This design comes from an exercise in tuning for small area, a short achievable clock period and few clock cycles on the open sky130 flow, not from production work.
RTL that was checked went through simulation tests only; none was proved equivalent to the original.
Not every run is shown, and edits may drop behaviour that the tests do not exercise.
Function not checked in runs 4 to 11: the RTL went through the layout flow alone.

==> design/flow/run.sh <==
#!/bin/bash
# synth_recipe.tcl (not shown) runs the flow's synth.tcl, then flattens the netlist and writes it again
# the make line also repeats each setting of config.mk as NAME=value (left out here)
make -C /OpenROAD-flow-scripts/flow DESIGN_CONFIG=/design/flow/config.mk WORK_HOME=/design/flow/orfs CLKGATE_MAP_FILE= SYNTH_SCRIPT=/design/flow/synth_recipe.tcl finish
==> design/flow/config.mk <==
export PLATFORM = sky130hd
export DESIGN_NAME = peak_finder_fp
export DESIGN_NICKNAME = peak_finder_fp
export VERILOG_FILES = /design/flow/design.v
export SDC_FILE = /design/flow/constraint.sdc
export NUM_CORES = 4
export LEC_CHECK = 0
export CAP_MARGIN = 20
export CORE_MARGIN = 2
export CORE_UTILIZATION = 40
export SLEW_MARGIN = 20
==> design/flow/constraint.sdc <==
create_clock -name core_clock -period 5.0 [get_ports {clk}]
set_input_delay 1.0000 -clock core_clock [delete_from_list [all_inputs] [get_ports {clk}]]
set_output_delay 1.0000 -clock core_clock [all_outputs]
set_load 0.01 [all_outputs]
==> design/flow/design.v <==
module fp_gt (
    input wire clk,
    input wire [31:0] a,
    input wire [31:0] b,
    input wire in_valid,
    output reg result
);
    wire a_nan = (a[30:23] == 8'hff) && (a[22:0] != 0);
    wire b_nan = (b[30:23] == 8'hff) && (b[22:0] != 0);
    wire a_zero = (a[30:23] == 8'h00);
    wire b_zero = (b[30:23] == 8'h00);
    wire [31:0] a_key = a_zero ? 32'h80000000 :
                        (a[31] ? ~a : {1'b1, a[30:0]});
    wire [31:0] b_key = b_zero ? 32'h80000000 :
                        (b[31] ? ~b : {1'b1, b[30:0]});
    wire gt_comb = !a_nan && !b_nan && (a_key > b_key);
    reg [2:0] v_pipe;
    reg [2:0] r_pipe;
    always @(posedge clk) begin
        v_pipe <= {v_pipe[1:0], in_valid};
        r_pipe <= {r_pipe[1:0], gt_comb};
        if (v_pipe[2])
            result <= r_pipe[2];
    end
endmodule
module peak_finder_fp (
    input clk,
    input rst_n,
    output reg [12:0] bram_addr,
    input wire [31 : 0] bram_data,
    output reg [0 : 0] web,
    output reg [6 : 0] addrb,
    output reg [44 : 0] dinb,
    input wire [31:0] threshold,
    input wire        start,
    output reg        done
);
    localparam IDLE = 4'd0, FETCH1 = 4'd1, FETCH2 = 4'd2, FETCH3 = 4'd3, WAIT_CMP = 4'd4,  CMP = 4'd5,
               STORE1 = 4'd6, STORE2 = 4'd7, NEXT = 4'd8, FINISH = 4'd9;
    reg [3:0] state;
    reg [5:0] peak_count;
    reg [13:0] a;
    reg [13:0] b;
    reg [2:0] offset;
    reg [2:0] load_bram_counter;
    reg [2:0] compare_counter;
    reg [12:0] current_index;
    reg [31:0] prev_val, curr_val, next_val;
    reg inputs_valid;
    wire gt1_result, gt2_result, gt_thresh_result;
    reg [2:0] ready;
    fp_gt cmp1 (.clk(clk), .a(curr_val), .b(prev_val), .in_valid(inputs_valid), .result(gt1_result));
    fp_gt cmp2 (.clk(clk), .a(curr_val), .b(next_val), .in_valid(inputs_valid), .result(gt2_result));
    fp_gt cmp3 (.clk(clk), .a(curr_val), .b(threshold), .in_valid(inputs_valid), .result(gt_thresh_result));
    always @(posedge clk) begin
        if (!rst_n) begin
            state <= IDLE;
            peak_count <= 0;
            a <= 14'd899;
            b <= 14'd904;
            prev_val <= 0;
            curr_val <= 0;
            next_val <= 0;
            offset <= 0;
            inputs_valid <=0;
            ready <= 3'b000;
            done <= 1'b0;
            load_bram_counter <= 0;
            compare_counter <= 0;
            web <= 1'b0;
            bram_addr <= 13'd0;
        end else begin
            case (state)
                IDLE: begin
                    peak_count <= 0;
                    a <= 14'd899;
                    b <= 14'd904;
                    prev_val <= 0;
                    curr_val <= 0;
                    next_val <= 0;
                    offset <= 0;
                    inputs_valid <=0;
                    ready <= 3'b000;
                    done <= 1'b0;
                    web <= 1'b0;
                    if (start) begin
                    current_index <= 13'd899;  
                    state <= FETCH1;
                    end
                end
                FETCH1: begin
                    if(load_bram_counter == 0) begin
                        bram_addr <= current_index -1;  
                        load_bram_counter <= load_bram_counter + 1'b1;
                    end 
                    else if(load_bram_counter == 1)
                        begin
                        load_bram_counter <= load_bram_counter + 1'b1;  
                        end
                    else if(load_bram_counter == 2)
                        begin
                        load_bram_counter <= load_bram_counter + 1'b1;  
                        end
                    else if(load_bram_counter == 3)
                        begin
                        prev_val <= bram_data;  
                        state <= FETCH2;  
                        load_bram_counter <= 0;  
                        end        
                end
                FETCH2: begin
                    if(load_bram_counter == 0) begin
                        bram_addr <= current_index;  
                        load_bram_counter <= load_bram_counter + 1'b1;
                    end 
                    else if(load_bram_counter == 1)
                        begin
                        load_bram_counter <= load_bram_counter + 1'b1;  
                        end
                    else if(load_bram_counter == 2)
                        begin
                        load_bram_counter <= load_bram_counter + 1'b1;  
                        end
                    else if(load_bram_counter == 3)
                        begin
                        curr_val <= bram_data;  
                        state <= FETCH3;  
                        load_bram_counter <= 0;  
                        end        
                end
                FETCH3: begin
                    if(load_bram_counter == 0) begin
                        bram_addr <= current_index+1;  
                        load_bram_counter <= load_bram_counter + 1'b1;
                    end 
                    else if(load_bram_counter == 1)
                        begin
                        load_bram_counter <= load_bram_counter + 1'b1;  
                        end
                    else if(load_bram_counter == 2)
                        begin
                        load_bram_counter <= load_bram_counter + 1'b1;  
                        end
                    else if(load_bram_counter == 3)
                        begin
                        next_val <= bram_data;  
                        load_bram_counter <= load_bram_counter + 1'b1;
                        end
                    else if(load_bram_counter == 4)
                        begin  
                        load_bram_counter <= 0;  
                        inputs_valid <= 1'b1;
                        ready <= 3'b111;
                        state <= WAIT_CMP;
                    end      
                end
                WAIT_CMP: begin
                    inputs_valid <= 1'b0;
                    if(compare_counter == 5) begin
                    compare_counter <= 0;
                    state <= CMP;
                    end
                    else begin
                    compare_counter <= compare_counter +1;
                    end
                end
                CMP: begin
                ready <= 3'b000;
                    if (gt1_result && gt2_result && gt_thresh_result) begin
                        inputs_valid <=0;
                        state <= STORE1;
                    end else begin
                        inputs_valid <=0;
                        state <= NEXT;
                        offset <= offset + 1;
                    end
                end
                STORE1: begin
                    addrb <= peak_count;
                    peak_count <= peak_count + 1;
                    if (peak_count == 6'd34) state <= FINISH;
                    else state <= STORE2;
                end
                STORE2: begin
                    dinb <= {current_index,curr_val};
                    web <= 1'b1;
                    state <= NEXT;
                    offset <= offset + 1;
                end
                NEXT: begin
                    web <= 1'b0;
                    if (a + offset == b) begin
                        a <= a + 14'd53;
                        b <= b + 14'd53;
                        current_index <= a;
                        offset <= 0;
                    end
                    if (a > 8187 || peak_count == 35) state <= FINISH;
                    else begin
                    current_index <= a + offset;
                    state <= FETCH1;
                    end
                end
                FINISH: begin
                        done <= 1'b1;
                        state <= IDLE;
                    end
            endcase
        end
    end
endmodule
==> out/qor.txt, run 1 <==
Outcome -> no timing/DRC/antenna violations
Vias in the first global route -> 12,200
Critical path type -> reg -> reg
Total GRT Usage -> 22.5%
Reg clk slew, reported paths -> 0.07 ns
Synth area leader -> dfxtp_1
Inst Count DP -> 2,224
CP required -> 5.44 ns
Async SR Flop Fraction -> 0%
ANT nets after route -> 0
TritonCTS Sinks -> 238
Rel. slew slack -> 29.2%
MaxCap Viol Count -> 0
Netlist cell types -> 75
H-tree levels -> 1
DP Wirelength -> 31.7 mm
Fin crit period -> 4.16 ns
Mux share of post-synthesis cell area -> 0.564%
Kind of cell adding the most delay to the critical path -> simple AND/OR/NAND/NOR gates
Critical path cell sequence -> or4_1 > nor2_2 > buf_4 > nor2_1 > ha_1 > nand4_1 > nor3_1 > nand4_1 > or4_1 > or2_2 > o311ai_0 > nor2_1
Hold Slack -> 0.325 ns
Largest fanout on the critical path -> 30
Share of cells above drive strength 1 -> 6.01%
Die height -> 194 um
WL/cell -> 19.1 um
Register area share after synthesis -> 37.7%
DRC viols -> 0
Slowest-stage cell, CP -> or4_1
Vias -> 12,800
Hold Crit Depth -> 0
Post-place instance area -> 16,200 um^2
Type of the worst min-delay path -> reg -> reg
Die ar. -> 37,600 um^2
Fin cells -> 2,277
WP buf/inv -> 1
First-pass GRT wire length -> 68.9 mm
Max Slew Vio Count -> 0
Worst slew pin tran -> 1.06 ns
First-pass DRT Iterations -> 5
GPL Wtd Cong -> 0.893
GRT busiest layer -> met1
GR Util met3 -> 3.20%
Root buffer cell -> clkbuf_16
Cell Area, Synth -> 14,400 um^2
Top cell type's share of synthesized area -> 23.7%
Critical path launch point type -> flop
Synth warnings -> 2
Starting Density -> 40.6%
Register-to-Register Path Depth -> 12
Clock Skews -> 0.0144 ns
Resized cells post-CTS -> 0
Die X -> 194 um
GR Overflow Total -> 0
Postcts setup bufs -> 0
Testbench counts for the RTL of run 1, summed over its fixed seeds: cycles 384,358.
-- run 1: routing by layer --
metal	up-vias	wire length (um)	part of all wire [%]
met1	6114	21300	49
met4	0	891	2.1
met2	373	18800	43
met5	-	0	0
li1	6265	-	-
met3	57	2460	5.7
-- run 1: path summary, 6_finish.rpt --
kind	start	end	slack, ns
max	curr_val[27]$_SDFFE_PN0P_	cmp2.r_pipe[0]$_DFF_P_	0.84
min	cmp3.v_pipe[1]$_DFF_P_	cmp1.v_pipe[2]$_DFF_P_	0.33
min reg2reg	cmp3.v_pipe[1]$_DFF_P_	cmp1.v_pipe[2]$_DFF_P_	0.33
max reg2reg	curr_val[27]$_SDFFE_PN0P_	cmp2.r_pipe[0]$_DFF_P_	0.84
-- run 1: Yosys cell counts (34+ instances only) --
| cell type | n |
|---|---|
| nand2_1 | 256 |
| a21oi_1 | 179 |
| dfxtp_1 | 171 |
| nand3_1 | 129 |
| ha_1 | 117 |
| nor2_1 | 115 |
| xor2_1 | 105 |
| clkbuf_1 | 74 |
| edfxtp_1 | 67 |
| xnor2_1 | 59 |
| o21ai_0 | 52 |
| a21o_1 | 45 |
| nand4_1 | 38 |
| nor4_1 | 34 |
-- run 1: final cells by class --
class	instances	area (um^2)
tap	461	577
timing repair buffer	158	1520
antenna	3	7.51
fill	3428	18500
clock buffer	32	714
multi-input combinational	1338	8510
sequential	238	5440
inverter	29	111
clock inverter	18	191
-- run 1: cells in the final DEF (no fill, tap or decap), drive strengths merged, types with 10 or more instances in the layout --
cell type / instances
xnor2: 59
a31oi: 19
nor4: 37
nand3: 129
clkinv: 13
edfxtp: 67
o21a: 11
and2: 10
nor3: 21
and3: 13
o21ai: 57
clkdlybuf4s50: 131
ha: 117
dfxtp: 171
a211oi: 12
buf: 27
inv: 30
nand4: 39
nand2: 256
a21o: 45
nor2: 115
xor2: 105
a21oi: 180
clkbuf: 32
-- run 1: cell families (layout without fill, tap and decap cells) --
family                     Yosys count  after routing
DFF                                238            238
muxes                                8              8
adders and majority gates          122            122
buffers and inverters              133            237
xor gates and xnor gates           164            164
other                                1              4
and+or+nand+nor                    662            662
AOI/OAI and AO/OA                  381            381
run_1/routing.png
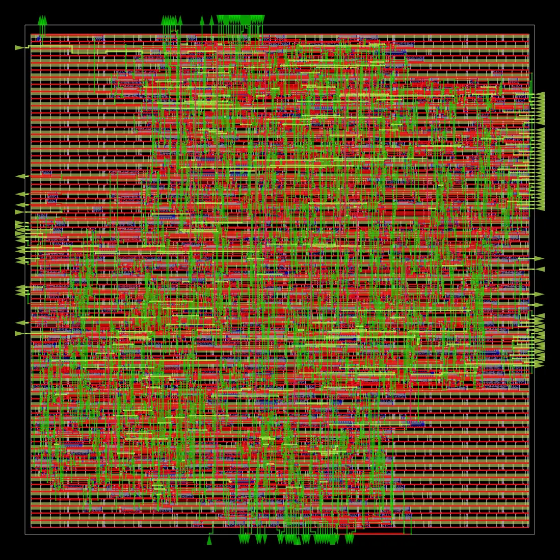
met2 WL post-DR: 18.8 mm
Max Used Layer: met4

run_1/placement_by_type.png
Scale: 2 px per um. Fill, decap, tap and diode cells in gray.
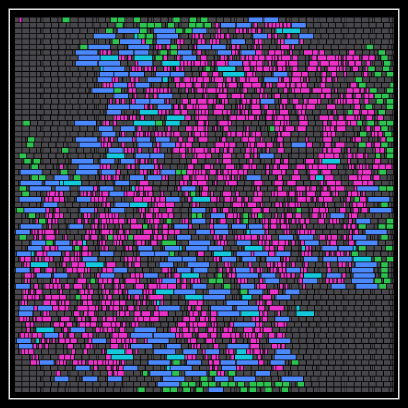
| class | color | cells | share of their area |
|---|---|---|---|
| sequential cells | blue | 238 | 33% |
| remaining buffers and delay cells | green | 158 | 9.2% |
| clock drivers and dummy loads | cyan | 50 | 5.5% |
| combinational and other logic | magenta | 1,367 | 52% |
final core occ: 48.0%
sequential cell area share: 31.8%
core region area: 35,600 um^2
final instance area: 17,100 um^2
FP Rows: 69

run_1/io_fan.png
Scale: 3 px per um.
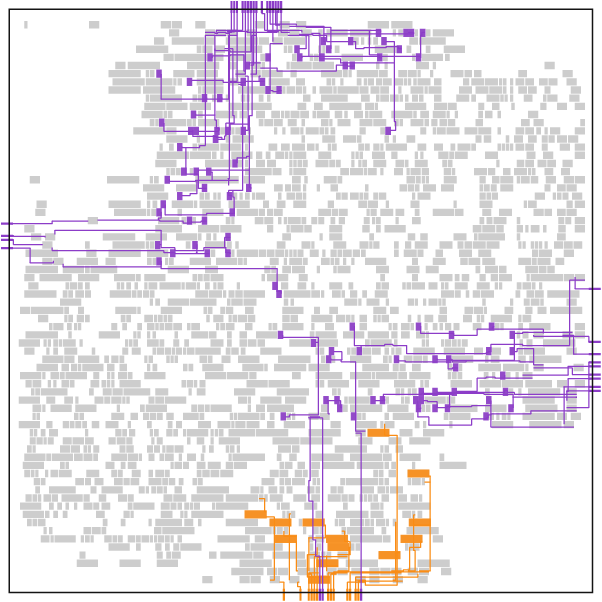
| port | color | bits | direction | edge | end cells | buffers | wire |
|---|---|---|---|---|---|---|---|
| bram_addr | orange | 13 | output | south | 13 | 13 | 521 um |
| bram_data | purple | 32 | input | 16 north, 9 east, 4 west, 3 south | 96 | 32 | 2,530 um |
# port buffers: 132
I/O pin count: 134

--- run 2 (changed files replaced; the others as in run 1) ---
==> design/flow/design.v <==
module fp_gt (
    input  wire [31:0] a,
    input  wire [31:0] b,
    output wire        a_gt_b,
    output wire        b_gt_a
);
    wire a_nan = (a[30:23] == 8'hff) && (a[22:0] != 0);
    wire b_nan = (b[30:23] == 8'hff) && (b[22:0] != 0);
    wire zz    = (a[30:23] == 8'h00) && (b[30:23] == 8'h00);
    wire ok    = !a_nan && !b_nan;
    wire mg = a[30:0] > b[30:0];
    wire ml = a[30:0] < b[30:0];
    wire mgt = mg && !zz;
    wire mlt = ml && !zz;
    wire sa = a[31], sb = b[31];
    assign a_gt_b = ok && ((!sa && !sb && mgt) || (!sa && sb && !zz) || (sa && sb && mlt));
    assign b_gt_a = ok && ((!sa && !sb && mlt) || (sa && !sb && !zz) || (sa && sb && mgt));
endmodule
module peak_finder_fp (
    input clk,
    input rst_n,
    output reg [12:0] bram_addr,
    input wire [31:0] bram_data,
    output reg [0:0]  web,
    output wire [6:0] addrb,
    output wire [44:0] dinb,
    input wire [31:0] threshold,
    input wire        start,
    output reg        done
);
    localparam T_NONE = 3'd0, T_BF = 3'd1, T_BM = 3'd2, T_BL = 3'd3,
               T_TS = 3'd4, T_TP = 3'd5, T_FIN = 3'd6;
    localparam S_IDLE = 3'd0, S_BASE = 3'd1, S_RR = 3'd2, S_RRT = 3'd3, S_FINW = 3'd4;
    reg [2:0] st;
    reg [2:0] tA, tB, tC;
    reg [2:0] bc;           
    reg [1:0] cd;           
    reg       fb, m0, pg0;  
    reg       last, phantom;
    reg [3:0] fo;           
    reg       rrt_last;     
    reg [31:0] r1;          
    reg [12:0] widx;
    reg [5:0]  cnt;         
    reg        cand;
    reg [4:0]  S;           
    reg        lastc;
    reg [4:0]  PS;          
    reg        PL;
    assign addrb = {1'b0, cnt};
    assign dinb  = {widx, r1};
    wire gwr, grw, gwt, gtw;
    fp_gt c_pair (.a(bram_data), .b(r1),        .a_gt_b(gwr), .b_gt_a(grw));
    fp_gt c_thr  (.a(bram_data), .b(threshold), .a_gt_b(gwt), .b_gt_a(gtw));
    wire is_tgt  = (tC == T_TS) || (tC == T_TP);
    wire confirm = (tC == T_TS) || ((tC == T_TP) && gwr);
    wire term    = confirm && (cnt == 6'd34);
    wire hasS = |PS;
    reg [2:0] j;
    always @(*) begin
        casez (PS)
            5'b1????: j = 3'd4;
            5'b01???: j = 3'd3;
            5'b001??: j = 3'd2;
            5'b0001?: j = 3'd1;
            default:  j = 3'd0;
        endcase
    end
    wire isfirst = (j == 3'd4) || ((j == 3'd3) && !pg0);
    reg signed [8:0] from_off;
    always @(*) begin
        case (fo)
            4'd0: from_off = 9'sd0;
            4'd1: from_off = -9'sd1;
            4'd2: from_off = -9'sd2;
            4'd3: from_off = -9'sd3;
            4'd4: from_off = -9'sd4;
            4'd5: from_off = -9'sd5;
            default: from_off = 9'sd53;
        endcase
    end
    reg signed [8:0] to_off;
    reg [2:0] op;  
    always @(*) begin
        op = 3'd0;
        to_off = 9'sd0;
        if (hasS) begin
            if (isfirst) begin
                to_off = -9'sd2 - {6'd0, j};
                if (cd <= 2'd1) op = 3'd1;
            end else begin
                to_off = -9'sd1 - {6'd0, j};
                if (cd == 2'd0) op = 3'd2;
            end
        end else if (PL) begin
            to_off = 9'sd1;
            if (cd <= 2'd1) op = 3'd3;
        end else if (phantom) begin
            op = 3'd5;
        end else begin
            to_off = 9'sd102;
            op = 3'd4;
        end
    end
    wire signed [8:0] delta = to_off - from_off;
    wire [12:0] jump_addr = bram_addr + {{4{delta[8]}}, delta};
    always @(posedge clk) begin
        r1 <= bram_data;
        if (!rst_n) begin
            st <= S_IDLE;
            tA <= T_NONE; tB <= T_NONE; tC <= T_NONE;
            web <= 1'b0;
            done <= 1'b0;
            bram_addr <= 13'd0;
            cd <= 2'd0;
        end else begin
            tB <= tA;
            tC <= tB;
            web <= 1'b0;
            done <= 1'b0;
            if (cd != 2'd0) cd <= cd - 2'd1;
            if (tA == T_TS || tA == T_TP) widx <= bram_addr;
            case (tC)
                T_BF: begin
                    PS <= S; PL <= lastc;
                    S <= 5'd0;
                    cand <= gwt;
                end
                T_BM: begin
                    S <= {S[3:0], cand & grw};
                    cand <= gwt & gwr;
                end
                T_BL: begin
                    S <= {S[3:0], cand & grw};
                    lastc <= gwt & gwr;
                end
                T_FIN: done <= 1'b1;
                default: ;
            endcase
            if (confirm) begin
                if (cnt == 6'd34) done <= 1'b1;
                else web <= 1'b1;
            end
            if (web) cnt <= cnt + 6'd1;
            tA <= T_NONE;
            case (st)
                S_IDLE: begin
                    if (start) begin
                        bram_addr <= 13'd899;
                        tA <= T_BF;
                        bc <= 3'd5;
                        st <= S_BASE;
                        fb <= 1'b1; m0 <= 1'b0; pg0 <= 1'b0;
                        last <= 1'b0; phantom <= 1'b0;
                        S <= 5'd0; lastc <= 1'b0; PS <= 5'd0; PL <= 1'b0;
                        cnt <= 6'd0;
                    end
                end
                S_BASE: begin
                    bram_addr <= bram_addr + 13'd1;
                    bc <= bc - 3'd1;
                    if (bc == 3'd1) begin
                        tA <= T_BL;
                        st <= S_RR;
                        fo <= 4'd8;
                        {pg0, m0} <= {m0, fb};
                        fb <= 1'b0;
                        if (bram_addr == 13'd8164) last <= 1'b1;
                    end else
                        tA <= T_BM;
                end
                S_RR: begin
                    case (op)
                        3'd1: begin  
                            bram_addr <= jump_addr;
                            PS[j] <= 1'b0;
                            rrt_last <= 1'b0;
                            fo <= {1'b0, j} + 4'd1;
                            st <= S_RRT;
                        end
                        3'd2: begin
                            bram_addr <= jump_addr;
                            PS[j] <= 1'b0;
                            tA <= T_TS;
                            cd <= 2'd2;
                            fo <= {1'b0, j} + 4'd1;
                        end
                        3'd3: begin  
                            bram_addr <= jump_addr;
                            PL <= 1'b0;
                            rrt_last <= 1'b1;
                            fo <= 4'd0;
                            st <= S_RRT;
                        end
                        3'd4: begin
                            bram_addr <= jump_addr;
                            tA <= T_BF;
                            bc <= 3'd4;
                            st <= S_BASE;
                            if (last) phantom <= 1'b1;
                        end
                        3'd5: begin
                            tA <= T_FIN;
                            st <= S_FINW;
                        end
                        default: ;
                    endcase
                end
                S_RRT: begin
                    bram_addr <= rrt_last ? bram_addr - 13'd1 : bram_addr + 13'd1;
                    tA <= T_TP;
                    cd <= 2'd2;
                    st <= S_RR;
                end
                S_FINW: begin
                    if (tC == T_FIN) st <= S_IDLE;
                end
                default: st <= S_IDLE;
            endcase
            if (term) begin
                st <= S_IDLE;
                tA <= T_NONE; tB <= T_NONE; tC <= T_NONE;
            end
        end
    end
endmodule
==> design/flow/config.mk <==
export PLATFORM = sky130hd
export DESIGN_NAME = peak_finder_fp
export DESIGN_NICKNAME = peak_finder_fp
export VERILOG_FILES = /design/flow/design.v
export SDC_FILE = /design/flow/constraint.sdc
export NUM_CORES = 4
export LEC_CHECK = 0
export CAP_MARGIN = 20
export CORE_MARGIN = 2
export CORE_UTILIZATION = 40
export SETUP_SLACK_MARGIN = 2.5
export SLEW_MARGIN = 20
run_2/wires.png
Scale: 3 px per um. Two of the layers only.
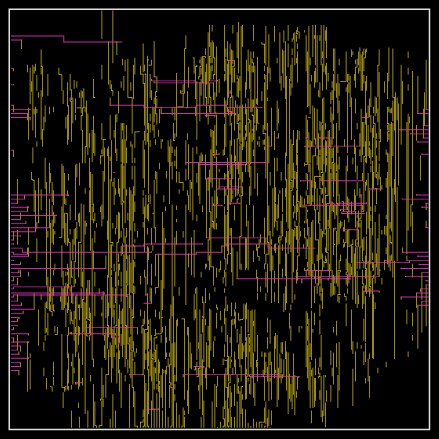
| layer | color | wire length |
|---|---|---|
| metal 3 | magenta | 1,110 um |
| metal 2 | yellow | 11,200 um |
wirelength, routed: 22.8 mm
Total GRT Usage: 23.1%
vias: 7,036

run_2/placement_by_type.png
Scale: 3 px per um. Fill, decap, tap and diode cells in gray.
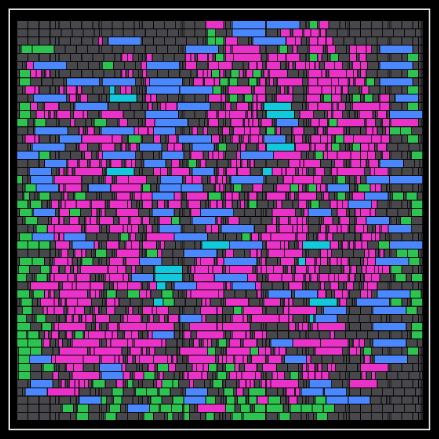
| class | color | cells | share of their area |
|---|---|---|---|
| remaining buffers and delay cells | green | 185 | 16% |
| clock drivers and dummy loads | cyan | 16 | 2.8% |
| sequential cells | blue | 106 | 25% |
| combinational and other logic | magenta | 719 | 56% |
core region area: 18,000 um^2
FP Rows: 49
final instance area: 10,700 um^2
sequential cell area share: 24.2%

run_2/io_fan.png
Scale: 4 px per um.
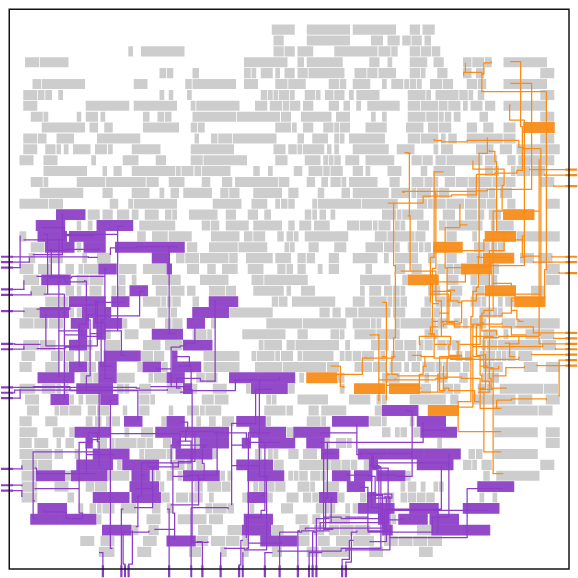
| port | color | bits | direction | edge | end cells | buffers | wire |
|---|---|---|---|---|---|---|---|
| bram_data | purple | 32 | input | 18 south, 14 west | 107 | 33 | 2,150 um |
| bram_addr | orange | 13 | output | east | 13 | 13 | 1,600 um |

==> out/qor.txt, run 2 <==
Starting Density -> 40.8%
Most frequent cell after synthesis -> inv_1
Initial drt markers -> 378
First-pass GRT wire length -> 36.3 mm
Final setup TNS -> 0 ns
Top cell type's share of synthesized area -> 18.4%
Kind of cell adding the most delay to the critical path -> simple AND/OR/NAND/NOR gates
Filler instances -> 1,582
RSZ-0062 raised after global routing -> true
Largest registers -> r1 (32), bram_addr (13), widx (13)
Die ar. -> 19,500 um^2
Critical path launch point type -> flop
Num CTS Buffers -> 9
Type of the worst min-delay path -> reg -> reg
Largest fanout on the critical path -> 4
Outcome -> no timing/DRC/antenna violations
Area Growth Syn to Fin -> 45.5%
Hold Slack -> 0.435 ns
Clk buf depth -> 2
DP Worst Slack -> 0.643 ns
CP max stage delay -> 0.59 ns
Latest clock arrival within the worst-skew pair -> 0.35 ns
Rel. slew slack -> 39.3%
MaxCap Viol Count -> 0
Register area share after synthesis -> 35.0%
# setup viols final -> 0
FMAX -> 242 MHz
Commonest non-fill, non-tap cell in the layout -> inv_1
CP Data Arrival Time -> 4.38 ns
Commonest cells in the netlist -> inv_1, ha_1, nand2_1
Inst Count DP -> 1,187
CP required -> 5.25 ns
WP buf/inv -> 0
Max reg flops -> 32
Yosys reg bits -> 106
# port buffers -> 132
Worst setup EP type -> flop
ANT nets after route -> 0
Initial antenna violation count -> 1
Worst r2r src -> PS[1]$_DFFE_PP_
GPL Wtd Cong -> 0.884
Syn_area_per_cell -> 8.66 um^2
Hold Crit Start -> tB[0]$_SDFF_PP0_
First-pass DRT Iterations -> 5
Fin cells -> 1,256
Vias per cell -> 5.60
Most frequent cells in the layout -> inv_1, clkdlybuf4s50_1, nand2_1
Register-to-Register Path Depth -> 20
Netlist cell types -> 69
Reg clk slew, reported paths -> 0.08 ns
Top reg by flops -> r1
Synth warnings -> 1
Share of cells above drive strength 1 -> 28.0%
Worst slew pin tran -> 0.909 ns
Clock Skews -> 0.0130 ns
Setup ws final -> 0.868 ns
Largest net degree at the start of global routing -> 30
TritonCTS Sinks -> 106
Register-to-register setup slack -> 0.87 ns
Syn Nets -> 1,011
DRC viols -> 0
Root buffer cell -> clkbuf_16
Reg2reg end -> bram_addr[9]$_SDFFE_PN0P_
Vias in the first global route -> 7,045
Die X -> 140 um
Worst Setup EP -> bram_addr[9]$_SDFFE_PN0P_
DP Wirelength -> 16.6 mm
Critical path type -> reg -> reg
Post-synth EDFFs -> 45
Post-place instance area -> 9300 um^2
GR Overflow Total -> 0
Top FF cell, synth -> dfxtp_1
H-tree levels -> 3
Critical path depth -> 20
Layout Nets -> 1,183
Cell Area, Synth -> 7350 um^2
Final hold viol count -> 0
Critical path cell sequence -> or4_4 > nor2_4 > nand2_1 > a21boi_1 > ha_2 > fa_2 > nor2b_2 > o21ai_2 > a21oi_2 > a21o_1 > nor2_2 > xnor2_1 > ha_2 > nor3_1 > nor2_1 > a31o_2 > a21oi_2 > xor2_1 > nor2_1 > o221a_1
I/O pin count -> 134
Async SR Flop Fraction -> 0%
CP startpoint -> PS[1]$_DFFE_PP_
Final Cycle Share -> 82.6%
Synth area leader -> edfxtp_1
Final core occ -> 59.3%
Max Slew Vio Count -> 0
WL/cell -> 18.2 um
Slowest-stage cell, CP -> or4_4
CTS tree -> done
Largest cells by area after synthesis -> edfxtp_1, dfxtp_1, ha_1, inv_1, a21oi_1
Die height -> 140 um
Fin crit period -> 4.13 ns
Synth Instances -> 849
Testbench counts for the RTL of run 2, summed over its fixed seeds: cycles 19,939.
==> run 2: per-layer routing <==
metal / global-route usage [%] / routed length [um] / vias to the layer above
li1: - / - / 3447
met4: 6.68 / 415 / 0
met2: 39.1 / 11200 / 190
met3: 4.20 / 1110 / 28
met5: 0 / 0 / -
met1: 30.2 / 10200 / 3371
==> run 2: how the worst min path moves through the flow <==
stage	endpoint	depth (start not counted)
2_1_floorplan	tB[0]$_SDFF_PP0_	1
5_1_grt	tC[0]$_SDFF_PP0_	1
3_3_place_gp	tC[0]$_SDFF_PP0_	1
4_1_cts	tC[0]$_SDFF_PP0_	1
3_5_place_dp	tC[2]$_SDFF_PP0_	1
6_report	tC[0]$_SDFF_PP0_	1
==> run 2: cell families (layout without fill, tap and decap cells) <==
group	after synthesis	count (layout)	share of synthesized area [%]
multiplexers	5	5	0.681
flip-flops	106	106	35.0
buffers and inverters	122	298	6.38
AO/OA/AOI/OAI	193	194	16.9
other	1	2	0.0510
XOR/XNOR	31	31	3.69
AND/OR/NAND/NOR	296	296	20.9
adder cells (fa/ha/maj)	95	95	16.4
==> run 2: cell type report <==
cell class / count / area (um^2) / area share, %
inverter: 97 / 368 / 3.44
timing repair buffer: 185 / 1710 / 16.0
sequential: 106 / 2590 / 24.2
clock inverter: 4 / 32.5 / 0.304
tap: 229 / 287 / 2.68
antenna: 1 / 2.50 / 0.0234
multi-input combinational: 622 / 5450 / 50.9
clock buffer: 12 / 259 / 2.42
==> run 2: timing repair <==
| item | 4_1_cts | 5_1_grt |
|---|---|---|
| setup buffers | 38 | 12 |
| endpoints found under the setup margin | 78 | 56 |
| pin swaps | 68 | 33 |
| resized for setup | 264 | 53 |
| gates cloned | 1 | 1 |
| hold buffers | 0 | 0 |
==> inputs of run 3 (changes only) <==
--- a/design/flow/config.mk
+++ b/design/flow/config.mk
@@ -9,4 +9,3 @@
 export CORE_MARGIN = 2
 export CORE_UTILIZATION = 40
-export SETUP_SLACK_MARGIN = 2.5
 export SLEW_MARGIN = 20
run_3/wires.png
Scale: 3 px per um. Two of the layers only.
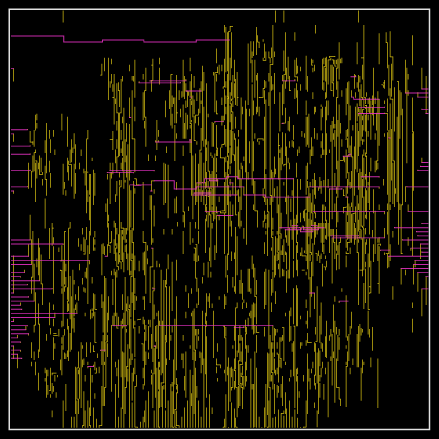
| layer | color | wire length |
|---|---|---|
| metal 2 | yellow | 9,780 um |
| metal 3 | magenta | 823 um |
WL/cell: 17.1 um
vias: 6,656

run_3/io_fan.png
Scale: 4 px per um.
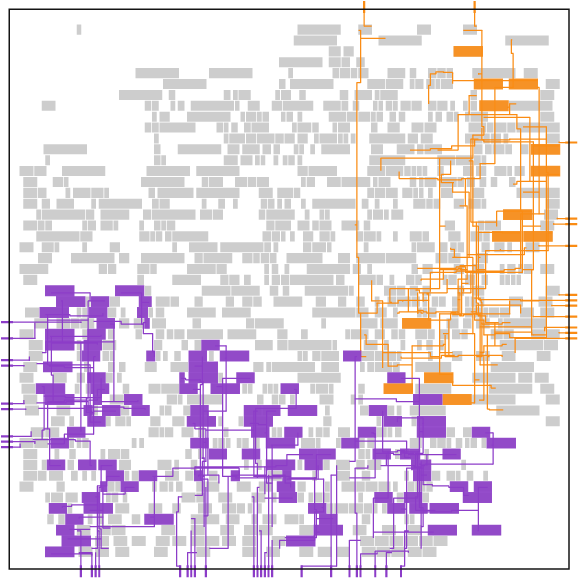
| port | color | bits | direction | edge | end cells | buffers | wire |
|---|---|---|---|---|---|---|---|
| bram_addr | orange | 13 | output | 11 east, 2 north | 13 | 13 | 1,610 um |
| bram_data | purple | 32 | input | 23 south, 9 west | 107 | 32 | 1,930 um |

run_3/placement_by_type.png
Scale: 3 px per um. Fill, decap, tap and diode cells in gray.
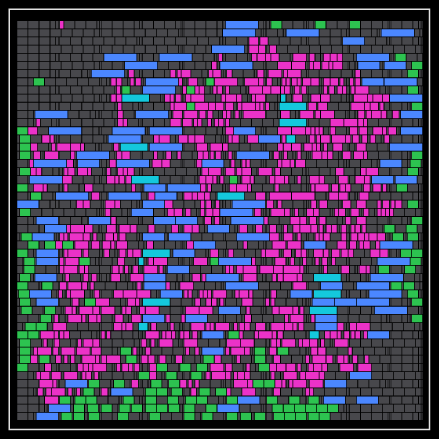
sequential cell area share: 27.9%
final core occ: 51.2%
final instance area: 9230 um^2

==> out/qor.txt, run 3 <==
Top cell type's share of synthesized area -> 18.4%
DRT met1 WL -> 9.73 mm
Initial antenna violation count -> 0
Reg clk slew, reported paths -> 0.08 ns
MaxCap Viol Count -> 0
GRT busiest layer -> met2
Initial drt markers -> 347
Final hold viol count -> 0
TritonCTS Sinks -> 106
Clock Skews -> 0.00840 ns
Layout Nets -> 1,135
CP Data Arrival Time -> 4.86 ns
Ant diodes -> 0
Synth area leader -> edfxtp_1
Wire length on met3 -> 822 um
Met2 WL post-DR -> 9.78 mm
Hold Slack -> 0.440 ns
Wirelength, routed -> 20.6 mm
Die height -> 140 um
RSZ-0062 raised after global routing -> false
Vias per cell -> 5.51
GR Util met3 -> 2.75%
Hold bufs inserted after CTS -> 0
Syn_area_per_cell -> 8.66 um^2
CP required -> 5.25 ns
Cell Area, Synth -> 7350 um^2
Die ar. -> 19,500 um^2
GPL Wtd Cong -> 0.864
Register area share after synthesis -> 35.0%
Largest registers -> r1 (32), bram_addr (13), widx (13)
Num CTS Buffers -> 9
FP Rows -> 49
First-pass DRT Iterations -> 5
Hold Crit Depth -> 1
Top FF cell, synth -> dfxtp_1
Register-to-Register Path Depth -> 20
CTS tree -> done
H-tree levels -> 3
Share of cells above drive strength 1 -> 4.50%
Total GRT Usage -> 21.0%
Synth Instances -> 849
Most frequent cell after synthesis -> inv_1
DP Wirelength -> 16.1 mm
Most frequent cells in the layout -> clkdlybuf4s50_1, inv_1, ha_1
Final Cycle Share -> 92.2%
Max Slew Vio Count -> 0
Clk buf depth -> 2
Synth warnings -> 1
GRT met1 Usage -> 28.6%
Top reg by flops -> r1
Latest clock arrival within the worst-skew pair -> 0.36 ns
Largest net degree at the start of global routing -> 29
Final setup TNS -> 0 ns
First-pass GRT wire length -> 33.1 mm
Max reg flops -> 32
Type of the worst min-delay path -> reg -> reg
Max Used Layer -> met4
Fin crit period -> 4.61 ns
Area Growth Syn to Fin -> 25.6%
Largest fanout on the critical path -> 7
ANT nets after route -> 0
Root buffer cell -> clkbuf_16
Rel. slew slack -> 41.4%
Worst slew pin tran -> 0.878 ns
Yosys reg bits -> 106
Core region area -> 18,000 um^2
Async SR Flop Fraction -> 0%
Commonest non-fill, non-tap cell in the layout -> clkdlybuf4s50_1
FMAX -> 217 MHz
Critical path type -> reg -> reg
# setup viols final -> 0
Outcome -> no timing/DRC/antenna violations
# port buffers -> 132
[run 3: cell types whose count changed in the layout (fill, tap and decap cells not counted), moves of 13 or more]
cell,delta
buf_4,-47
o21ai_0,+24
ha_4,-41
dlygate4sd2_1,-18
ha_1,+45
dfxtp_1,+13
a21oi_2,-19
dfxtp_2,-13
a21oi_1,+21
clkdlybuf4s50_1,+53
[run 3: metrics by stage]
stage / std cells / worst slack [ns]
after floorplan: 849 / 0.728
after global placement: 1189 / 0.383
after detailed placement: 1189 / 0.243
after CTS: 1205 / 0.229
after global routing: 1207 / 0.0235
final: 1207 / 0.389
[run 3: worst paths after layout]
path	startpoint	endpoint	slack, ns
min	tB[0]$_SDFF_PP0_	tC[0]$_SDFF_PP0_	0.44
max	PS[4]$_DFFE_PP_	bram_addr[9]$_SDFFE_PN0P_	0.39
max reg2reg	PS[4]$_DFFE_PP_	bram_addr[9]$_SDFFE_PN0P_	0.39
min reg2reg	tB[0]$_SDFF_PP0_	tC[0]$_SDFF_PP0_	0.44
[run 3: timing repair]
action	in CTS	in global routing
buffers inserted	0	2
resized for setup	0	6
hold endpoints to repair	0	0
endpoints found under the setup margin	0	5
[run 3: critical path, cell delays in order (launching register included)]
cell,delay (ns)
edfxtp_1,0.48
or4_4,0.61
nor2_1,0.24
inv_1,0.19
o211ai_1,0.12
nand2_1,0.12
fa_1,0.49
nor2b_1,0.12
o21ai_0,0.11
a21oi_1,0.21
a21o_1,0.15
nor2_1,0.06
xnor2_1,0.13
ha_1,0.23
nor3_1,0.21
o2111ai_1,0.17
a31o_2,0.27
a21oi_1,0.18
xor2_1,0.16
nor2_1,0.05
o221a_1,0.22
[run 3: final cells by class]
| cell class | instances | area [um^2] |
|---|---|---|
| fillers | 1738 | 8800 |
| multi-input cells | 621 | 4330 |
| flip-flops and latches | 106 | 2570 |
| repair buffers | 138 | 1370 |
| inverters | 97 | 364 |
| well taps | 229 | 287 |
| clock buffers | 11 | 275 |
| clock inverters | 5 | 36.3 |
[run 3: cells by family (layout without fill, tap and decap cells)]
logic type,count (synthesis),after routing,share of synthesized area (%)
AOI/OAI and AO/OA,193,193,16.9
other,1,1,0.0510
buffers and inverters,122,251,6.38
xor gates and xnor gates,31,31,3.69
adders and majority gates,95,95,16.4
DFF,106,106,35.0
muxes,5,5,0.681
and+or+nand+nor,296,296,20.9
==> run 4: a larger rewrite; changed files in full <==
==> design/flow/design.v <==
module fp_gt (
    input  wire [31:0] a,
    input  wire [31:0] b,
    output wire        a_gt_b,
    output wire        b_gt_a
);
    wire a_nan = (a[30:23] == 8'hff) && (a[22:0] != 0);
    wire b_nan = (b[30:23] == 8'hff) && (b[22:0] != 0);
    wire zz    = (a[30:23] == 8'h00) && (b[30:23] == 8'h00);
    wire ok    = !a_nan && !b_nan;
    wire mg = a[30:0] > b[30:0];
    wire ml = a[30:0] < b[30:0];
    wire mgt = mg && !zz;
    wire mlt = ml && !zz;
    wire sa = a[31], sb = b[31];
    assign a_gt_b = ok && ((!sa && !sb && mgt) || (!sa && sb && !zz) || (sa && sb && mlt));
    assign b_gt_a = ok && ((!sa && !sb && mlt) || (sa && !sb && !zz) || (sa && sb && mgt));
endmodule
module peak_finder_fp (
    input clk,
    input rst_n,
    output reg [12:0] bram_addr,
    input wire [31:0] bram_data,
    output reg [0:0]  web,
    output wire [6:0] addrb,
    output wire [44:0] dinb,
    input wire [31:0] threshold,
    input wire        start,
    output reg        done
);
    localparam T_NONE = 3'd0, T_BF = 3'd1, T_BM = 3'd2, T_BL = 3'd3,
               T_TS = 3'd4, T_TP = 3'd5, T_FIN = 3'd6;
    localparam S_IDLE = 3'd0, S_BASE = 3'd1, S_RR = 3'd2, S_RRT = 3'd3,
               S_REP = 3'd4, S_FINW = 3'd5;
    localparam D_NB = 3'd0, D_TS = 3'd1, D_LNB = 3'd2, D_BF = 3'd3, D_FIN = 3'd4;
    reg [2:0] st;
    reg [2:0] tA, tB, tC, tD;
    reg [2:0] bc;           
    reg [1:0] cd;           
    reg       fb, m0, pg0;  
    reg       last, phantom;
    reg [3:0] fo;           
    reg       rrt_last;
    reg [2:0] dt, dj;       
    reg [31:0] r1;          
    reg        f_wr, f_rw, f_wt;
    reg [12:0] widx;
    reg [5:0]  cnt;         
    reg        cand;
    reg [4:0]  S;           
    reg        lastc;
    reg [4:0]  PS;          
    reg        PL;
    assign addrb = {1'b0, cnt};
    assign dinb  = {widx, r1};
    wire gwr, grw, gwt, gtw;
    fp_gt c_pair (.a(bram_data), .b(r1),        .a_gt_b(gwr), .b_gt_a(grw));
    fp_gt c_thr  (.a(bram_data), .b(threshold), .a_gt_b(gwt), .b_gt_a(gtw));
    wire confirm = (tD == T_TS) || ((tD == T_TP) && f_wr);
    wire term    = confirm && (cnt == 6'd34);
    wire start_run = (st == S_IDLE) && start;
    wire bl_issue  = (st == S_BASE) && (bc == 3'd1);
    wire op_ok     = (dt == D_TS) ? (cd == 2'd0) :
                     (dt == D_NB || dt == D_LNB) ? (cd != 2'd2) : 1'b1;
    wire rr_go     = (st == S_RR) && op_ok;
    reg [4:0] PS_n;
    reg       PL_n;
    always @(*) begin
        PS_n = PS;
        PL_n = PL;
        if (tD == T_BF) begin
            PS_n = S;
            PL_n = lastc;
        end
        if (rr_go && (dt == D_NB || dt == D_TS)) PS_n[dj] = 1'b0;
        if (rr_go && dt == D_LNB) PL_n = 1'b0;
        if (start_run) begin
            PS_n = 5'd0;
            PL_n = 1'b0;
        end
    end
    wire pg0_n = bl_issue ? m0 : pg0;
    reg [2:0] j_n;
    always @(*) begin
        casez (PS_n)
            5'b1????: j_n = 3'd4;
            5'b01???: j_n = 3'd3;
            5'b001??: j_n = 3'd2;
            5'b0001?: j_n = 3'd1;
            default:  j_n = 3'd0;
        endcase
    end
    wire [2:0] dt_n = (|PS_n) ? (((j_n == 3'd4) || ((j_n == 3'd3) && !pg0_n)) ? D_NB : D_TS) :
                      PL_n ? D_LNB : phantom ? D_FIN : D_BF;
    reg signed [8:0] from_off, to_off;
    always @(*) begin
        case (fo)
            4'd0: from_off = 9'sd0;
            4'd1: from_off = -9'sd1;
            4'd2: from_off = -9'sd2;
            4'd3: from_off = -9'sd3;
            4'd4: from_off = -9'sd4;
            4'd5: from_off = -9'sd5;
            default: from_off = 9'sd53;
        endcase
        case (dt)
            D_NB:  to_off = -9'sd2 - {6'd0, dj};
            D_TS:  to_off = -9'sd1 - {6'd0, dj};
            D_LNB: to_off = 9'sd1;
            default: to_off = 9'sd102;
        endcase
    end
    wire signed [8:0] delta = to_off - from_off;
    wire [12:0] jump_addr = bram_addr + {{4{delta[8]}}, delta};
    always @(posedge clk) begin
        r1 <= bram_data;
        f_wr <= gwr;
        f_rw <= grw;
        f_wt <= gwt;
        PS <= PS_n;
        PL <= PL_n;
        pg0 <= pg0_n;
        dt <= dt_n;
        dj <= j_n;
        if (!rst_n) begin
            st <= S_IDLE;
            tA <= T_NONE; tB <= T_NONE; tC <= T_NONE; tD <= T_NONE;
            web <= 1'b0;
            done <= 1'b0;
            bram_addr <= 13'd0;
            cd <= 2'd0;
        end else begin
            tB <= tA;
            tC <= tB;
            tD <= tC;
            web <= 1'b0;
            done <= 1'b0;
            if (cd != 2'd0) cd <= cd - 2'd1;
            if (tB == T_TS || tB == T_TP) widx <= bram_addr;
            case (tD)
                T_BF: begin
                    S <= 5'd0;
                    cand <= f_wt;
                end
                T_BM: begin
                    S <= {S[3:0], cand & f_rw};
                    cand <= f_wt & f_wr;
                end
                T_BL: begin
                    S <= {S[3:0], cand & f_rw};
                    lastc <= f_wt & f_wr;
                end
                T_FIN: done <= 1'b1;
                default: ;
            endcase
            if (confirm) begin
                if (cnt == 6'd34) done <= 1'b1;
                else web <= 1'b1;
            end
            if (web) cnt <= cnt + 6'd1;
            tA <= T_NONE;
            case (st)
                S_IDLE: begin
                    if (start) begin
                        bram_addr <= 13'd899;
                        tA <= T_BF;
                        bc <= 3'd5;
                        st <= S_BASE;
                        fb <= 1'b1; m0 <= 1'b0;
                        last <= 1'b0; phantom <= 1'b0;
                        S <= 5'd0; lastc <= 1'b0;
                        cnt <= 6'd0;
                    end
                end
                S_BASE: begin
                    bram_addr <= bram_addr + 13'd1;
                    bc <= bc - 3'd1;
                    if (bc == 3'd1) begin
                        tA <= T_BL;
                        st <= S_RR;
                        fo <= 4'd8;
                        m0 <= fb;
                        fb <= 1'b0;
                        if (bram_addr == 13'd8164) last <= 1'b1;
                    end else
                        tA <= T_BM;
                end
                S_RR: begin
                    if (op_ok) begin
                        case (dt)
                            D_NB: begin  
                                bram_addr <= jump_addr;
                                rrt_last <= 1'b0;
                                fo <= {1'b0, dj} + 4'd1;
                                st <= S_RRT;
                            end
                            D_TS: begin
                                bram_addr <= jump_addr;
                                tA <= T_TS;
                                cd <= 2'd2;
                                fo <= {1'b0, dj} + 4'd1;
                                st <= S_REP;
                            end
                            D_LNB: begin  
                                bram_addr <= jump_addr;
                                rrt_last <= 1'b1;
                                fo <= 4'd0;
                                st <= S_RRT;
                            end
                            D_BF: begin
                                bram_addr <= jump_addr;
                                tA <= T_BF;
                                bc <= 3'd4;
                                st <= S_BASE;
                                if (last) phantom <= 1'b1;
                            end
                            default: begin
                                tA <= T_FIN;
                                st <= S_FINW;
                            end
                        endcase
                    end
                end
                S_RRT: begin
                    bram_addr <= rrt_last ? bram_addr - 13'd1 : bram_addr + 13'd1;
                    tA <= T_TP;
                    cd <= 2'd2;
                    st <= S_REP;
                end
                S_REP: st <= S_RR;
                S_FINW: begin
                    if (tD == T_FIN) st <= S_IDLE;
                end
                default: st <= S_IDLE;
            endcase
            if (term) begin
                st <= S_IDLE;
                tA <= T_NONE; tB <= T_NONE; tC <= T_NONE; tD <= T_NONE;
            end
        end
    end
endmodule
run_4/routing.png
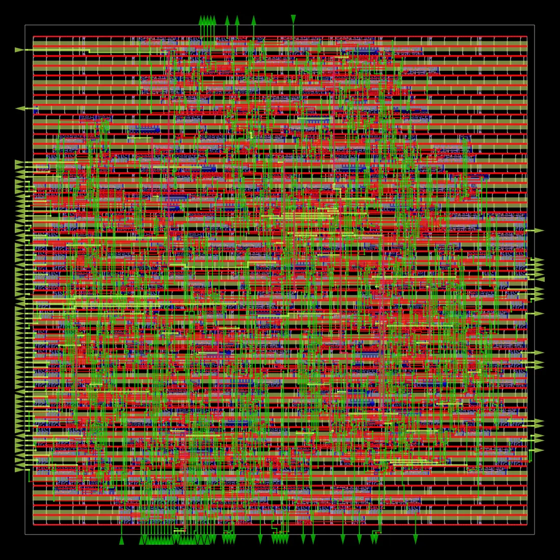
wirelength, routed: 20.8 mm
WL/cell: 17.0 um
wire length on met3: 1.02 mm
vias: 6,733

run_4/placement_by_type.png
Scale: 3 px per um. Fill, decap, tap and diode cells in gray.
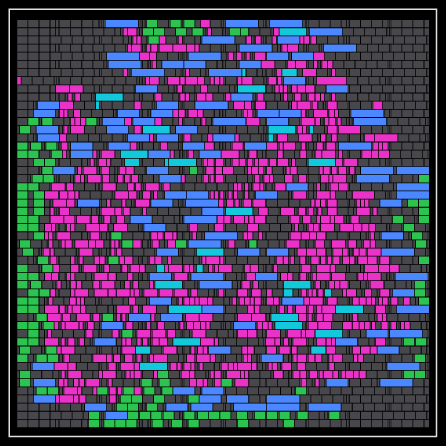
| class | color | cells | share of their area |
|---|---|---|---|
| remaining buffers and delay cells | green | 135 | 14% |
| combinational and other logic | magenta | 708 | 51% |
| clock drivers and dummy loads | cyan | 32 | 6.2% |
| sequential cells | blue | 117 | 29% |
core region area: 18,700 um^2
final core occ: 52.0%
sequential cell area share: 28.0%
FP Rows: 50

run_4/clk_routes.png
Scale: 3 px per um.
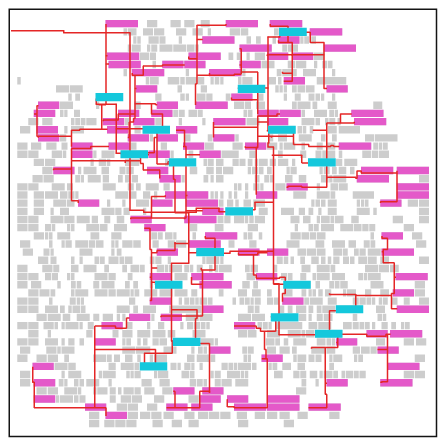
[flip-flops] magenta | count: 117
[clock wires] red | length: 1,740 um
[clock drivers] cyan | count: 17
flops lie: widely spread
routed clock nets: 18
latest clock arrival within the worst-skew pair: 0.42 ns

==> out/qor.txt, run 4 <==
Top FF cell, synth -> dfxtp_1
H-tree levels -> 4
Initial antenna violation count -> 0
Top cell type's share of synthesized area -> 20.8%
Rel. slew slack -> 39.2%
Share of cells above drive strength 1 -> 5.44%
I/O pin count -> 134
# setup viols final -> 0
Clock Skews -> 0.00995 ns
Synth Instances -> 847
Die height -> 142 um
Syn Nets -> 1,011
Met2 GRT Util -> 34.8%
Fin crit period -> 4.28 ns
Outcome -> no timing/DRC/antenna violations
Synth area leader -> dfxtp_1
RSZ-0062 raised after global routing -> false
CP Data Arrival Time -> 4.54 ns
Vias per cell -> 5.49
CTS tree -> done
Final hold viol count -> 0
Starting Density -> 40.7%
Top reg by flops -> r1
GPL Wtd Cong -> 0.868
Final Cycle Share -> 85.6%
Largest registers -> r1 (32), bram_addr (13), widx (13)
DRC viols -> 0
Worst slew pin tran -> 0.899 ns
Root buffer cell -> clkbuf_16
Layout Nets -> 1,143
Final setup TNS -> 0 ns
Hold bufs inserted after CTS -> 0
Ant diodes -> 0
Commonest cells in the netlist -> ha_1, inv_1, dfxtp_1
Async SR Flop Fraction -> 0%
Clk buf depth -> 2
Synth warnings -> 1
Reg clk slew, reported paths -> 0.06 ns
CP required -> 5.26 ns
FMAX -> 234 MHz
# port buffers -> 132
GR Util met3 -> 5.10%
Syn_area_per_cell -> 8.98 um^2
-- run 4: cell families after synthesis --
| family | after synthesis | share of synthesized area (%) |
|---|---|---|
| AO/OA/AOI/OAI | 196 | 16.7 |
| XOR/XNOR | 35 | 4.03 |
| adder cells (fa/ha/maj) | 97 | 16.1 |
| buffers and inverters | 111 | 5.84 |
| flip-flops | 117 | 35.8 |
| multiplexers | 11 | 1.45 |
| other | 1 | 0.0493 |
| AND/OR/NAND/NOR | 279 | 20.0 |
-- run 4: layout make-up --
type                    instances  share of cell area [%]
multi-input cells             619                    45.7
flip-flops and latches        117                    28.0
repair buffers                135                    13.8
clock buffers                  26                    5.36
inverters                      89                    3.44
well taps                     234                    3.01
clock inverters                 6                   0.657
-- run 4: through the flow --
step                      util (%)  setup WS (ns)  cell area, um^2
after floorplan                  -           1.20             7610
after global placement        48.8          0.831             9140
after detailed placement      48.8          0.763             9140
after CTS                     52.0          0.733             9720
after global routing          52.0          0.338             9720
final                         52.0          0.722             9720
-- run 4: final timing paths --
path | from | endpoint | slack [ns] | depth (start not counted)
hold reg to reg | tC[0]$_SDFF_PP0_ | tD[0]$_SDFF_PP0_ | 0.42 | 1
setup reg to reg | dj[0]$_DFF_P_ | bram_addr[12]$_SDFFE_PN0P_ | 0.72 | 20
setup / recovery | dj[0]$_DFF_P_ | bram_addr[12]$_SDFFE_PN0P_ | 0.72 | 20
hold / removal | tC[0]$_SDFF_PP0_ | tD[0]$_SDFF_PP0_ | 0.42 | 1
-- run 4: per-layer routing --
metal  routed length (um)  share of wire (%)
met5                    0                  0
met4                  399                1.9
met2                 9790                 47
met1                 9600                 46
met3                 1020                4.9
-- run 4: critical path: stages, from the launching register on --
cell and delay (ns):
dfxtp_1 0.46, inv_1 0.10, ha_1 0.37, nor2_1 0.07, o22ai_1 0.14, nand2b_1 0.14
ha_1 0.31, a21o_1 0.18, a21o_1 0.19, a21oi_1 0.13, o21ai_0 0.14, a31oi_1 0.24
xnor2_1 0.19, ha_1 0.30, a21oi_1 0.22, nand2_1 0.07, o21ai_0 0.28, a31oi_1 0.15
xnor2_1 0.15, a221oi_1 0.24, a211oi_1 0.08
==> inputs of run 5 (changes only) <==
--- a/design/flow/design.v
+++ b/design/flow/design.v
@@ -9,11 +9,48 @@
     wire zz    = (a[30:23] == 8'h00) && (b[30:23] == 8'h00);
     wire ok    = !a_nan && !b_nan;
-    wire mg = a[30:0] > b[30:0];
-    wire ml = a[30:0] < b[30:0];
+    wire mg, meq;
+    mag_cmp u_mag (.a(a[30:0]), .b(b[30:0]), .gt(mg), .eq(meq));
     wire mgt = mg && !zz;
-    wire mlt = ml && !zz;
+    wire mlt = !mg && !meq && !zz;
     wire sa = a[31], sb = b[31];
     assign a_gt_b = ok && ((!sa && !sb && mgt) || (!sa && sb && !zz) || (sa && sb && mlt));
     assign b_gt_a = ok && ((!sa && !sb && mlt) || (sa && !sb && !zz) || (sa && sb && mgt));
+endmodule
+module mag_cmp (
+    input  wire [30:0] a,
+    input  wire [30:0] b,
+    output wire gt,
+    output wire eq
+);
+    function [1:0] node(input [1:0] h, input [1:0] l);
+        node = {h[1] | (h[0] & l[1]), h[0] & l[0]};
+    endfunction
+    wire [1:0] lv0 [0:31];
+    wire [1:0] lv1 [0:15];
+    wire [1:0] lv2 [0:7];
+    wire [1:0] lv3 [0:3];
+    wire [1:0] lv4 [0:1];
+    genvar i;
+    generate
+        for (i = 0; i < 32; i = i + 1) begin : g0
+            if (i < 31) assign lv0[i] = {a[i] & ~b[i], ~(a[i] ^ b[i])};
+            else        assign lv0[i] = 2'b01;
+        end
+        for (i = 0; i < 16; i = i + 1) begin : g1
+            assign lv1[i] = node(lv0[2*i+1], lv0[2*i]);
+        end
+        for (i = 0; i < 8; i = i + 1) begin : g2
+            assign lv2[i] = node(lv1[2*i+1], lv1[2*i]);
+        end
+        for (i = 0; i < 4; i = i + 1) begin : g3
+            assign lv3[i] = node(lv2[2*i+1], lv2[2*i]);
+        end
+        for (i = 0; i < 2; i = i + 1) begin : g4
+            assign lv4[i] = node(lv3[2*i+1], lv3[2*i]);
+        end
+    endgenerate
+    wire [1:0] r = node(lv4[1], lv4[0]);
+    assign gt = r[1];
+    assign eq = r[0];
 endmodule
 module peak_finder_fp (
run_5/io_fan.png
Scale: 4 px per um.
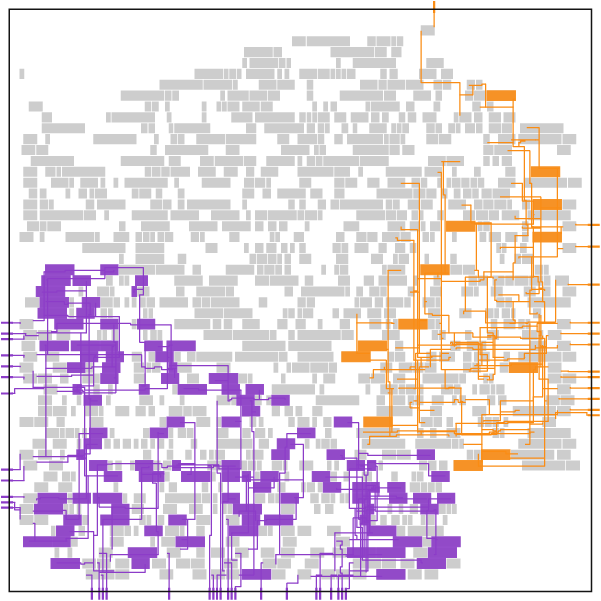
| port | color | bits | direction | edge | end cells | buffers | wire |
|---|---|---|---|---|---|---|---|
| bram_addr | orange | 13 | output | 12 east, 1 north | 13 | 13 | 1,760 um |
| bram_data | purple | 32 | input | 20 south, 12 west | 107 | 32 | 2,080 um |

run_5/clk_routes.png
Scale: 3 px per um.
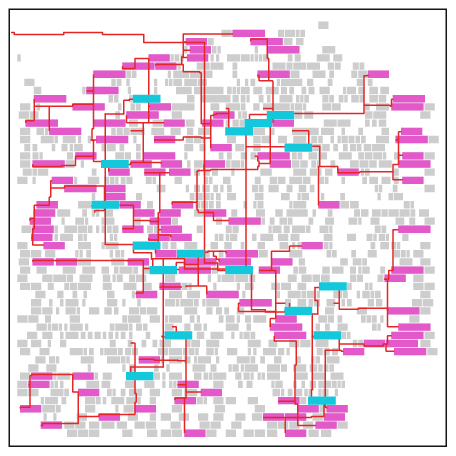
[flip-flops] magenta | count: 117
[clock wires] red | length: 1,790 um
[clock drivers] cyan | count: 17
flops lie: widely spread
Clock Skews: 0.00955 ns

run_5/placement_by_type.png
Scale: 3 px per um. Fill, decap, tap and diode cells in gray.
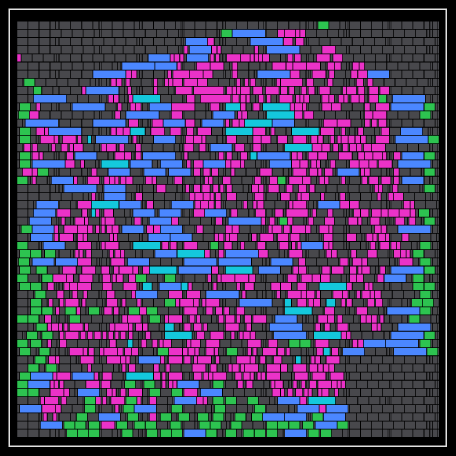
| class | color | cells | share of their area |
|---|---|---|---|
| remaining buffers and delay cells | green | 137 | 14% |
| combinational and other logic | magenta | 758 | 52% |
| clock drivers and dummy loads | cyan | 32 | 5.9% |
| sequential cells | blue | 117 | 28% |
core region area: 19,500 um^2
sequential cell area share: 27.0%
final instance area: 10,100 um^2
FP Rows: 51
final core occ: 51.7%

==> out/qor.txt, run 5 <==
Max Used Layer -> met4
ANT nets after route -> 0
Syn Nets -> 1,071
Largest cells by area after synthesis -> dfxtp_1, ha_1, edfxtp_1, inv_1, a21oi_1
Largest net degree at the start of global routing -> 24
Die ar. -> 21,100 um^2
Inst Count DP -> 1,277
H-tree levels -> 4
Synth warnings -> 2
Syn_area_per_cell -> 8.79 um^2
DRC viols -> 0
CTS tree -> done
Initial antenna violation count -> 0
Final setup TNS -> 0 ns
Worst slew pin tran -> 0.854 ns
Die X -> 145 um
Post-synth EDFFs -> 38
Total GRT Usage -> 21.8%
DP Wirelength -> 17.2 mm
Register-to-register setup slack -> 0.55 ns
I/O pin count -> 134
Async SR Flop Fraction -> 0%
# port buffers -> 132
Top reg by flops -> r1
Layout Nets -> 1,195
Top FF cell, synth -> dfxtp_1
First-pass DRT Iterations -> 5
Hold Crit Start -> tA[2]$_SDFF_PP0_
Commonest cells in the netlist -> ha_1, inv_1, dfxtp_1
Vias -> 7,282
Netlist cell types -> 84
Starting Density -> 40.8%
Fin crit period -> 4.45 ns
Share of cells above drive strength 1 -> 6.03%
Synth Instances -> 907
Ant diodes -> 0
Rel. slew slack -> 43.0%
Num CTS Buffers -> 17
Postcts setup bufs -> 0
Met2 WL post-DR -> 10.5 mm
Final Cycle Share -> 88.9%
Setup ws final -> 0.554 ns
Largest registers -> r1 (32), bram_addr (13), widx (13)
Max reg flops -> 32
Hold bufs inserted after CTS -> 0
GR Overflow Total -> 0
Register area share after synthesis -> 34.2%
Cell Area, Synth -> 7970 um^2
Root buffer cell -> clkbuf_16
Worst r2r src -> dj[0]$_DFF_P_
Wirelength, routed -> 22.7 mm
Synth area leader -> dfxtp_1
Area Growth Syn to Fin -> 26.6%
Commonest non-fill, non-tap cell in the layout -> clkdlybuf4s50_1
Worst setup EP type -> flop
Most frequent cells in the layout -> clkdlybuf4s50_1, ha_1, inv_1
First-pass GRT wire length -> 36.9 mm
# setup viols final -> 0
Reg2reg end -> bram_addr[12]$_SDFFE_PN0P_
Type of the worst min-delay path -> reg -> reg
Latest clock arrival within the worst-skew pair -> 0.42 ns
Vias per cell -> 5.56
Outcome -> no timing/DRC/antenna violations
Vias in the first global route -> 7,038
Resized cells post-CTS -> 0
Yosys reg bits -> 117
Fin cells -> 1,309
Top cell type's share of synthesized area -> 19.8%
Register-to-Register Path Depth -> 17
Clk buf depth -> 2
Hold Crit Depth -> 1
TritonCTS Sinks -> 117
DP Worst Slack -> 0.601 ns
Initial drt markers -> 322
Max Slew Vio Count -> 0
DRT met1 WL -> 10.5 mm
Die height -> 145 um
Most frequent cell after synthesis -> ha_1
Final hold viol count -> 0
Hold Slack -> 0.426 ns
Critical path type -> reg -> reg
CP required -> 5.27 ns
Largest fanout on the critical path -> 9
GPL Wtd Cong -> 0.845
Critical path launch point type -> flop
Wire length on met3 -> 1.04 mm
FMAX -> 225 MHz
CP Data Arrival Time -> 4.72 ns
run 5: how the worst max path moves through the flow:
stage	startpoint	slack, ns	depth (start not counted)	to
after floorplan	dj[0]$_DFF_P_	0.80	16	bram_addr[12]$_SDFFE_PN0P_
after CTS	dj[0]$_DFF_P_	0.60	17	bram_addr[12]$_SDFFE_PN0P_
after global routing	dj[0]$_DFF_P_	0.23	17	bram_addr[12]$_SDFFE_PN0P_
after global placement	dj[0]$_DFF_P_	0.71	17	bram_addr[12]$_SDFFE_PN0P_
final	dj[0]$_DFF_P_	0.55	17	bram_addr[12]$_SDFFE_PN0P_
after detailed placement	dj[0]$_DFF_P_	0.60	17	bram_addr[12]$_SDFFE_PN0P_
run 5: cell families (layout without fill, tap and decap cells):
family	after synthesis	in the layout	share of synthesized area (%)
and+or+nand+nor	316	316	21.6
DFF	117	117	34.2
xor gates and xnor gates	29	29	3.19
adders and majority gates	97	97	15.4
buffers and inverters	122	259	6.12
muxes	6	6	0.769
other	1	1	0.0470
AOI/OAI and AO/OA	219	219	18.7
run 5: worst max-delay path, cell delays in order, from the launching register on:
cell and delay (ns):
dfxtp_1 0.53, inv_1 0.09, ha_1 0.40, nor3_1 0.07, a211o_1 0.33, fa_1 0.48, a21o_1 0.22, a221o_1 0.35
o21a_1 0.19, o21ai_0 0.16, buf_4 0.16, ha_1 0.26, a21o_1 0.19, a21oi_1 0.16, nand4_1 0.16, a41oi_1 0.29
xnor2_1 0.14, o32ai_1 0.10
run 5: layout make-up:
| cell class | instances | area [um^2] |
|---|---|---|
| well taps | 265 | 332 |
| fillers | 1883 | 9440 |
| clock buffers | 23 | 510 |
| repair buffers | 137 | 1360 |
| clock inverters | 9 | 61.3 |
| multi-input cells | 668 | 4770 |
| flip-flops and latches | 117 | 2720 |
| inverters | 90 | 338 |
run 5: metrics by stage:
| step | cell area (um^2) | util, % |
|---|---|---|
| finish | 10100 | 51.7 |
| global route | 10100 | 51.7 |
| CTS | 10100 | 51.7 |
| detailed placement | 9520 | 48.7 |
| global placement | 9520 | 48.7 |
| floorplan | 7970 | - |
run 5: layer usage:
layer  track usage [%]  vias to the layer above
met3              3.84                       47
met5                 0                        -
met2              35.7                      205
li1                  -                     3612
met1              28.4                     3418
met4              8.87                        0
--- run 6 (changed files replaced; the others as in run 5) ---
==> design/flow/design.v <==
module fp_gt_s1 (
    input  wire [31:0] a,
    input  wire [31:0] b,
    output wire [7:0]  p
);
    wire a_nan = (a[30:23] == 8'hff) && (a[22:0] != 0);
    wire b_nan = (b[30:23] == 8'hff) && (b[22:0] != 0);
    wire zz    = (a[30:23] == 8'h00) && (b[30:23] == 8'h00);
    wire ok    = !a_nan && !b_nan && !zz;
    wire sa = a[31], sb = b[31];
    wire gh = a[30:15] > b[30:15];
    wire lh = a[30:15] < b[30:15];
    wire gl = a[14:0] > b[14:0];
    wire ll = a[14:0] < b[14:0];
    assign p = {ok && !sa && !sb,    
                ok && sa && sb,      
                ok && !sa && sb,     
                ok && sa && !sb,     
                gh, lh, gl, ll};
endmodule
module fp_gt_s2 (
    input  wire [7:0] p,
    output wire       a_gt_b,
    output wire       b_gt_a
);
    wire pp = p[7], nn = p[6], pn = p[5], np = p[4];
    wire gh = p[3], lh = p[2], gl = p[1], ll = p[0];
    wire mg = gh || (!lh && gl);
    wire ml = lh || (!gh && ll);
    assign a_gt_b = pn || (pp && mg) || (nn && ml);
    assign b_gt_a = np || (pp && ml) || (nn && mg);
endmodule
module peak_finder_fp (
    input clk,
    input rst_n,
    output reg [12:0] bram_addr,
    input wire [31:0] bram_data,
    output reg [0:0]  web,
    output wire [6:0] addrb,
    output wire [44:0] dinb,
    input wire [31:0] threshold,
    input wire        start,
    output reg        done
);
    localparam T_NONE = 3'd0, T_BF = 3'd1, T_B1 = 3'd2, T_BM = 3'd3, T_BL = 3'd4,
               T_TS = 3'd5, T_TP = 3'd6, T_FIN = 3'd7;
    localparam S_IDLE = 3'd0, S_BASE = 3'd1, S_RR = 3'd2, S_RRT = 3'd3,
               S_REP = 3'd4, S_FINW = 3'd5;
    localparam D_NB = 3'd0, D_TS = 3'd1, D_LNB = 3'd2, D_BF = 3'd3, D_FIN = 3'd4;
    reg [2:0] st;
    reg [2:0] tA, tB, tC, tD;
    reg [2:0] bc;           
    reg [1:0] cd;           
    reg       fb, m0, pg0;  
    reg       last, phantom;
    reg       rrt_last;
    reg [2:0] dt, dj;       
    reg [6:0] off;          
    reg [12:0] E;           
    reg [31:0] r1;          
    reg [7:0]  pw, pt;      
    reg [12:0] widx;
    reg [5:0]  cnt;         
    reg        cand;
    reg        SF;          
    reg [4:0]  S;           
    reg        lastc;       
    reg        PF, PL;      
    reg [4:0]  PS;
    assign addrb = {1'b0, cnt};
    assign dinb  = {widx, r1};
    wire [7:0] pw_n, pt_n;
    fp_gt_s1 c1w (.a(bram_data), .b(r1),        .p(pw_n));
    fp_gt_s1 c1t (.a(bram_data), .b(threshold), .p(pt_n));
    wire f_wr, f_rw, f_wt, f_tw;
    fp_gt_s2 c2w (.p(pw), .a_gt_b(f_wr), .b_gt_a(f_rw));
    fp_gt_s2 c2t (.p(pt), .a_gt_b(f_wt), .b_gt_a(f_tw));
    wire confirm = (tD == T_TS) || ((tD == T_TP) && f_wr);
    wire term    = confirm && (cnt == 6'd34);
    wire bl_issue  = (st == S_BASE) && (bc == 3'd1);
    wire op_ok     = (dt == D_TS) ? (cd == 2'd0) :
                     (dt == D_NB || dt == D_LNB) ? (cd != 2'd2) : 1'b1;
    wire rr_go     = (st == S_RR) && op_ok;
    wire xfer      = (tD == T_BF);
    function [2:0] top5(input [4:0] x);
        casez (x)
            5'b1????: top5 = 3'd4;
            5'b01???: top5 = 3'd3;
            5'b001??: top5 = 3'd2;
            5'b0001?: top5 = 3'd1;
            default:  top5 = 3'd0;
        endcase
    endfunction
    function [2:0] optype(input f, input [4:0] s, input l, input ph);
        optype = f ? D_NB : (|s) ? D_TS : l ? D_LNB : ph ? D_FIN : D_BF;
    endfunction
    wire [4:0] PS_clr = PS & ~(5'd1 << dj);
    reg        PF_n, PL_n;
    reg [4:0]  PS_n;
    always @(*) begin
        PF_n = PF; PS_n = PS; PL_n = PL;
        if (xfer) begin
            PF_n = SF; PS_n = S; PL_n = lastc;
        end else if (rr_go) begin
            case (dt)
                D_NB:  PF_n = 1'b0;
                D_TS:  PS_n = PS_clr;
                D_LNB: PL_n = 1'b0;
                default: ;
            endcase
        end
    end
    wire [2:0] dt_x = optype(SF, S, lastc, phantom);
    wire [2:0] dj_x = top5(S);
    wire [4:0] PS_c = (dt == D_TS) ? PS_clr : PS;
    wire [2:0] dt_c = optype(1'b0, PS_c, (dt == D_LNB) ? 1'b0 : PL, phantom);
    wire [2:0] dj_c = top5(PS_c);
    wire [2:0] dt_n = xfer ? dt_x : rr_go ? dt_c : dt;
    wire [2:0] dj_n = xfer ? dj_x : rr_go ? dj_c : dj;
    wire pg0_n = bl_issue ? m0 : pg0;
    wire st_rrt_n = rr_go && (dt == D_NB || dt == D_LNB);
    reg [6:0] off_n;
    always @(*) begin
        if (st_rrt_n) off_n = -7'sd53;
        else case (dt_n)
            D_NB:  off_n = pg0_n ? -7'sd59 : -7'sd58;
            D_TS:  off_n = -7'sd54 - {4'd0, dj_n};
            D_LNB: off_n = -7'sd52;
            default: off_n = 7'sd49;
        endcase
    end
    wire [12:0] rel_addr = E + {{6{off[6]}}, off};
    wire [12:0] inc_addr = bram_addr + 13'd1;
    always @(posedge clk) begin
        r1 <= bram_data;
        pw <= pw_n;
        pt <= pt_n;
        PF <= PF_n;
        PS <= PS_n;
        PL <= PL_n;
        pg0 <= pg0_n;
        dt <= dt_n;
        dj <= dj_n;
        off <= off_n;
        if (!rst_n) begin
            st <= S_IDLE;
            tA <= T_NONE; tB <= T_NONE; tC <= T_NONE; tD <= T_NONE;
            web <= 1'b0;
            done <= 1'b0;
            bram_addr <= 13'd0;
            cd <= 2'd0;
        end else begin
            tB <= tA;
            tC <= tB;
            tD <= tC;
            web <= 1'b0;
            done <= 1'b0;
            if (cd != 2'd0) cd <= cd - 2'd1;
            if (tB == T_TS || tB == T_TP) widx <= bram_addr;
            case (tD)
                T_BF: begin
                    S <= 5'd0;
                    cand <= f_wt;
                end
                T_B1: begin
                    SF <= cand & f_rw;
                    cand <= f_wt & f_wr;
                end
                T_BM: begin
                    S <= {S[3:0], cand & f_rw};
                    cand <= f_wt & f_wr;
                end
                T_BL: begin
                    S <= {S[3:0], cand & f_rw};
                    lastc <= f_wt & f_wr;
                end
                T_FIN: done <= 1'b1;
                default: ;
            endcase
            if (confirm) begin
                if (cnt == 6'd34) done <= 1'b1;
                else web <= 1'b1;
            end
            if (web) cnt <= cnt + 6'd1;
            tA <= T_NONE;
            case (st)
                S_IDLE: begin
                    if (start) begin
                        bram_addr <= 13'd899;
                        tA <= T_BF;
                        bc <= 3'd5;
                        st <= S_BASE;
                        fb <= 1'b1; m0 <= 1'b0;
                        last <= 1'b0; phantom <= 1'b0;
                        SF <= 1'b0; S <= 5'd0; lastc <= 1'b0;
                        cnt <= 6'd0;
                    end
                end
                S_BASE: begin
                    bram_addr <= inc_addr;
                    bc <= bc - 3'd1;
                    tA <= (bc == 3'd1) ? T_BL : (tA == T_BF) ? T_B1 : T_BM;
                    if (bc == 3'd1) begin
                        st <= S_RR;
                        E <= inc_addr;
                        m0 <= fb;
                        fb <= 1'b0;
                        if (bram_addr == 13'd8164) last <= 1'b1;
                    end
                end
                S_RR: begin
                    if (op_ok) begin
                        case (dt)
                            D_NB: begin  
                                bram_addr <= rel_addr;
                                rrt_last <= 1'b0;
                                st <= S_RRT;
                            end
                            D_TS: begin
                                bram_addr <= rel_addr;
                                tA <= T_TS;
                                cd <= 2'd2;
                                st <= S_REP;
                            end
                            D_LNB: begin  
                                bram_addr <= rel_addr;
                                rrt_last <= 1'b1;
                                st <= S_RRT;
                            end
                            D_BF: begin
                                bram_addr <= rel_addr;
                                tA <= T_BF;
                                bc <= 3'd4;
                                st <= S_BASE;
                                if (last) phantom <= 1'b1;
                            end
                            default: begin
                                tA <= T_FIN;
                                st <= S_FINW;
                            end
                        endcase
                    end
                end
                S_RRT: begin
                    bram_addr <= rrt_last ? rel_addr : inc_addr;
                    tA <= T_TP;
                    cd <= 2'd2;
                    st <= S_REP;
                end
                S_REP: st <= S_RR;
                S_FINW: begin
                    if (tD == T_FIN) st <= S_IDLE;
                end
                default: st <= S_IDLE;
            endcase
            if (term) begin
                st <= S_IDLE;
                tA <= T_NONE; tB <= T_NONE; tC <= T_NONE; tD <= T_NONE;
            end
        end
    end
endmodule
run_6/wires.png
Scale: 3 px per um. Two of the layers only.
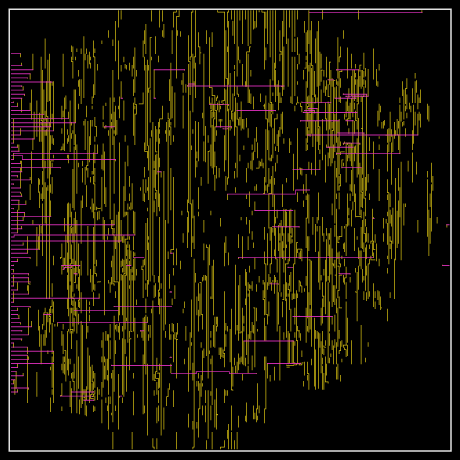
| layer | color | wire length |
|---|---|---|
| metal 2 | yellow | 9,850 um |
| metal 3 | magenta | 1,180 um |
vias: 6,890
Total GRT Usage: 20.5%
wirelength, routed: 21.3 mm
WL/cell: 16.6 um

run_6/placement_by_type.png
Scale: 3 px per um. Fill, decap, tap and diode cells in gray.
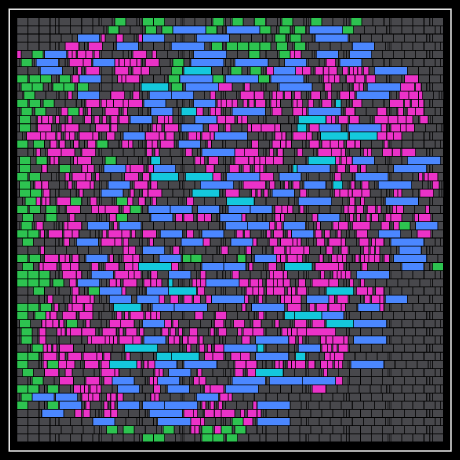
sequential cell area share: 33.4%
final instance area: 10,400 um^2
FP Rows: 52

run_6/routing.png
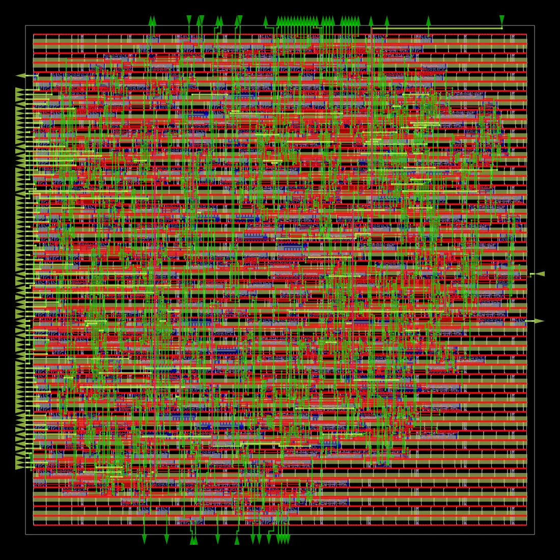
met2 WL post-DR: 9.85 mm
DRT met1 WL: 9.99 mm
wire length on met3: 1.18 mm

==> out/qor.txt, run 6 <==
Hold bufs inserted after CTS -> 0
Num CTS Buffers -> 17
# setup viols final -> 0
First-pass DRT Iterations -> 5
Largest net degree at the start of global routing -> 22
Async SR Flop Fraction -> 0%
CP required -> 5.33 ns
Register area share after synthesis -> 42.5%
Syn_area_per_cell -> 9.34 um^2
Core region area -> 20,100 um^2
First-pass GRT wire length -> 35.1 mm
Top FF cell, synth -> dfxtp_1
Reg clk slew, reported paths -> 0.06 ns
Largest fanout on the critical path -> 14
Max Slew Vio Count -> 0
Hold Crit Depth -> 1
DRC viols -> 0
Postcts setup bufs -> 0
Synth area leader -> dfxtp_1
Vias per cell -> 5.35
Root buffer cell -> clkbuf_16
Outcome -> no timing/DRC/antenna violations
Slowest-stage cell, CP -> dfxtp_1
Final hold viol count -> 0
Top reg by flops -> r1
Clock Skews -> 0.0102 ns
GPL Wtd Cong -> 0.885
CTS tree -> done
Clk buf depth -> 2
Worst slew pin tran -> 0.779 ns
Final Cycle Share -> 60.2%
Commonest non-fill, non-tap cell in the layout -> clkdlybuf4s50_1
Final core occ -> 51.6%
CP max stage delay -> 0.59 ns
Top cell type's share of synthesized area -> 22.6%
Rel. slew slack -> 47.9%
Latest clock arrival within the worst-skew pair -> 0.42 ns
Die height -> 147 um
Synth warnings -> 1
Commonest cells in the netlist -> dfxtp_1, inv_1, ha_1
Syn Nets -> 1,021
RSZ-0062 raised after global routing -> false
Register-to-Register Path Depth -> 9
Yosys reg bits -> 146
Layout Nets -> 1,153
Area Growth Syn to Fin -> 27.3%
Most frequent cell after synthesis -> dfxtp_1
## run 6: cell types whose count changed in the layout (fill, tap and decap cells not counted), moves of 11 or more
cell | before | now
a21oi_1 | 57 | 42
dfxtp_1 | 79 | 92
edfxtp_1 | 38 | 54
ha_1 | 95 | 81
nand3_1 | 31 | 20
## run 6: final timing paths
| kind | start | endpoint | slack [ns] |
|---|---|---|---|
| worst max-delay path | st[1]$_SDFFE_PP0P_ | off[1]$_SDFF_PP1_ | 1.99 |
| worst min-delay path | tC[0]$_SDFF_PP0_ | tD[0]$_SDFF_PP0_ | 0.46 |
| worst max register to register | st[1]$_SDFFE_PP0P_ | off[1]$_SDFF_PP1_ | 1.99 |
| worst min register to register | tC[0]$_SDFF_PP0_ | tD[0]$_SDFF_PP0_ | 0.46 |
## run 6: layout make-up
class	instances	area, um^2
sequential	146	3460
clock buffer	23	510
inverter	87	327
fill	1876	9730
timing repair buffer	134	1340
tap	270	338
multi-input combinational	618	4290
clock inverter	9	115
## run 6: critical path, delay by kind of cell (launching register included)
family / cells / cell delay (ns)
multiplexers: 1 / 0.28
AND/OR/NAND/NOR: 3 / 0.92
buffers and inverters: 1 / 0.14
AO/OA/AOI/OAI: 3 / 0.70
adder cells (fa/ha/maj): 1 / 0.30
flip-flops: 1 / 0.59
## run 6: stage by stage
step                cell area [um^2]  cells  hold slack, ns  setup slack, ns
floorplan                       8150    872           0.437             2.40
global placement                9740   1255           0.444             1.81
detailed placement              9740   1255           0.451             1.76
CTS                            10400   1287           0.469             2.00
global route                   10400   1287           0.487             1.76
finish                         10400   1287           0.464             1.99
## run 6: layer usage
metal | vias up | GRT usage, %
met5 | - | 0
met4 | 0 | 6.21
met3 | 20 | 5.00
met2 | 193 | 32.7
met1 | 3231 | 27.5
li1 | 3446 | -
## run 6: kinds of logic after synthesis
family / count (synthesis) / synth area share (%)
and+or+nand+nor: 300 / 19.1
AOI/OAI and AO/OA: 194 / 16.0
DFF: 146 / 42.5
buffers and inverters: 108 / 5.08
adders and majority gates: 82 / 12.7
xor gates and xnor gates: 29 / 3.12
muxes: 12 / 1.52
other: 1 / 0.0460
==> inputs of run 7 (changes only) <==
==> design/flow/flow/run.sh (new file) <==
#!/bin/bash
# The standard layout (standard.sh, standard synthesis unchanged), with
# the port buffers that placement inserts made of sky130_fd_sc_hd__buf_1
# instead of the resizer's default pick. Every port still gets its buffer.
set -euo pipefail
bash standard.sh "BUFFER_PORTS_ARGS=-buffer_cell sky130_fd_sc_hd__buf_1" finish > standard.log 2>&1
==> design/flow/standard.sh (new file) <==
#!/bin/bash
# synth_recipe.tcl (not shown) runs the flow's synth.tcl, then flattens the netlist and writes it again
# the make line also repeats each setting of config.mk as NAME=value (left out here)
make -C /OpenROAD-flow-scripts/flow DESIGN_CONFIG=/design/flow/config.mk WORK_HOME=/design/flow/orfs CLKGATE_MAP_FILE= SYNTH_SCRIPT=/design/flow/synth_recipe.tcl "${@:-finish}"
removed: design/flow/run.sh
run_7/wires.png
Scale: 3 px per um. Two of the layers only.
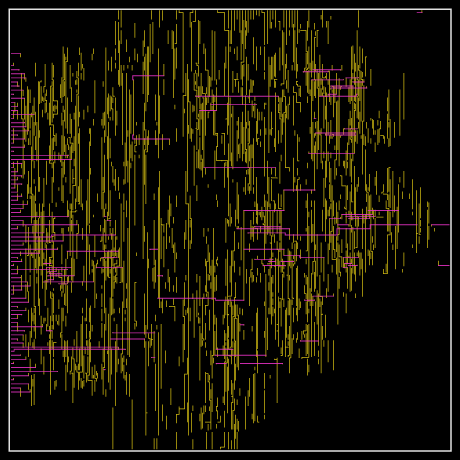
wirelength, routed: 20.8 mm
vias: 6,928
Total GRT Usage: 19.8%
WL/cell: 16.2 um

run_7/io_fan.png
Scale: 4 px per um.
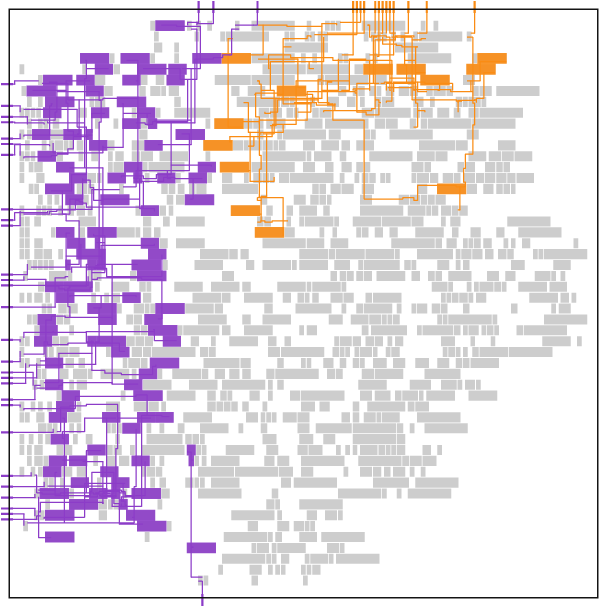

run_7/routing.png
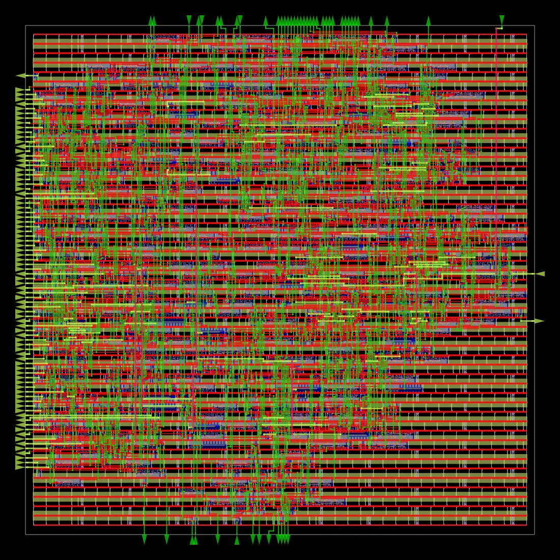
met2 WL post-DR: 9.75 mm
DRT met1 WL: 9.63 mm
wire length on met3: 1.14 mm

==> out/qor.txt, run 7 <==
Final setup TNS -> 0 ns
Synth Instances -> 872
Ant diodes -> 0
Die ar. -> 21,500 um^2
FP Rows -> 52
Worst setup EP type -> flop
Final hold viol count -> 0
Filler instances -> 1,930
Syn_area_per_cell -> 9.34 um^2
# setup viols final -> 0
Commonest non-fill, non-tap cell in the layout -> buf_1
FMAX -> 331 MHz
TritonCTS Sinks -> 146
Syn Nets -> 1,021
Layout Nets -> 1,153
Max reg flops -> 32
CP max stage delay -> 0.59 ns
CP Data Arrival Time -> 3.35 ns
Top cell type's share of synthesized area -> 22.6%
Initial drt markers -> 289
Largest cells by area after synthesis -> dfxtp_1, edfxtp_1, ha_1, inv_1, nand2_1
Root buffer cell -> clkbuf_16
Die height -> 147 um
ANT nets after route -> 0
Reg clk slew, reported paths -> 0.06 ns
Cell Area, Synth -> 8150 um^2
Core region area -> 20,100 um^2
Largest fanout on the critical path -> 14
Largest net degree at the start of global routing -> 25
DRC viols -> 0
Slowest-stage cell, CP -> dfxtp_1
Most frequent cell after synthesis -> dfxtp_1
Final Cycle Share -> 60.4%
Max Slew Vio Count -> 0
Vias per cell -> 5.38
Area Growth Syn to Fin -> 17.1%
Final core occ -> 47.4%
GRT busiest layer -> met2
Synth warnings -> 1
Type of the worst min-delay path -> reg -> reg
Met2 GRT Util -> 32.3%
Die X -> 147 um
Synth area leader -> dfxtp_1
Register area share after synthesis -> 42.5%
Initial antenna violation count -> 0
Critical path type -> reg -> reg
Resized cells post-CTS -> 0
Outcome -> no timing/DRC/antenna violations
# port buffers -> 132
Most frequent cells in the layout -> buf_1, dfxtp_1, inv_1
Starting Density -> 40.5%
Commonest cells in the netlist -> dfxtp_1, inv_1, ha_1
Netlist cell types -> 77
H-tree levels -> 4
Top FF cell, synth -> dfxtp_1
First-pass DRT Iterations -> 4
Post-synth EDFFs -> 54
Clk buf depth -> 2
Critical path launch point type -> flop
Latest clock arrival within the worst-skew pair -> 0.43 ns
GR Overflow Total -> 0
Critical path cell sequence -> and2b_1 > nand2_1 > inv_2 > o31ai_4 > or3_4 > o311ai_4 > ha_1 > mux2_1 > o31ai_1
Rel. slew slack -> 46.5%
Async SR Flop Fraction -> 0%
Num CTS Buffers -> 17
Worst slew pin tran -> 0.793 ns
Fin crit period -> 3.02 ns
==> run 7: kinds of logic (layout without fill, tap and decap cells) <==
logic type      after synthesis  after routing  synth area share, %
compound gates              194            194                 16.0
xor+xnor                     29             29                 3.12
fa+ha+maj                    82             82                 12.7
buf+inv                     108            253                 5.08
flops                       146            146                 42.5
mux                          12             12                 1.52
other cells                   1              1               0.0460
simple gates                300            300                 19.1
==> run 7: final timing paths <==
path / startpoint / to / slack [ns] / depth (start not counted)
max: st[1]$_SDFFE_PP0P_ / off[1]$_SDFF_PP1_ / 1.98 / 9
min: tC[1]$_SDFF_PP0_ / tD[1]$_SDFF_PP0_ / 0.46 / 1
max reg2reg: st[1]$_SDFFE_PP0P_ / off[1]$_SDFF_PP1_ / 1.98 / 9
min reg2reg: tC[1]$_SDFF_PP0_ / tD[1]$_SDFF_PP0_ / 0.46 / 1
==> run 7: layout make-up <==
| class | instances | area [um^2] | area share, % |
|---|---|---|---|
| timing repair buffer | 134 | 512 | 5.36 |
| sequential | 146 | 3460 | 36.3 |
| clock inverter | 14 | 189 | 1.98 |
| inverter | 87 | 327 | 3.42 |
| clock buffer | 18 | 429 | 4.50 |
| tap | 270 | 338 | 3.54 |
| multi-input combinational | 618 | 4280 | 44.9 |
==> run 7: per-stage QoR <==
step | hold slack [ns] | instances | setup slack (ns) | cell area, um^2
3_3_place_gp | 0.444 | 1255 | 2.17 | 8910
6_report | 0.460 | 1287 | 1.98 | 9540
4_1_cts | 0.464 | 1287 | 2.02 | 9530
5_1_grt | 0.479 | 1287 | 1.78 | 9540
2_1_floorplan | 0.437 | 872 | 2.40 | 8150
3_5_place_dp | 0.450 | 1255 | 2.05 | 8910
==> run 7: worst max-delay path: cells and delay by family (launching register included) <==
kind	cells	cell delay [ns]
simple gates	3	0.89
compound gates	3	0.71
flops	1	0.59
fa+ha+maj	1	0.30
mux	1	0.29
buf+inv	1	0.14
==> run 7: metal layers <==
layer	vias up	part of all wire (%)
met2	215	47
met4	0	1.4
met5	-	0
li1	3445	-
met1	3249	46
met3	19	5.5
## Run 8: files that changed since run 7, shown whole
==> design/flow/design.v <==
module mag_cmp2 (
    input  wire [30:0] a,
    input  wire [30:0] b,
    output wire [3:0]  p       
);
    assign p = {a[30:15] > b[30:15], a[30:15] < b[30:15],
                a[14:0]  > b[14:0],  a[14:0]  < b[14:0]};
endmodule
module fp_class (
    input  wire [31:0] x,
    output wire [2:0]  c
);
    assign c = {x[31], (x[30:23] == 8'hff) && (x[22:0] != 0), x[30:23] == 8'h00};
endmodule
module fp_gt_s2 (
    input  wire [3:0] p,
    input  wire [2:0] ca,
    input  wire [2:0] cb,
    output wire       a_gt_b,
    output wire       b_gt_a
);
    wire gh = p[3], lh = p[2], gl = p[1], ll = p[0];
    wire mg = gh || (!lh && gl);
    wire ml = lh || (!gh && ll);
    wire sa = ca[2], sb = cb[2];
    wire ok = !ca[1] && !cb[1] && !(ca[0] && cb[0]);
    assign a_gt_b = ok && ((!sa && sb) || (!sa && !sb && mg) || (sa && sb && ml));
    assign b_gt_a = ok && ((sa && !sb) || (!sa && !sb && ml) || (sa && sb && mg));
endmodule
module peak_finder_fp (
    input clk,
    input rst_n,
    output reg [12:0] bram_addr,
    input wire [31:0] bram_data,
    output reg [0:0]  web,
    output wire [6:0] addrb,
    output wire [44:0] dinb,
    input wire [31:0] threshold,
    input wire        start,
    output reg        done
);
    localparam T_NONE = 3'd0, T_BF = 3'd1, T_B1 = 3'd2, T_BM = 3'd3, T_BL = 3'd4,
               T_TS = 3'd5, T_TP = 3'd6, T_FIN = 3'd7;
    localparam S_IDLE = 3'd0, S_BASE = 3'd1, S_RR = 3'd2, S_RRT = 3'd3,
               S_REP = 3'd4, S_FINW = 3'd5;
    localparam D_NB = 2'd0, D_TS = 2'd1, D_LNB = 2'd2, D_BF = 2'd3;
    reg [2:0] st;
    reg [2:0] tA, tB, tC, tD;
    reg [2:0] bc;           
    reg [1:0] cd;           
    reg       fb, m0, pg0;  
    reg       last, phantom;
    reg       rrt_last;
    reg [1:0] dt;           
    reg [6:0] off;          
    reg [12:0] E;           
    reg [31:0] r1;          
    reg [3:0]  pw, pt;      
    reg [2:0]  cp, ct;      
    reg [12:0] widx;
    reg [5:0]  cnt;         
    reg        cand;
    reg        SF;          
    reg [4:0]  S;           
    reg        lastc;       
    reg        PF, PL;      
    reg [4:0]  PS;
    assign addrb = {1'b0, cnt};
    assign dinb  = {widx, r1};
    wire [3:0] pw_n, pt_n;
    mag_cmp2 m1w (.a(bram_data[30:0]), .b(r1[30:0]),        .p(pw_n));
    mag_cmp2 m1t (.a(bram_data[30:0]), .b(threshold[30:0]), .p(pt_n));
    wire [2:0] cw, ct_n;
    fp_class kw (.x(r1), .c(cw));
    fp_class kt (.x(threshold), .c(ct_n));
    wire f_wr, f_rw, f_wt, f_tw;
    fp_gt_s2 c2w (.p(pw), .ca(cw), .cb(cp), .a_gt_b(f_wr), .b_gt_a(f_rw));
    fp_gt_s2 c2t (.p(pt), .ca(cw), .cb(ct), .a_gt_b(f_wt), .b_gt_a(f_tw));
    wire confirm = (tD == T_TS) || ((tD == T_TP) && f_wr);
    wire term    = confirm && (cnt == 6'd34);
    wire bl_issue = (st == S_BASE) && (bc == 3'd1);
    wire op_ok    = (dt == D_TS) ? (cd == 2'd0) :
                    (dt == D_NB || dt == D_LNB) ? (cd != 2'd2) : 1'b1;
    wire rr_go    = (st == S_RR) && op_ok;
    wire xfer     = (tD == T_BF);
    wire pg0_n    = bl_issue ? m0 : pg0;
    wire [4:0] PS_clr = {1'b0, PS[3] & PS[4], PS[2] & (|PS[4:3]),
                         PS[1] & (|PS[4:2]), PS[0] & (|PS[4:1])};
    function [8:0] desc(input f, input [4:0] s, input l, input g0);
        casez ({f, s, l})
            7'b1??????: desc = {D_NB, g0 ? -7'sd59 : -7'sd58};
            7'b01?????: desc = {D_TS, -7'sd58};
            7'b001????: desc = {D_TS, -7'sd57};
            7'b0001???: desc = {D_TS, -7'sd56};
            7'b00001??: desc = {D_TS, -7'sd55};
            7'b000001?: desc = {D_TS, -7'sd54};
            7'b0000001: desc = {D_LNB, -7'sd52};
            default:    desc = {D_BF, 7'sd49};
        endcase
    endfunction
    reg        PF_n, PL_n;
    reg [4:0]  PS_n;
    reg [1:0]  dt_n;
    reg [6:0]  off_n;
    always @(*) begin
        PF_n = PF; PS_n = PS; PL_n = PL;
        dt_n = dt; off_n = off;
        if (xfer) begin
            PF_n = SF; PS_n = S; PL_n = lastc;
            {dt_n, off_n} = desc(SF, S, lastc, pg0_n);
        end else if (rr_go) begin
            case (dt)
                D_NB: begin
                    PF_n = 1'b0;
                    dt_n = desc(1'b0, PS, PL, 1'b0) >> 7;
                    off_n = -7'sd53;
                end
                D_TS: begin
                    PS_n = PS_clr;
                    {dt_n, off_n} = desc(1'b0, PS_clr, PL, 1'b0);
                end
                D_LNB: begin
                    PL_n = 1'b0;
                    dt_n = D_BF;
                    off_n = -7'sd53;
                end
                default: ;
            endcase
        end else if (st == S_RRT) begin
            {dt_n, off_n} = desc(1'b0, PS, PL, 1'b0);
        end
    end
    wire [12:0] rel_addr = E + {{6{off[6]}}, off};
    wire [12:0] inc_addr = bram_addr + 13'd1;
    always @(posedge clk) begin
        r1 <= bram_data;
        pw <= pw_n;
        pt <= pt_n;
        cp <= cw;
        ct <= ct_n;
        PF <= PF_n;
        PS <= PS_n;
        PL <= PL_n;
        pg0 <= pg0_n;
        dt <= dt_n;
        off <= off_n;
        if (cd != 2'd0) cd <= cd - 2'd1;
        if (tB == T_TS || tB == T_TP) widx <= bram_addr;
        if (web) cnt <= cnt + 6'd1;
        case (tD)
            T_BF: begin
                S <= 5'd0;
                cand <= f_wt;
            end
            T_B1: begin
                SF <= cand & f_rw;
                cand <= f_wt & f_wr;
            end
            T_BM: begin
                S <= {S[3:0], cand & f_rw};
                cand <= f_wt & f_wr;
            end
            T_BL: begin
                S <= {S[3:0], cand & f_rw};
                lastc <= f_wt & f_wr;
            end
            default: ;
        endcase
        case (st)
            S_IDLE: begin
                if (start) begin
                    bram_addr <= 13'd899;
                    bc <= 3'd5;
                    fb <= 1'b1; m0 <= 1'b0;
                    last <= 1'b0; phantom <= 1'b0;
                    SF <= 1'b0; S <= 5'd0; lastc <= 1'b0;
                    cnt <= 6'd0;
                end
            end
            S_BASE: begin
                bram_addr <= inc_addr;
                bc <= bc - 3'd1;
                if (bc == 3'd1) begin
                    E <= inc_addr;
                    m0 <= fb;
                    fb <= 1'b0;
                    if (bram_addr == 13'd8164) last <= 1'b1;
                end
            end
            S_RR: begin
                if (op_ok) begin
                    case (dt)
                        D_NB: begin  
                            bram_addr <= rel_addr;
                            rrt_last <= 1'b0;
                        end
                        D_TS: begin
                            bram_addr <= rel_addr;
                            cd <= 2'd2;
                        end
                        D_LNB: begin  
                            bram_addr <= rel_addr;
                            rrt_last <= 1'b1;
                        end
                        default: begin
                            if (!phantom) begin
                                bram_addr <= rel_addr;
                                bc <= 3'd4;
                                if (last) phantom <= 1'b1;
                            end
                        end
                    endcase
                end
            end
            S_RRT: begin
                bram_addr <= rrt_last ? rel_addr : inc_addr;
                cd <= 2'd2;
            end
            default: ;
        endcase
        if (!rst_n) begin
            st <= S_IDLE;
            tA <= T_NONE; tB <= T_NONE; tC <= T_NONE; tD <= T_NONE;
            web <= 1'b0;
            done <= 1'b0;
        end else begin
            tB <= tA;
            tC <= tB;
            tD <= tC;
            web <= confirm && (cnt != 6'd34);
            done <= (tD == T_FIN) || term;
            tA <= T_NONE;
            case (st)
                S_IDLE: begin
                    if (start) begin
                        tA <= T_BF;
                        st <= S_BASE;
                    end
                end
                S_BASE: begin
                    tA <= (bc == 3'd1) ? T_BL : (tA == T_BF) ? T_B1 : T_BM;
                    if (bc == 3'd1) st <= S_RR;
                end
                S_RR: begin
                    if (op_ok) begin
                        case (dt)
                            D_NB:  st <= S_RRT;
                            D_TS: begin
                                tA <= T_TS;
                                st <= S_REP;
                            end
                            D_LNB: st <= S_RRT;
                            default: begin
                                if (phantom) begin
                                    tA <= T_FIN;
                                    st <= S_FINW;
                                end else begin
                                    tA <= T_BF;
                                    st <= S_BASE;
                                end
                            end
                        endcase
                    end
                end
                S_RRT: begin
                    tA <= T_TP;
                    st <= S_REP;
                end
                S_REP: st <= S_RR;
                S_FINW: begin
                    if (tD == T_FIN) st <= S_IDLE;
                end
                default: st <= S_IDLE;
            endcase
            if (term) begin
                st <= S_IDLE;
                tA <= T_NONE; tB <= T_NONE; tC <= T_NONE; tD <= T_NONE;
            end
        end
    end
endmodule
run_8/wires.png
Scale: 3 px per um. Two of the layers only.
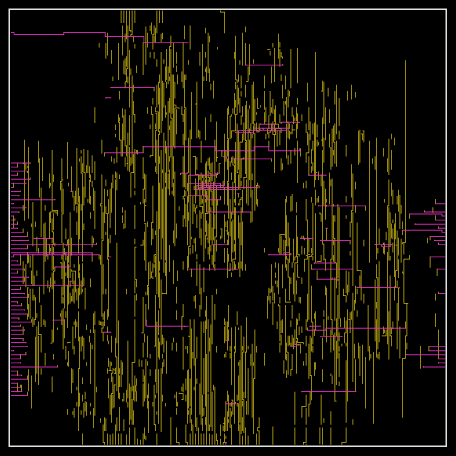
WL/cell: 15.1 um
vias: 6,450

run_8/routing.png
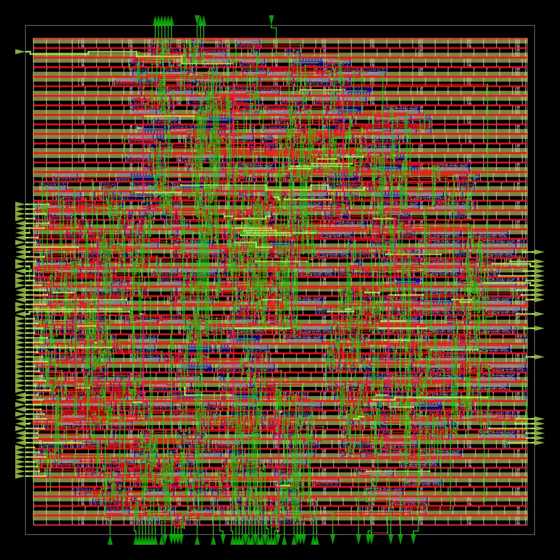
wirelength, routed: 18.9 mm
wire length on met3: 968 um

run_8/io_fan.png
Scale: 4 px per um.
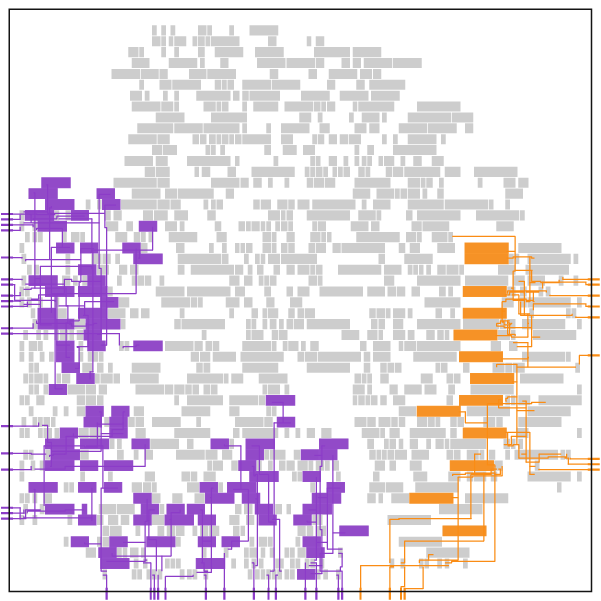
| port | color | bits | direction | edge | end cells | buffers | wire |
|---|---|---|---|---|---|---|---|
| bram_data | purple | 32 | input | 18 west, 14 south | 92 | 32 | 1,430 um |
| bram_addr | orange | 13 | output | 9 east, 4 south | 13 | 13 | 731 um |

==> out/qor.txt, run 8 <==
Top FF cell, synth -> dfxtp_1
Worst slew pin tran -> 0.873 ns
Most frequent cell after synthesis -> inv_1
Worst setup EP type -> flop
Area occupied by multi-input gates -> 4080 um^2
Max reg flops -> 32
Largest fanout on the critical path -> 8
Reg clk slew, reported paths -> 0.06 ns
Max Slew Vio Count -> 0
Cell Area, Synth -> 7970 um^2
Ant diodes -> 0
Final hold viol count -> 0
Register area share after synthesis -> 43.2%
Fin crit period -> 2.47 ns
Root buffer cell -> clkbuf_16
Clk buf depth -> 2
Type of the worst min-delay path -> reg -> reg
TritonCTS Sinks -> 141
FP Rows -> 51
Largest net degree at the start of global routing -> 23
Filler instances -> 1,907
Die height -> 145 um
CP most frequent cell -> inv_1
CP startpoint -> dt[1]$_DFFE_PP_
DRC viols -> 0
Latest clock arrival within the worst-skew pair -> 0.43 ns
Resized cells post-CTS -> 0
WP buf/inv -> 2
Outcome -> no timing/DRC/antenna violations
CP max stage delay -> 0.44 ns
Core region area -> 19,500 um^2
H-tree levels -> 4
MaxCap Viol Count -> 0
CP Data Arrival Time -> 2.64 ns
Vias in the first global route -> 6,232
Register-to-register setup slack -> 2.53 ns
Synth Instances -> 842
Commonest non-fill, non-tap cell in the layout -> buf_1
Reg2reg end -> off[6]$_DFFE_PP_
GPL Wtd Cong -> 0.869
Syn Nets -> 995
# port buffers -> 132
Met2 GRT Util -> 30.2%
DP Worst Slack -> 2.19 ns
Synth warnings -> 1
Num CTS Buffers -> 17
ANT nets after route -> 0
GR Overflow Total -> 0
RSZ-0062 raised after global routing -> false
Die ar. -> 21,100 um^2
Netlist cell types -> 77
Register Area -> 3440 um^2
Initial antenna violation count -> 0
Area Growth Syn to Fin -> 17.0%
Postcts setup bufs -> 0
Hold bufs inserted after CTS -> 0
run 8: cell count changes in the layout (fill, tap and decap cells not counted), sizes merged, moves of 6 or more:
| cell | delta |
|---|---|
| dfxtp | -13 |
| nor4 | -12 |
| a21oi | +8 |
| and3 | -8 |
| edfxtp | +8 |
| o21a | +8 |
| and2 | +7 |
| nand2b | -7 |
| nor3 | -7 |
| o21ai | -7 |
| xnor2 | -7 |
| a21o | -6 |
| nor2 | +6 |
run 8: kinds of logic (layout without fill, tap and decap cells):
group / after synthesis / count (layout) / share of synthesized area (%)
AO/OA/AOI/OAI: 195 / 195 / 16.2
XOR/XNOR: 25 / 25 / 2.75
adder cells (fa/ha/maj): 87 / 87 / 13.7
buffers and inverters: 112 / 254 / 5.68
flip-flops: 141 / 141 / 43.2
multiplexers: 6 / 6 / 0.832
other: 1 / 1 / 0.0470
AND/OR/NAND/NOR: 275 / 275 / 17.6
run 8: per-stage QoR:
stage	utilization, %	area [um^2]	instances	hold slack (ns)
after detailed placement	44.6	8700	1217	0.409
after global routing	47.8	9330	1249	0.445
after floorplan	-	7970	842	0.382
after global placement	44.6	8700	1217	0.406
after CTS	47.8	9330	1249	0.423
final	47.8	9330	1249	0.423
run 8: worst min-delay path by stage:
stage / from / endpoint / slack (ns) / cells past startpoint
after global routing: r1[31]$_DFF_P_ / cp[2]$_DFF_P_ / 0.45 / 0
after floorplan: r1[31]$_DFF_P_ / cp[2]$_DFF_P_ / 0.38 / 0
after CTS: r1[31]$_DFF_P_ / cp[2]$_DFF_P_ / 0.42 / 0
after detailed placement: r1[31]$_DFF_P_ / cp[2]$_DFF_P_ / 0.41 / 0
final: r1[31]$_DFF_P_ / cp[2]$_DFF_P_ / 0.42 / 0
after global placement: r1[31]$_DFF_P_ / cp[2]$_DFF_P_ / 0.41 / 0
run 8: final cells by class:
cell class | instances | share of cell area [%]
clock buffer | 22 | 5.69
timing repair buffer | 134 | 5.47
inverter | 88 | 3.62
sequential | 141 | 36.9
tap | 265 | 3.55
multi-input combinational | 589 | 43.7
clock inverter | 10 | 1.02
==> inputs of run 9 (changes only) <==
--- a/design/flow/design.v
+++ b/design/flow/design.v
@@ -77,9 +77,9 @@
     fp_gt_s2 c2w (.p(pw), .ca(cw), .cb(cp), .a_gt_b(f_wr), .b_gt_a(f_rw));
     fp_gt_s2 c2t (.p(pt), .ca(cw), .cb(ct), .a_gt_b(f_wt), .b_gt_a(f_tw));
-    wire confirm = (tD == T_TS) || ((tD == T_TP) && f_wr);
+    wire confirm = (tC == T_TS) || ((tD == T_TP) && f_wr);
     wire term    = confirm && (cnt == 6'd34);
     wire bl_issue = (st == S_BASE) && (bc == 3'd1);
     wire op_ok    = (dt == D_TS) ? (cd == 2'd0) :
-                    (dt == D_NB || dt == D_LNB) ? (cd != 2'd2) : 1'b1;
+                    (dt == D_NB || dt == D_LNB) ? (cd[1] == 1'b0) : 1'b1;
     wire rr_go    = (st == S_RR) && op_ok;
     wire xfer     = (tD == T_BF);
@@ -146,5 +146,5 @@
         off <= off_n;
         if (cd != 2'd0) cd <= cd - 2'd1;
-        if (tB == T_TS || tB == T_TP) widx <= bram_addr;
+        if (tA == T_TS || tB == T_TP) widx <= bram_addr;
         if (web) cnt <= cnt + 6'd1;
         case (tD)
@@ -215,5 +215,5 @@
             S_RRT: begin
                 bram_addr <= rrt_last ? rel_addr : inc_addr;
-                cd <= 2'd2;
+                cd <= 2'd3;
             end
             default: ;
@@ -246,8 +246,5 @@
                         case (dt)
                             D_NB:  st <= S_RRT;
-                            D_TS: begin
-                                tA <= T_TS;
-                                st <= S_REP;
-                            end
+                            D_TS: tA <= T_TS;
                             D_LNB: st <= S_RRT;
                             default: begin
run_9/routing.png
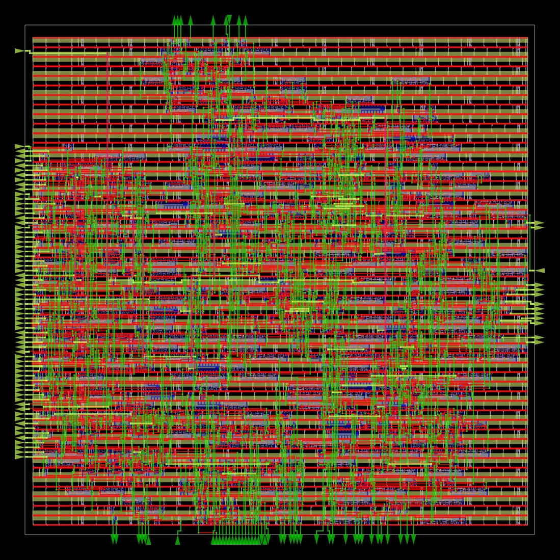
DRT met1 WL: 8.72 mm
wire length on met3: 854 um
wirelength, routed: 18.4 mm

run_9/wires.png
Scale: 3 px per um. Two of the layers only.
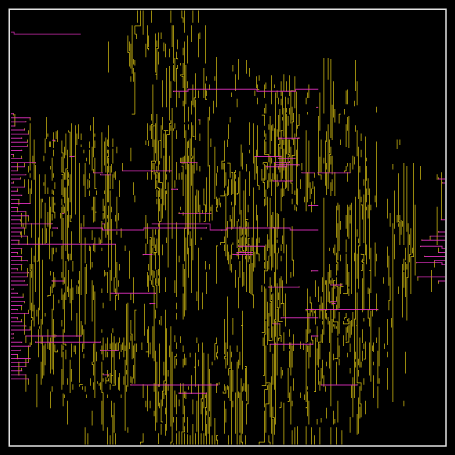
| layer | color | wire length |
|---|---|---|
| metal 3 | magenta | 854 um |
| metal 2 | yellow | 8,540 um |
Total GRT Usage: 17.5%
WL/cell: 14.8 um
vias: 6,467

run_9/placement_by_type.png
Scale: 3 px per um. Fill, decap, tap and diode cells in gray.
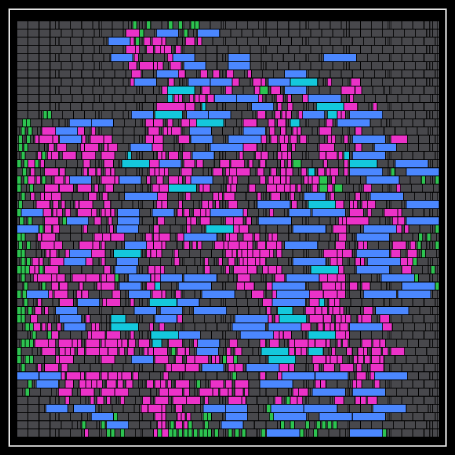
| class | color | cells | share of their area |
|---|---|---|---|
| clock drivers and dummy loads | cyan | 32 | 6.5% |
| sequential cells | blue | 141 | 39% |
| remaining buffers and delay cells | green | 137 | 6.0% |
| combinational and other logic | magenta | 672 | 49% |
FP Rows: 51
sequential cell area share: 37.2%
final core occ: 47.4%
final instance area: 9270 um^2

==> out/qor.txt, run 9 <==
Mux share of post-synthesis cell area -> 0.817%
Hold bufs inserted after CTS -> 0
# setup viols final -> 0
Synth Instances -> 840
Synth Area in Compound Gates -> 17.4%
Final Cycle Share -> 53.3%
Ant diodes -> 0
Synth warnings -> 1
Top cell type's share of synthesized area -> 23.4%
Die ar. -> 21,000 um^2
FMAX -> 375 MHz
Most frequent cells in the layout -> buf_1, inv_1, ha_1
Slowest-stage cell, CP -> and2_1
Fin cells -> 1,247
# port buffers -> 132
GRT met1 Usage -> 23.1%
Area Growth Syn to Fin -> 16.4%
Critical path type -> reg -> reg
Largest fanout on the critical path -> 17
Top FF cell, synth -> dfxtp_1
Num CTS Buffers -> 17
Top reg by flops -> r1
Register area share after synthesis -> 43.3%
CTS tree -> done
Vias per cell -> 5.19
Outcome -> no timing/DRC/antenna violations
Worst setup EP type -> flop
DP Wirelength -> 14.3 mm
Die height -> 145 um
Inst Count DP -> 1,215
Post-place instance area -> 8690 um^2
Post-synth EDFFs -> 62
First-pass DRT Iterations -> 5
Type of the worst min-delay path -> reg -> reg
Critical path cell sequence -> inv_1 > ha_1 > or2_1 > a21oi_2 > and2_1 > nand2_1 > a211o_1 > a22o_1
ANT nets after route -> 0
Root buffer cell -> clkbuf_16
Max reg flops -> 32
Async SR Flop Fraction -> 0%
Vias in the first global route -> 6,066
Adder-cell share of the synthesized area -> 13.6%
Largest cells by area after synthesis -> edfxtp_1, dfxtp_1, ha_1, inv_1, o21ai_0
Postcts setup bufs -> 0
Yosys reg bits -> 141
CP required -> 5.18 ns
Synth Area in Simple Gates -> 16.1%
Starting Density -> 40.8%
Share of cells above drive strength 1 -> 5.30%
Final setup TNS -> 0 ns
Resized cells post-CTS -> 0
Core region area -> 19,500 um^2
RSZ-0062 raised after global routing -> false
Largest net degree at the start of global routing -> 20
Rel. slew slack -> 33.3%
Synth Area in XOR/XNOR -> 2.86%
H-tree levels -> 4
Clock Skews -> 0.00877 ns
Syn Nets -> 992
Commonest non-fill, non-tap cell in the layout -> buf_1
Cell Area, Synth -> 7960 um^2
Fin crit period -> 2.67 ns
Layout Nets -> 1,121
CP max stage delay -> 0.51 ns
TritonCTS Sinks -> 141
Filler instances -> 1,911
Netlist cell types -> 71
Worst slew pin tran -> 0.996 ns
-- run 9: worst max-delay path, delay by kind of cell (launching register included) --
| kind | cells | cell delay [ns] |
|---|---|---|
| flops | 1 | 0.40 |
| buf+inv | 1 | 0.08 |
| simple gates | 3 | 0.97 |
| fa+ha+maj | 1 | 0.27 |
| compound gates | 3 | 0.70 |
-- run 9: metrics by stage --
step | utilization, % | worst slack, ns | hold slack, ns
after floorplan | - | 2.61 | 0.382
after global placement | 44.5 | 2.39 | 0.421
after detailed placement | 44.5 | 2.34 | 0.420
after CTS | 47.4 | 2.33 | 0.429
after global routing | 47.4 | 2.13 | 0.463
final | 47.4 | 2.33 | 0.423
-- run 9: per-layer routing --
metal / routed length (um) / up-vias
met5: 0 / -
met4: 310 / 0
met3: 854 / 26
met2: 8540 / 164
met1: 8720 / 2976
li1: - / 3301
-- run 9: final timing paths --
path                         start          endpoint  slack, ns  cells past startpoint
setup / recovery   dt[0]$_DFFE_PP_   dt[0]$_DFFE_PP_       2.33                      8
setup reg to reg   dt[0]$_DFFE_PP_   dt[0]$_DFFE_PP_       2.33                      8
hold reg to reg   tC[1]$_SDFF_PP0_  tD[1]$_SDFF_PP0_       0.42                      2
hold / removal    tC[1]$_SDFF_PP0_  tD[1]$_SDFF_PP0_       0.42                      2
-- run 9: logic make-up after synthesis --
kind of cell | Yosys count
flip-flops | 141
other | 1
buffers and inverters | 118
adder cells (fa/ha/maj) | 86
AND/OR/NAND/NOR | 253
XOR/XNOR | 26
multiplexers | 6
AO/OA/AOI/OAI | 209
-- run 9: layout make-up --
type	count	area [um^2]	area share, %
flip-flops and latches	141	3440	37.2
multi-input cells	581	4040	43.6
inverters	91	342	3.69
clock inverters	8	52.6	0.567
well taps	265	332	3.58
repair buffers	137	533	5.75
clock buffers	24	524	5.66
==> inputs of run 10 (changes only) <==
--- a/design/flow/config.mk
+++ b/design/flow/config.mk
@@ -9,3 +9,4 @@
 export CORE_MARGIN = 2
 export CORE_UTILIZATION = 40
+export SETUP_SLACK_MARGIN = 2.8
 export SLEW_MARGIN = 20
run_10/clk_routes.png
Scale: 3 px per um.
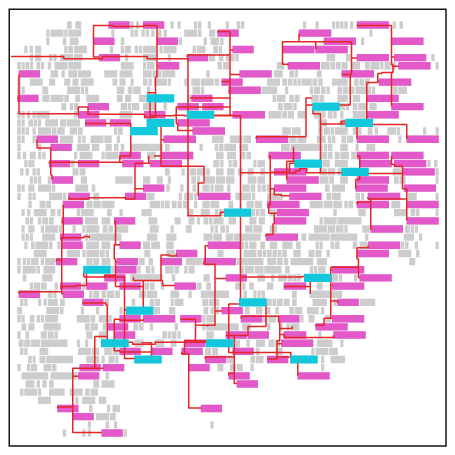
[clock wires] red | length: 1,840 um
[flip-flops] magenta | count: 141
[clock drivers] cyan | count: 17
flops lie: widely spread
Clock Skews: 0.00835 ns

run_10/io_fan.png
Scale: 4 px per um.
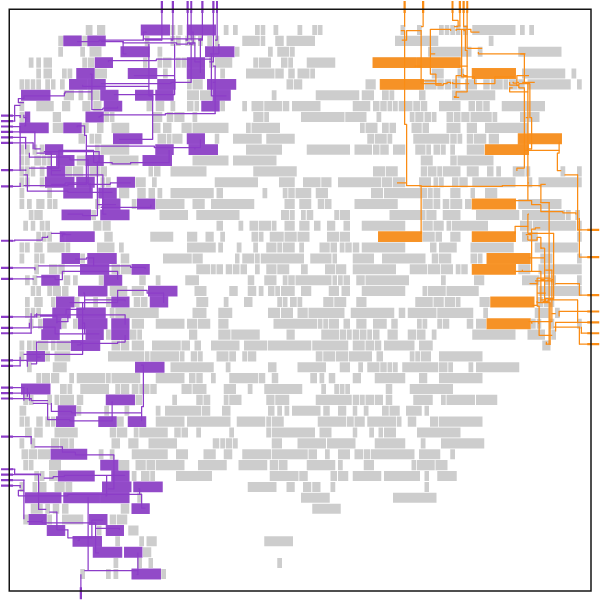
| port | color | bits | direction | edge | end cells | buffers | wire |
|---|---|---|---|---|---|---|---|
| bram_data | purple | 32 | input | 24 west, 7 north, 1 south | 92 | 32 | 1,350 um |
| bram_addr | orange | 13 | output | 7 east, 6 north | 13 | 13 | 703 um |

run_10/wires.png
Scale: 3 px per um. Two of the layers only.
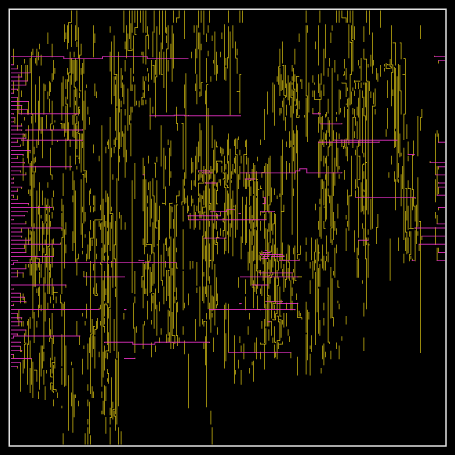
| layer | color | wire length |
|---|---|---|
| metal 2 | yellow | 9,020 um |
| metal 3 | magenta | 991 um |
Total GRT Usage: 17.4%
WL/cell: 14.8 um
wirelength, routed: 18.7 mm
vias: 6,536

==> out/qor.txt, run 10 <==
Reg clk slew, reported paths -> 0.06 ns
I/O pin count -> 134
Synth area leader -> edfxtp_1
Num CTS Buffers -> 17
FP Rows -> 51
Critical path type -> reg -> reg
RSZ-0062 raised after global routing -> true
Largest fanout on the critical path -> 4
# port buffers -> 132
Met2 WL post-DR -> 9.02 mm
Die X -> 145 um
Hold Crit Depth -> 2
Cell Area, Synth -> 7960 um^2
Register-to-Register Path Depth -> 7
Clk buf depth -> 2
Adder-cell share of the synthesized area -> 13.6%
Top FF cell, synth -> dfxtp_1
Register area share after synthesis -> 43.3%
Initial antenna violation count -> 1
Final core occ -> 49.8%
Mux share of post-synthesis cell area -> 0.817%
Slowest-stage cell, CP -> edfxtp_1
Type of the worst min-delay path -> reg -> reg
Syn Nets -> 992
Most frequent cell after synthesis -> inv_1
Final hold viol count -> 0
Latest clock arrival within the worst-skew pair -> 0.42 ns
Netlist cell types -> 71
Synth warnings -> 1
Vias per cell -> 5.18
CP required -> 5.16 ns
Starting Density -> 40.8%
CTS tree -> done
Largest net degree at the start of global routing -> 20
Die ar. -> 21,000 um^2
Max Used Layer -> met4
Largest cells by area after synthesis -> edfxtp_1, dfxtp_1, ha_1, inv_1, o21ai_0
Hold bufs inserted after CTS -> 0
Synth Area in XOR/XNOR -> 2.86%
Max Slew Vio Count -> 0
Yosys reg bits -> 141
Core region area -> 19,500 um^2
DP Wirelength -> 14.2 mm
DRT met1 WL -> 8.45 mm
TritonCTS Sinks -> 141
Commonest cells in the netlist -> inv_1, ha_1, dfxtp_1
Root buffer cell -> clkbuf_16
WP buf/inv -> 1
MaxCap Viol Count -> 0
DP Worst Slack -> 2.32 ns
Rel. slew slack -> 41.0%
Post-synth EDFFs -> 62
Critical path cell sequence -> inv_2 > ha_2 > nand2b_4 > or3_4 > mux2_4 > a211o_1 > o21a_1
Area Growth Syn to Fin -> 22.1%
Initial drt markers -> 295
Fin crit period -> 2.16 ns
Vias in the first global route -> 6,124
Synth Instances -> 840
Top reg by flops -> r1
Critical path launch point type -> flop
DRC viols -> 0
Layout Nets -> 1,134
ANT nets after route -> 0
Max reg flops -> 32
FMAX -> 462 MHz
Largest family of logic cells by synthesized area -> compound AO/OA/AOI/OAI gates
Top cell type's share of synthesized area -> 23.4%
First-pass GRT wire length -> 29.8 mm
Die height -> 145 um
First-pass DRT Iterations -> 5
Commonest non-fill, non-tap cell in the layout -> buf_1
CP Data Arrival Time -> 2.33 ns
# setup viols final -> 0
Kind of cell adding the most delay to the critical path -> compound AO/OA/AOI/OAI gates
Outcome -> no timing/DRC/antenna violations
Worst setup EP type -> flop
GPL Wtd Cong -> 0.892
Synth Area in Compound Gates -> 17.4%
Synth Area in Simple Gates -> 16.1%
Setup ws final -> 2.84 ns
Worst slew pin tran -> 0.881 ns
Async SR Flop Fraction -> 0%
Final Cycle Share -> 43.3%
Most frequent cells in the layout -> buf_1, inv_1, dfxtp_1
GR Overflow Total -> 0
Syn_area_per_cell -> 9.48 um^2
H-tree levels -> 4
Final setup TNS -> 0 ns
Share of cells above drive strength 1 -> 10.9%
Critical path depth -> 7
CP max stage delay -> 0.38 ns
Wire length on met3 -> 990 um
-- run 10: area by class of cell --
cell class,instances,area (um^2)
well taps,265,332
inverters,91,367
repair buffers,150,647
clock buffers,18,429
fillers,1876,9800
clock inverters,14,239
diodes,1,2.50
flip-flops and latches,141,3450
multi-input cells,581,4260
-- run 10: repair_timing --
item	in CTS	in global routing
setup buffers	8	7
hold endpoints to repair	0	0
gates resized for setup	14	32
gates cloned	0	0
pin swaps	3	9
endpoints found under the setup margin	42	39
-- run 10: final timing paths --
| kind | startpoint | endpoint | slack, ns |
|---|---|---|---|
| min reg2reg | tC[1]$_SDFF_PP0_ | tD[1]$_SDFF_PP0_ | 0.43 |
| max reg2reg | bc[1]$_DFFE_PP_ | off[0]$_DFFE_PP_ | 2.84 |
| max | bc[1]$_DFFE_PP_ | off[0]$_DFFE_PP_ | 2.84 |
| min | tC[1]$_SDFF_PP0_ | tD[1]$_SDFF_PP0_ | 0.43 |
-- run 10: through the flow --
step / cells / cell area, um^2 / hold WS [ns]
3_3_place_gp: 1213 / 8770 / 0.426
6_report: 1261 / 9720 / 0.434
2_1_floorplan: 840 / 8050 / 0.382
5_1_grt: 1260 / 9720 / 0.447
3_5_place_dp: 1213 / 8770 / 0.422
4_1_cts: 1253 / 9530 / 0.434
-- run 10: kinds of logic (layout without fill, tap and decap cells) --
group | after synthesis | count (layout)
fa+ha+maj | 86 | 86
other cells | 1 | 2
simple gates | 253 | 253
mux | 6 | 6
flops | 141 | 141
compound gates | 209 | 209
xor+xnor | 26 | 26
buf+inv | 118 | 273
-- run 10: routing by layer --
layer  up-vias  track usage (%)
li1       3330                -
met4         0             4.36
met1      3013             21.9
met5         -                0
met3        22             4.47
met2       171             30.0
-- run 10: tightest hold or removal path, cell delays in order, from the launching register on --
cell     delay, ns
dfxtp_1       0.31
nand2_1       0.05
nor2_1        0.03
==> inputs of run 11 (changes only) <==
--- a/design/flow/config.mk
+++ b/design/flow/config.mk
@@ -9,4 +9,4 @@
 export CORE_MARGIN = 2
 export CORE_UTILIZATION = 40
-export SETUP_SLACK_MARGIN = 2.8
+export SETUP_SLACK_MARGIN = 3.0
 export SLEW_MARGIN = 20
run_11/clk_routes.png
Scale: 3 px per um.
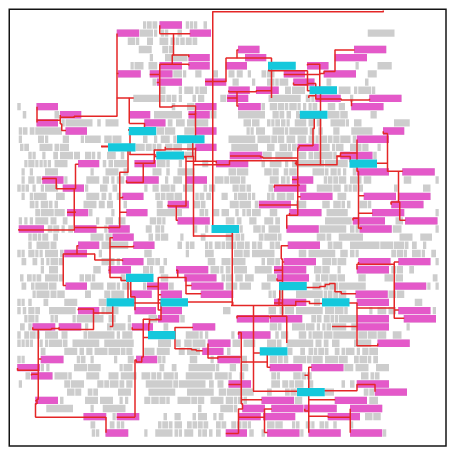
[clock wires] red | length: 1,960 um
[clock drivers] cyan | count: 17
[flip-flops] magenta | count: 141
flops lie: widely spread
routed clock nets: 18
Clock Skews: 0.0107 ns
latest clock arrival within the worst-skew pair: 0.43 ns

run_11/placement_by_type.png
Scale: 3 px per um. Fill, decap, tap and diode cells in gray.
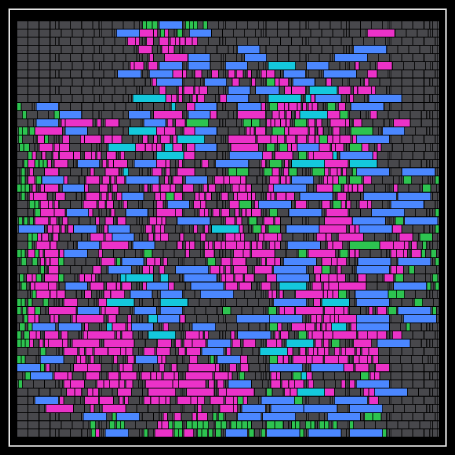
| class | color | cells | share of their area |
|---|---|---|---|
| remaining buffers and delay cells | green | 191 | 11% |
| clock drivers and dummy loads | cyan | 32 | 6.0% |
| sequential cells | blue | 141 | 34% |
| combinational and other logic | magenta | 673 | 49% |
final core occ: 54.1%
sequential cell area share: 33.0%
final instance area: 10,600 um^2

run_11/io_fan.png
Scale: 4 px per um.
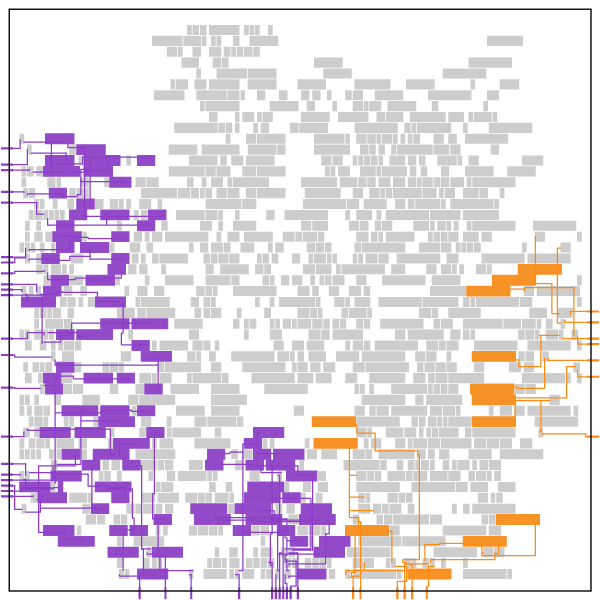
| port | color | bits | direction | edge | end cells | buffers | wire |
|---|---|---|---|---|---|---|---|
| bram_data | purple | 32 | input | 21 west, 11 south | 92 | 32 | 1,360 um |
| bram_addr | orange | 13 | output | 7 east, 6 south | 13 | 13 | 482 um |

==> out/qor.txt, run 11 <==
Outcome -> no timing/DRC/antenna violations
Vias -> 6,876
Yosys reg bits -> 141
Netlist cell types -> 71
WP buf/inv -> 1
Reg clk slew, reported paths -> 0.06 ns
Final setup TNS -> 0 ns
Hold bufs inserted after CTS -> 0
# port buffers -> 132
Die ar. -> 21,000 um^2
Synth warnings -> 1
Reg2reg end -> bram_addr[8]$_DFFE_PP_
Share of cells above drive strength 1 -> 25.5%
RSZ-0062 raised after global routing -> true
Inst Count DP -> 1,214
FP Rows -> 51
Filler instances -> 1,801
Synth Instances -> 840
Syn Nets -> 992
First-pass DRT Iterations -> 4
Worst r2r src -> E[0]$_DFFE_PP_
Fin crit period -> 2.16 ns
Die height -> 145 um
Register-to-register setup slack -> 2.84 ns
Layout Nets -> 1,176
TritonCTS Sinks -> 141
Final hold viol count -> 0
Initial antenna violation count -> 0
Area occupied by multi-input gates -> 4680 um^2
CP required -> 5.17 ns
Most frequent cells in the layout -> buf_1, inv_1, edfxtp_1
WL/cell -> 15.7 um
Wirelength, routed -> 20.4 mm
Register area share after synthesis -> 43.3%
Critical path cell sequence -> ha_2 > inv_2 > fa_2 > nor2b_2 > o31a_1 > o211ai_1 > and4b_1 > a31oi_1 > o21ai_1
Final Cycle Share -> 43.2%
Clk buf depth -> 2
Worst slew pin tran -> 0.655 ns
CP Data Arrival Time -> 2.33 ns
Max Slew Vio Count -> 0
Most frequent cell after synthesis -> inv_1
# setup viols final -> 0
CP startpoint -> E[0]$_DFFE_PP_
Die X -> 145 um
CP max stage delay -> 0.36 ns
Vias in the first global route -> 6,559
Slowest-stage cell, CP -> edfxtp_1
Rel. slew slack -> 56.2%
Critical path type -> reg -> reg
Max reg flops -> 32
H-tree levels -> 4
Critical path depth -> 9
Total GRT Usage -> 19.0%
CTS tree -> done
GR Overflow Total -> 0
Syn_area_per_cell -> 9.48 um^2
Commonest non-fill, non-tap cell in the layout -> buf_1
I/O pin count -> 134
Top cell type's share of synthesized area -> 23.4%
Async SR Flop Fraction -> 0%
Post-synth EDFFs -> 62
Cell Area, Synth -> 7960 um^2
Area Growth Syn to Fin -> 32.7%
Top FF cell, synth -> dfxtp_1
GPL Wtd Cong -> 0.824
ANT nets after route -> 0
Starting Density -> 40.8%
DP Wirelength -> 14.7 mm
Register-to-Register Path Depth -> 9
MaxCap Viol Count -> 0
Commonest cells in the netlist -> inv_1, ha_1, dfxtp_1
Type of the worst min-delay path -> reg -> reg
Synth area leader -> edfxtp_1
Critical path launch point type -> flop
Largest net degree at the start of global routing -> 20
Num CTS Buffers -> 17
Initial drt markers -> 353
Ant diodes -> 0
Top reg by flops -> r1
Kind of cell adding the most delay to the critical path -> compound AO/OA/AOI/OAI gates
[run 11: cell counts after synthesis]
No cell type changed its count.
[run 11: layout make-up]
class                           instances  share of cell area (%)
Sequential cell                       141                    33.0
Timing Repair Buffer                  191                    10.3
Multi-Input combinational cell        582                    44.3
Clock buffer                           20                    4.43
Clock inverter                         12                    1.35
Tap cell                              265                    3.14
Inverter                               91                    3.53
[run 11: metrics by stage]
stage | hold WS (ns) | area (um^2) | util [%] | setup slack (ns)
after global routing | 0.428 | 10600 | 54.1 | 2.74
after detailed placement | 0.426 | 8950 | 45.8 | 2.32
after CTS | 0.414 | 10100 | 52.0 | 2.83
after floorplan | 0.382 | 8240 | - | 2.73
final | 0.417 | 10600 | 54.1 | 2.84
after global placement | 0.422 | 8950 | 45.8 | 2.34
[run 11: metal layers]
metal / global-route usage, % / routed length, um / up-vias
met5: 0 / 0 / -
met4: 6.23 / 281 / 0
met3: 4.09 / 994 / 27
met2: 31.3 / 9840 / 193
met1: 25.0 / 9330 / 3236
li1: - / - / 3420
[run 11: logic make-up (layout without fill, tap and decap cells)]
kind of cell / Yosys count / after routing / share of synthesized area [%]
AO/OA/AOI/OAI: 209 / 209 / 17.4
flip-flops: 141 / 141 / 43.3
multiplexers: 6 / 6 / 0.817
buffers and inverters: 118 / 314 / 6.00
adder cells (fa/ha/maj): 86 / 86 / 13.6
AND/OR/NAND/NOR: 253 / 254 / 16.1
other: 1 / 1 / 0.0471
XOR/XNOR: 26 / 26 / 2.86
[run 11: worst min-delay path by stage]
stage | from | to | slack, ns | depth (start not counted)
final | r1[31]$_DFF_P_ | cp[2]$_DFF_P_ | 0.42 | 0
after global routing | r1[31]$_DFF_P_ | cp[2]$_DFF_P_ | 0.43 | 0
after CTS | r1[31]$_DFF_P_ | cp[2]$_DFF_P_ | 0.41 | 0
after detailed placement | tC[1]$_SDFF_PP0_ | tD[1]$_SDFF_PP0_ | 0.43 | 2
after global placement | tC[1]$_SDFF_PP0_ | tD[1]$_SDFF_PP0_ | 0.42 | 2
after floorplan | r1[31]$_DFF_P_ | cp[2]$_DFF_P_ | 0.38 | 0
[run 11: repair_timing]
action / CTS / global route
cloned: 2 / 0
buffers inserted: 40 / 14
pin swaps: 21 / 33
gates resized for setup: 74 / 104
setup endpoints to repair: 101 / 110

static timing again, ports no longer ideal:
How much do the figures lean on ideal ports? The routed layouts below were timed once more, with nothing changed but the port constraints. Step 1, drivers: a clkbuf_16 drives clk and a buf_2 each remaining input, both assumed. Step 2, shift: input delay + t, output delay - t, t = (earliest + latest rising clock arrival at the registers) / 2. This alone moves slack from input paths to output paths. a / b / c = no drivers / after step 1 / after step 2; a / b = the first two.
run | t (ns) | setup WS [ns] | hold WS [ns] | worst setup path at the end
run 1 | 0.610 | 0.845 / 0.845 / 0.629 | 0.325 / 0.325 / 0.325 | input to register
run 2 | 0.392 | 0.868 / 0.868 / 0.868 | 0.435 / 0.435 / 0.435 | register to register
run 3 | 0.399 | 0.389 / 0.389 / 0.389 | 0.440 / 0.440 / 0.440 | register to register
run 4 | 0.454 | 0.722 / 0.722 / 0.722 | 0.423 / 0.423 / 0.423 | register to register
run 5 | 0.461 | 0.554 / 0.554 / 0.554 | 0.426 / 0.426 / 0.426 | register to register
run 6 | 0.462 | 1.992 / 1.992 / 1.748 | 0.464 / 0.464 / 0.464 | input to register
run 7 | 0.469 | 1.980 / 1.980 / 1.980 | 0.460 / 0.460 / 0.460 | register to register
run 8 | 0.468 | 2.533 / 2.533 / 2.156 | 0.423 / 0.423 / 0.423 | input to register
run 9 | 0.463 | 2.333 / 2.333 / 2.333 | 0.423 / 0.423 / 0.423 | register to register
run 10 | 0.460 | 2.836 / 2.836 / 2.450 | 0.434 / 0.434 / 0.434 | input to register
run 11 | 0.465 | 2.841 / 2.841 / 2.530 | 0.417 / 0.417 / 0.417 | input to register
After both steps every run listed still meets setup and hold. The setup slack of run 10, which loses most, moves by 0.000 ns with the drivers and by -0.386 ns with both steps.
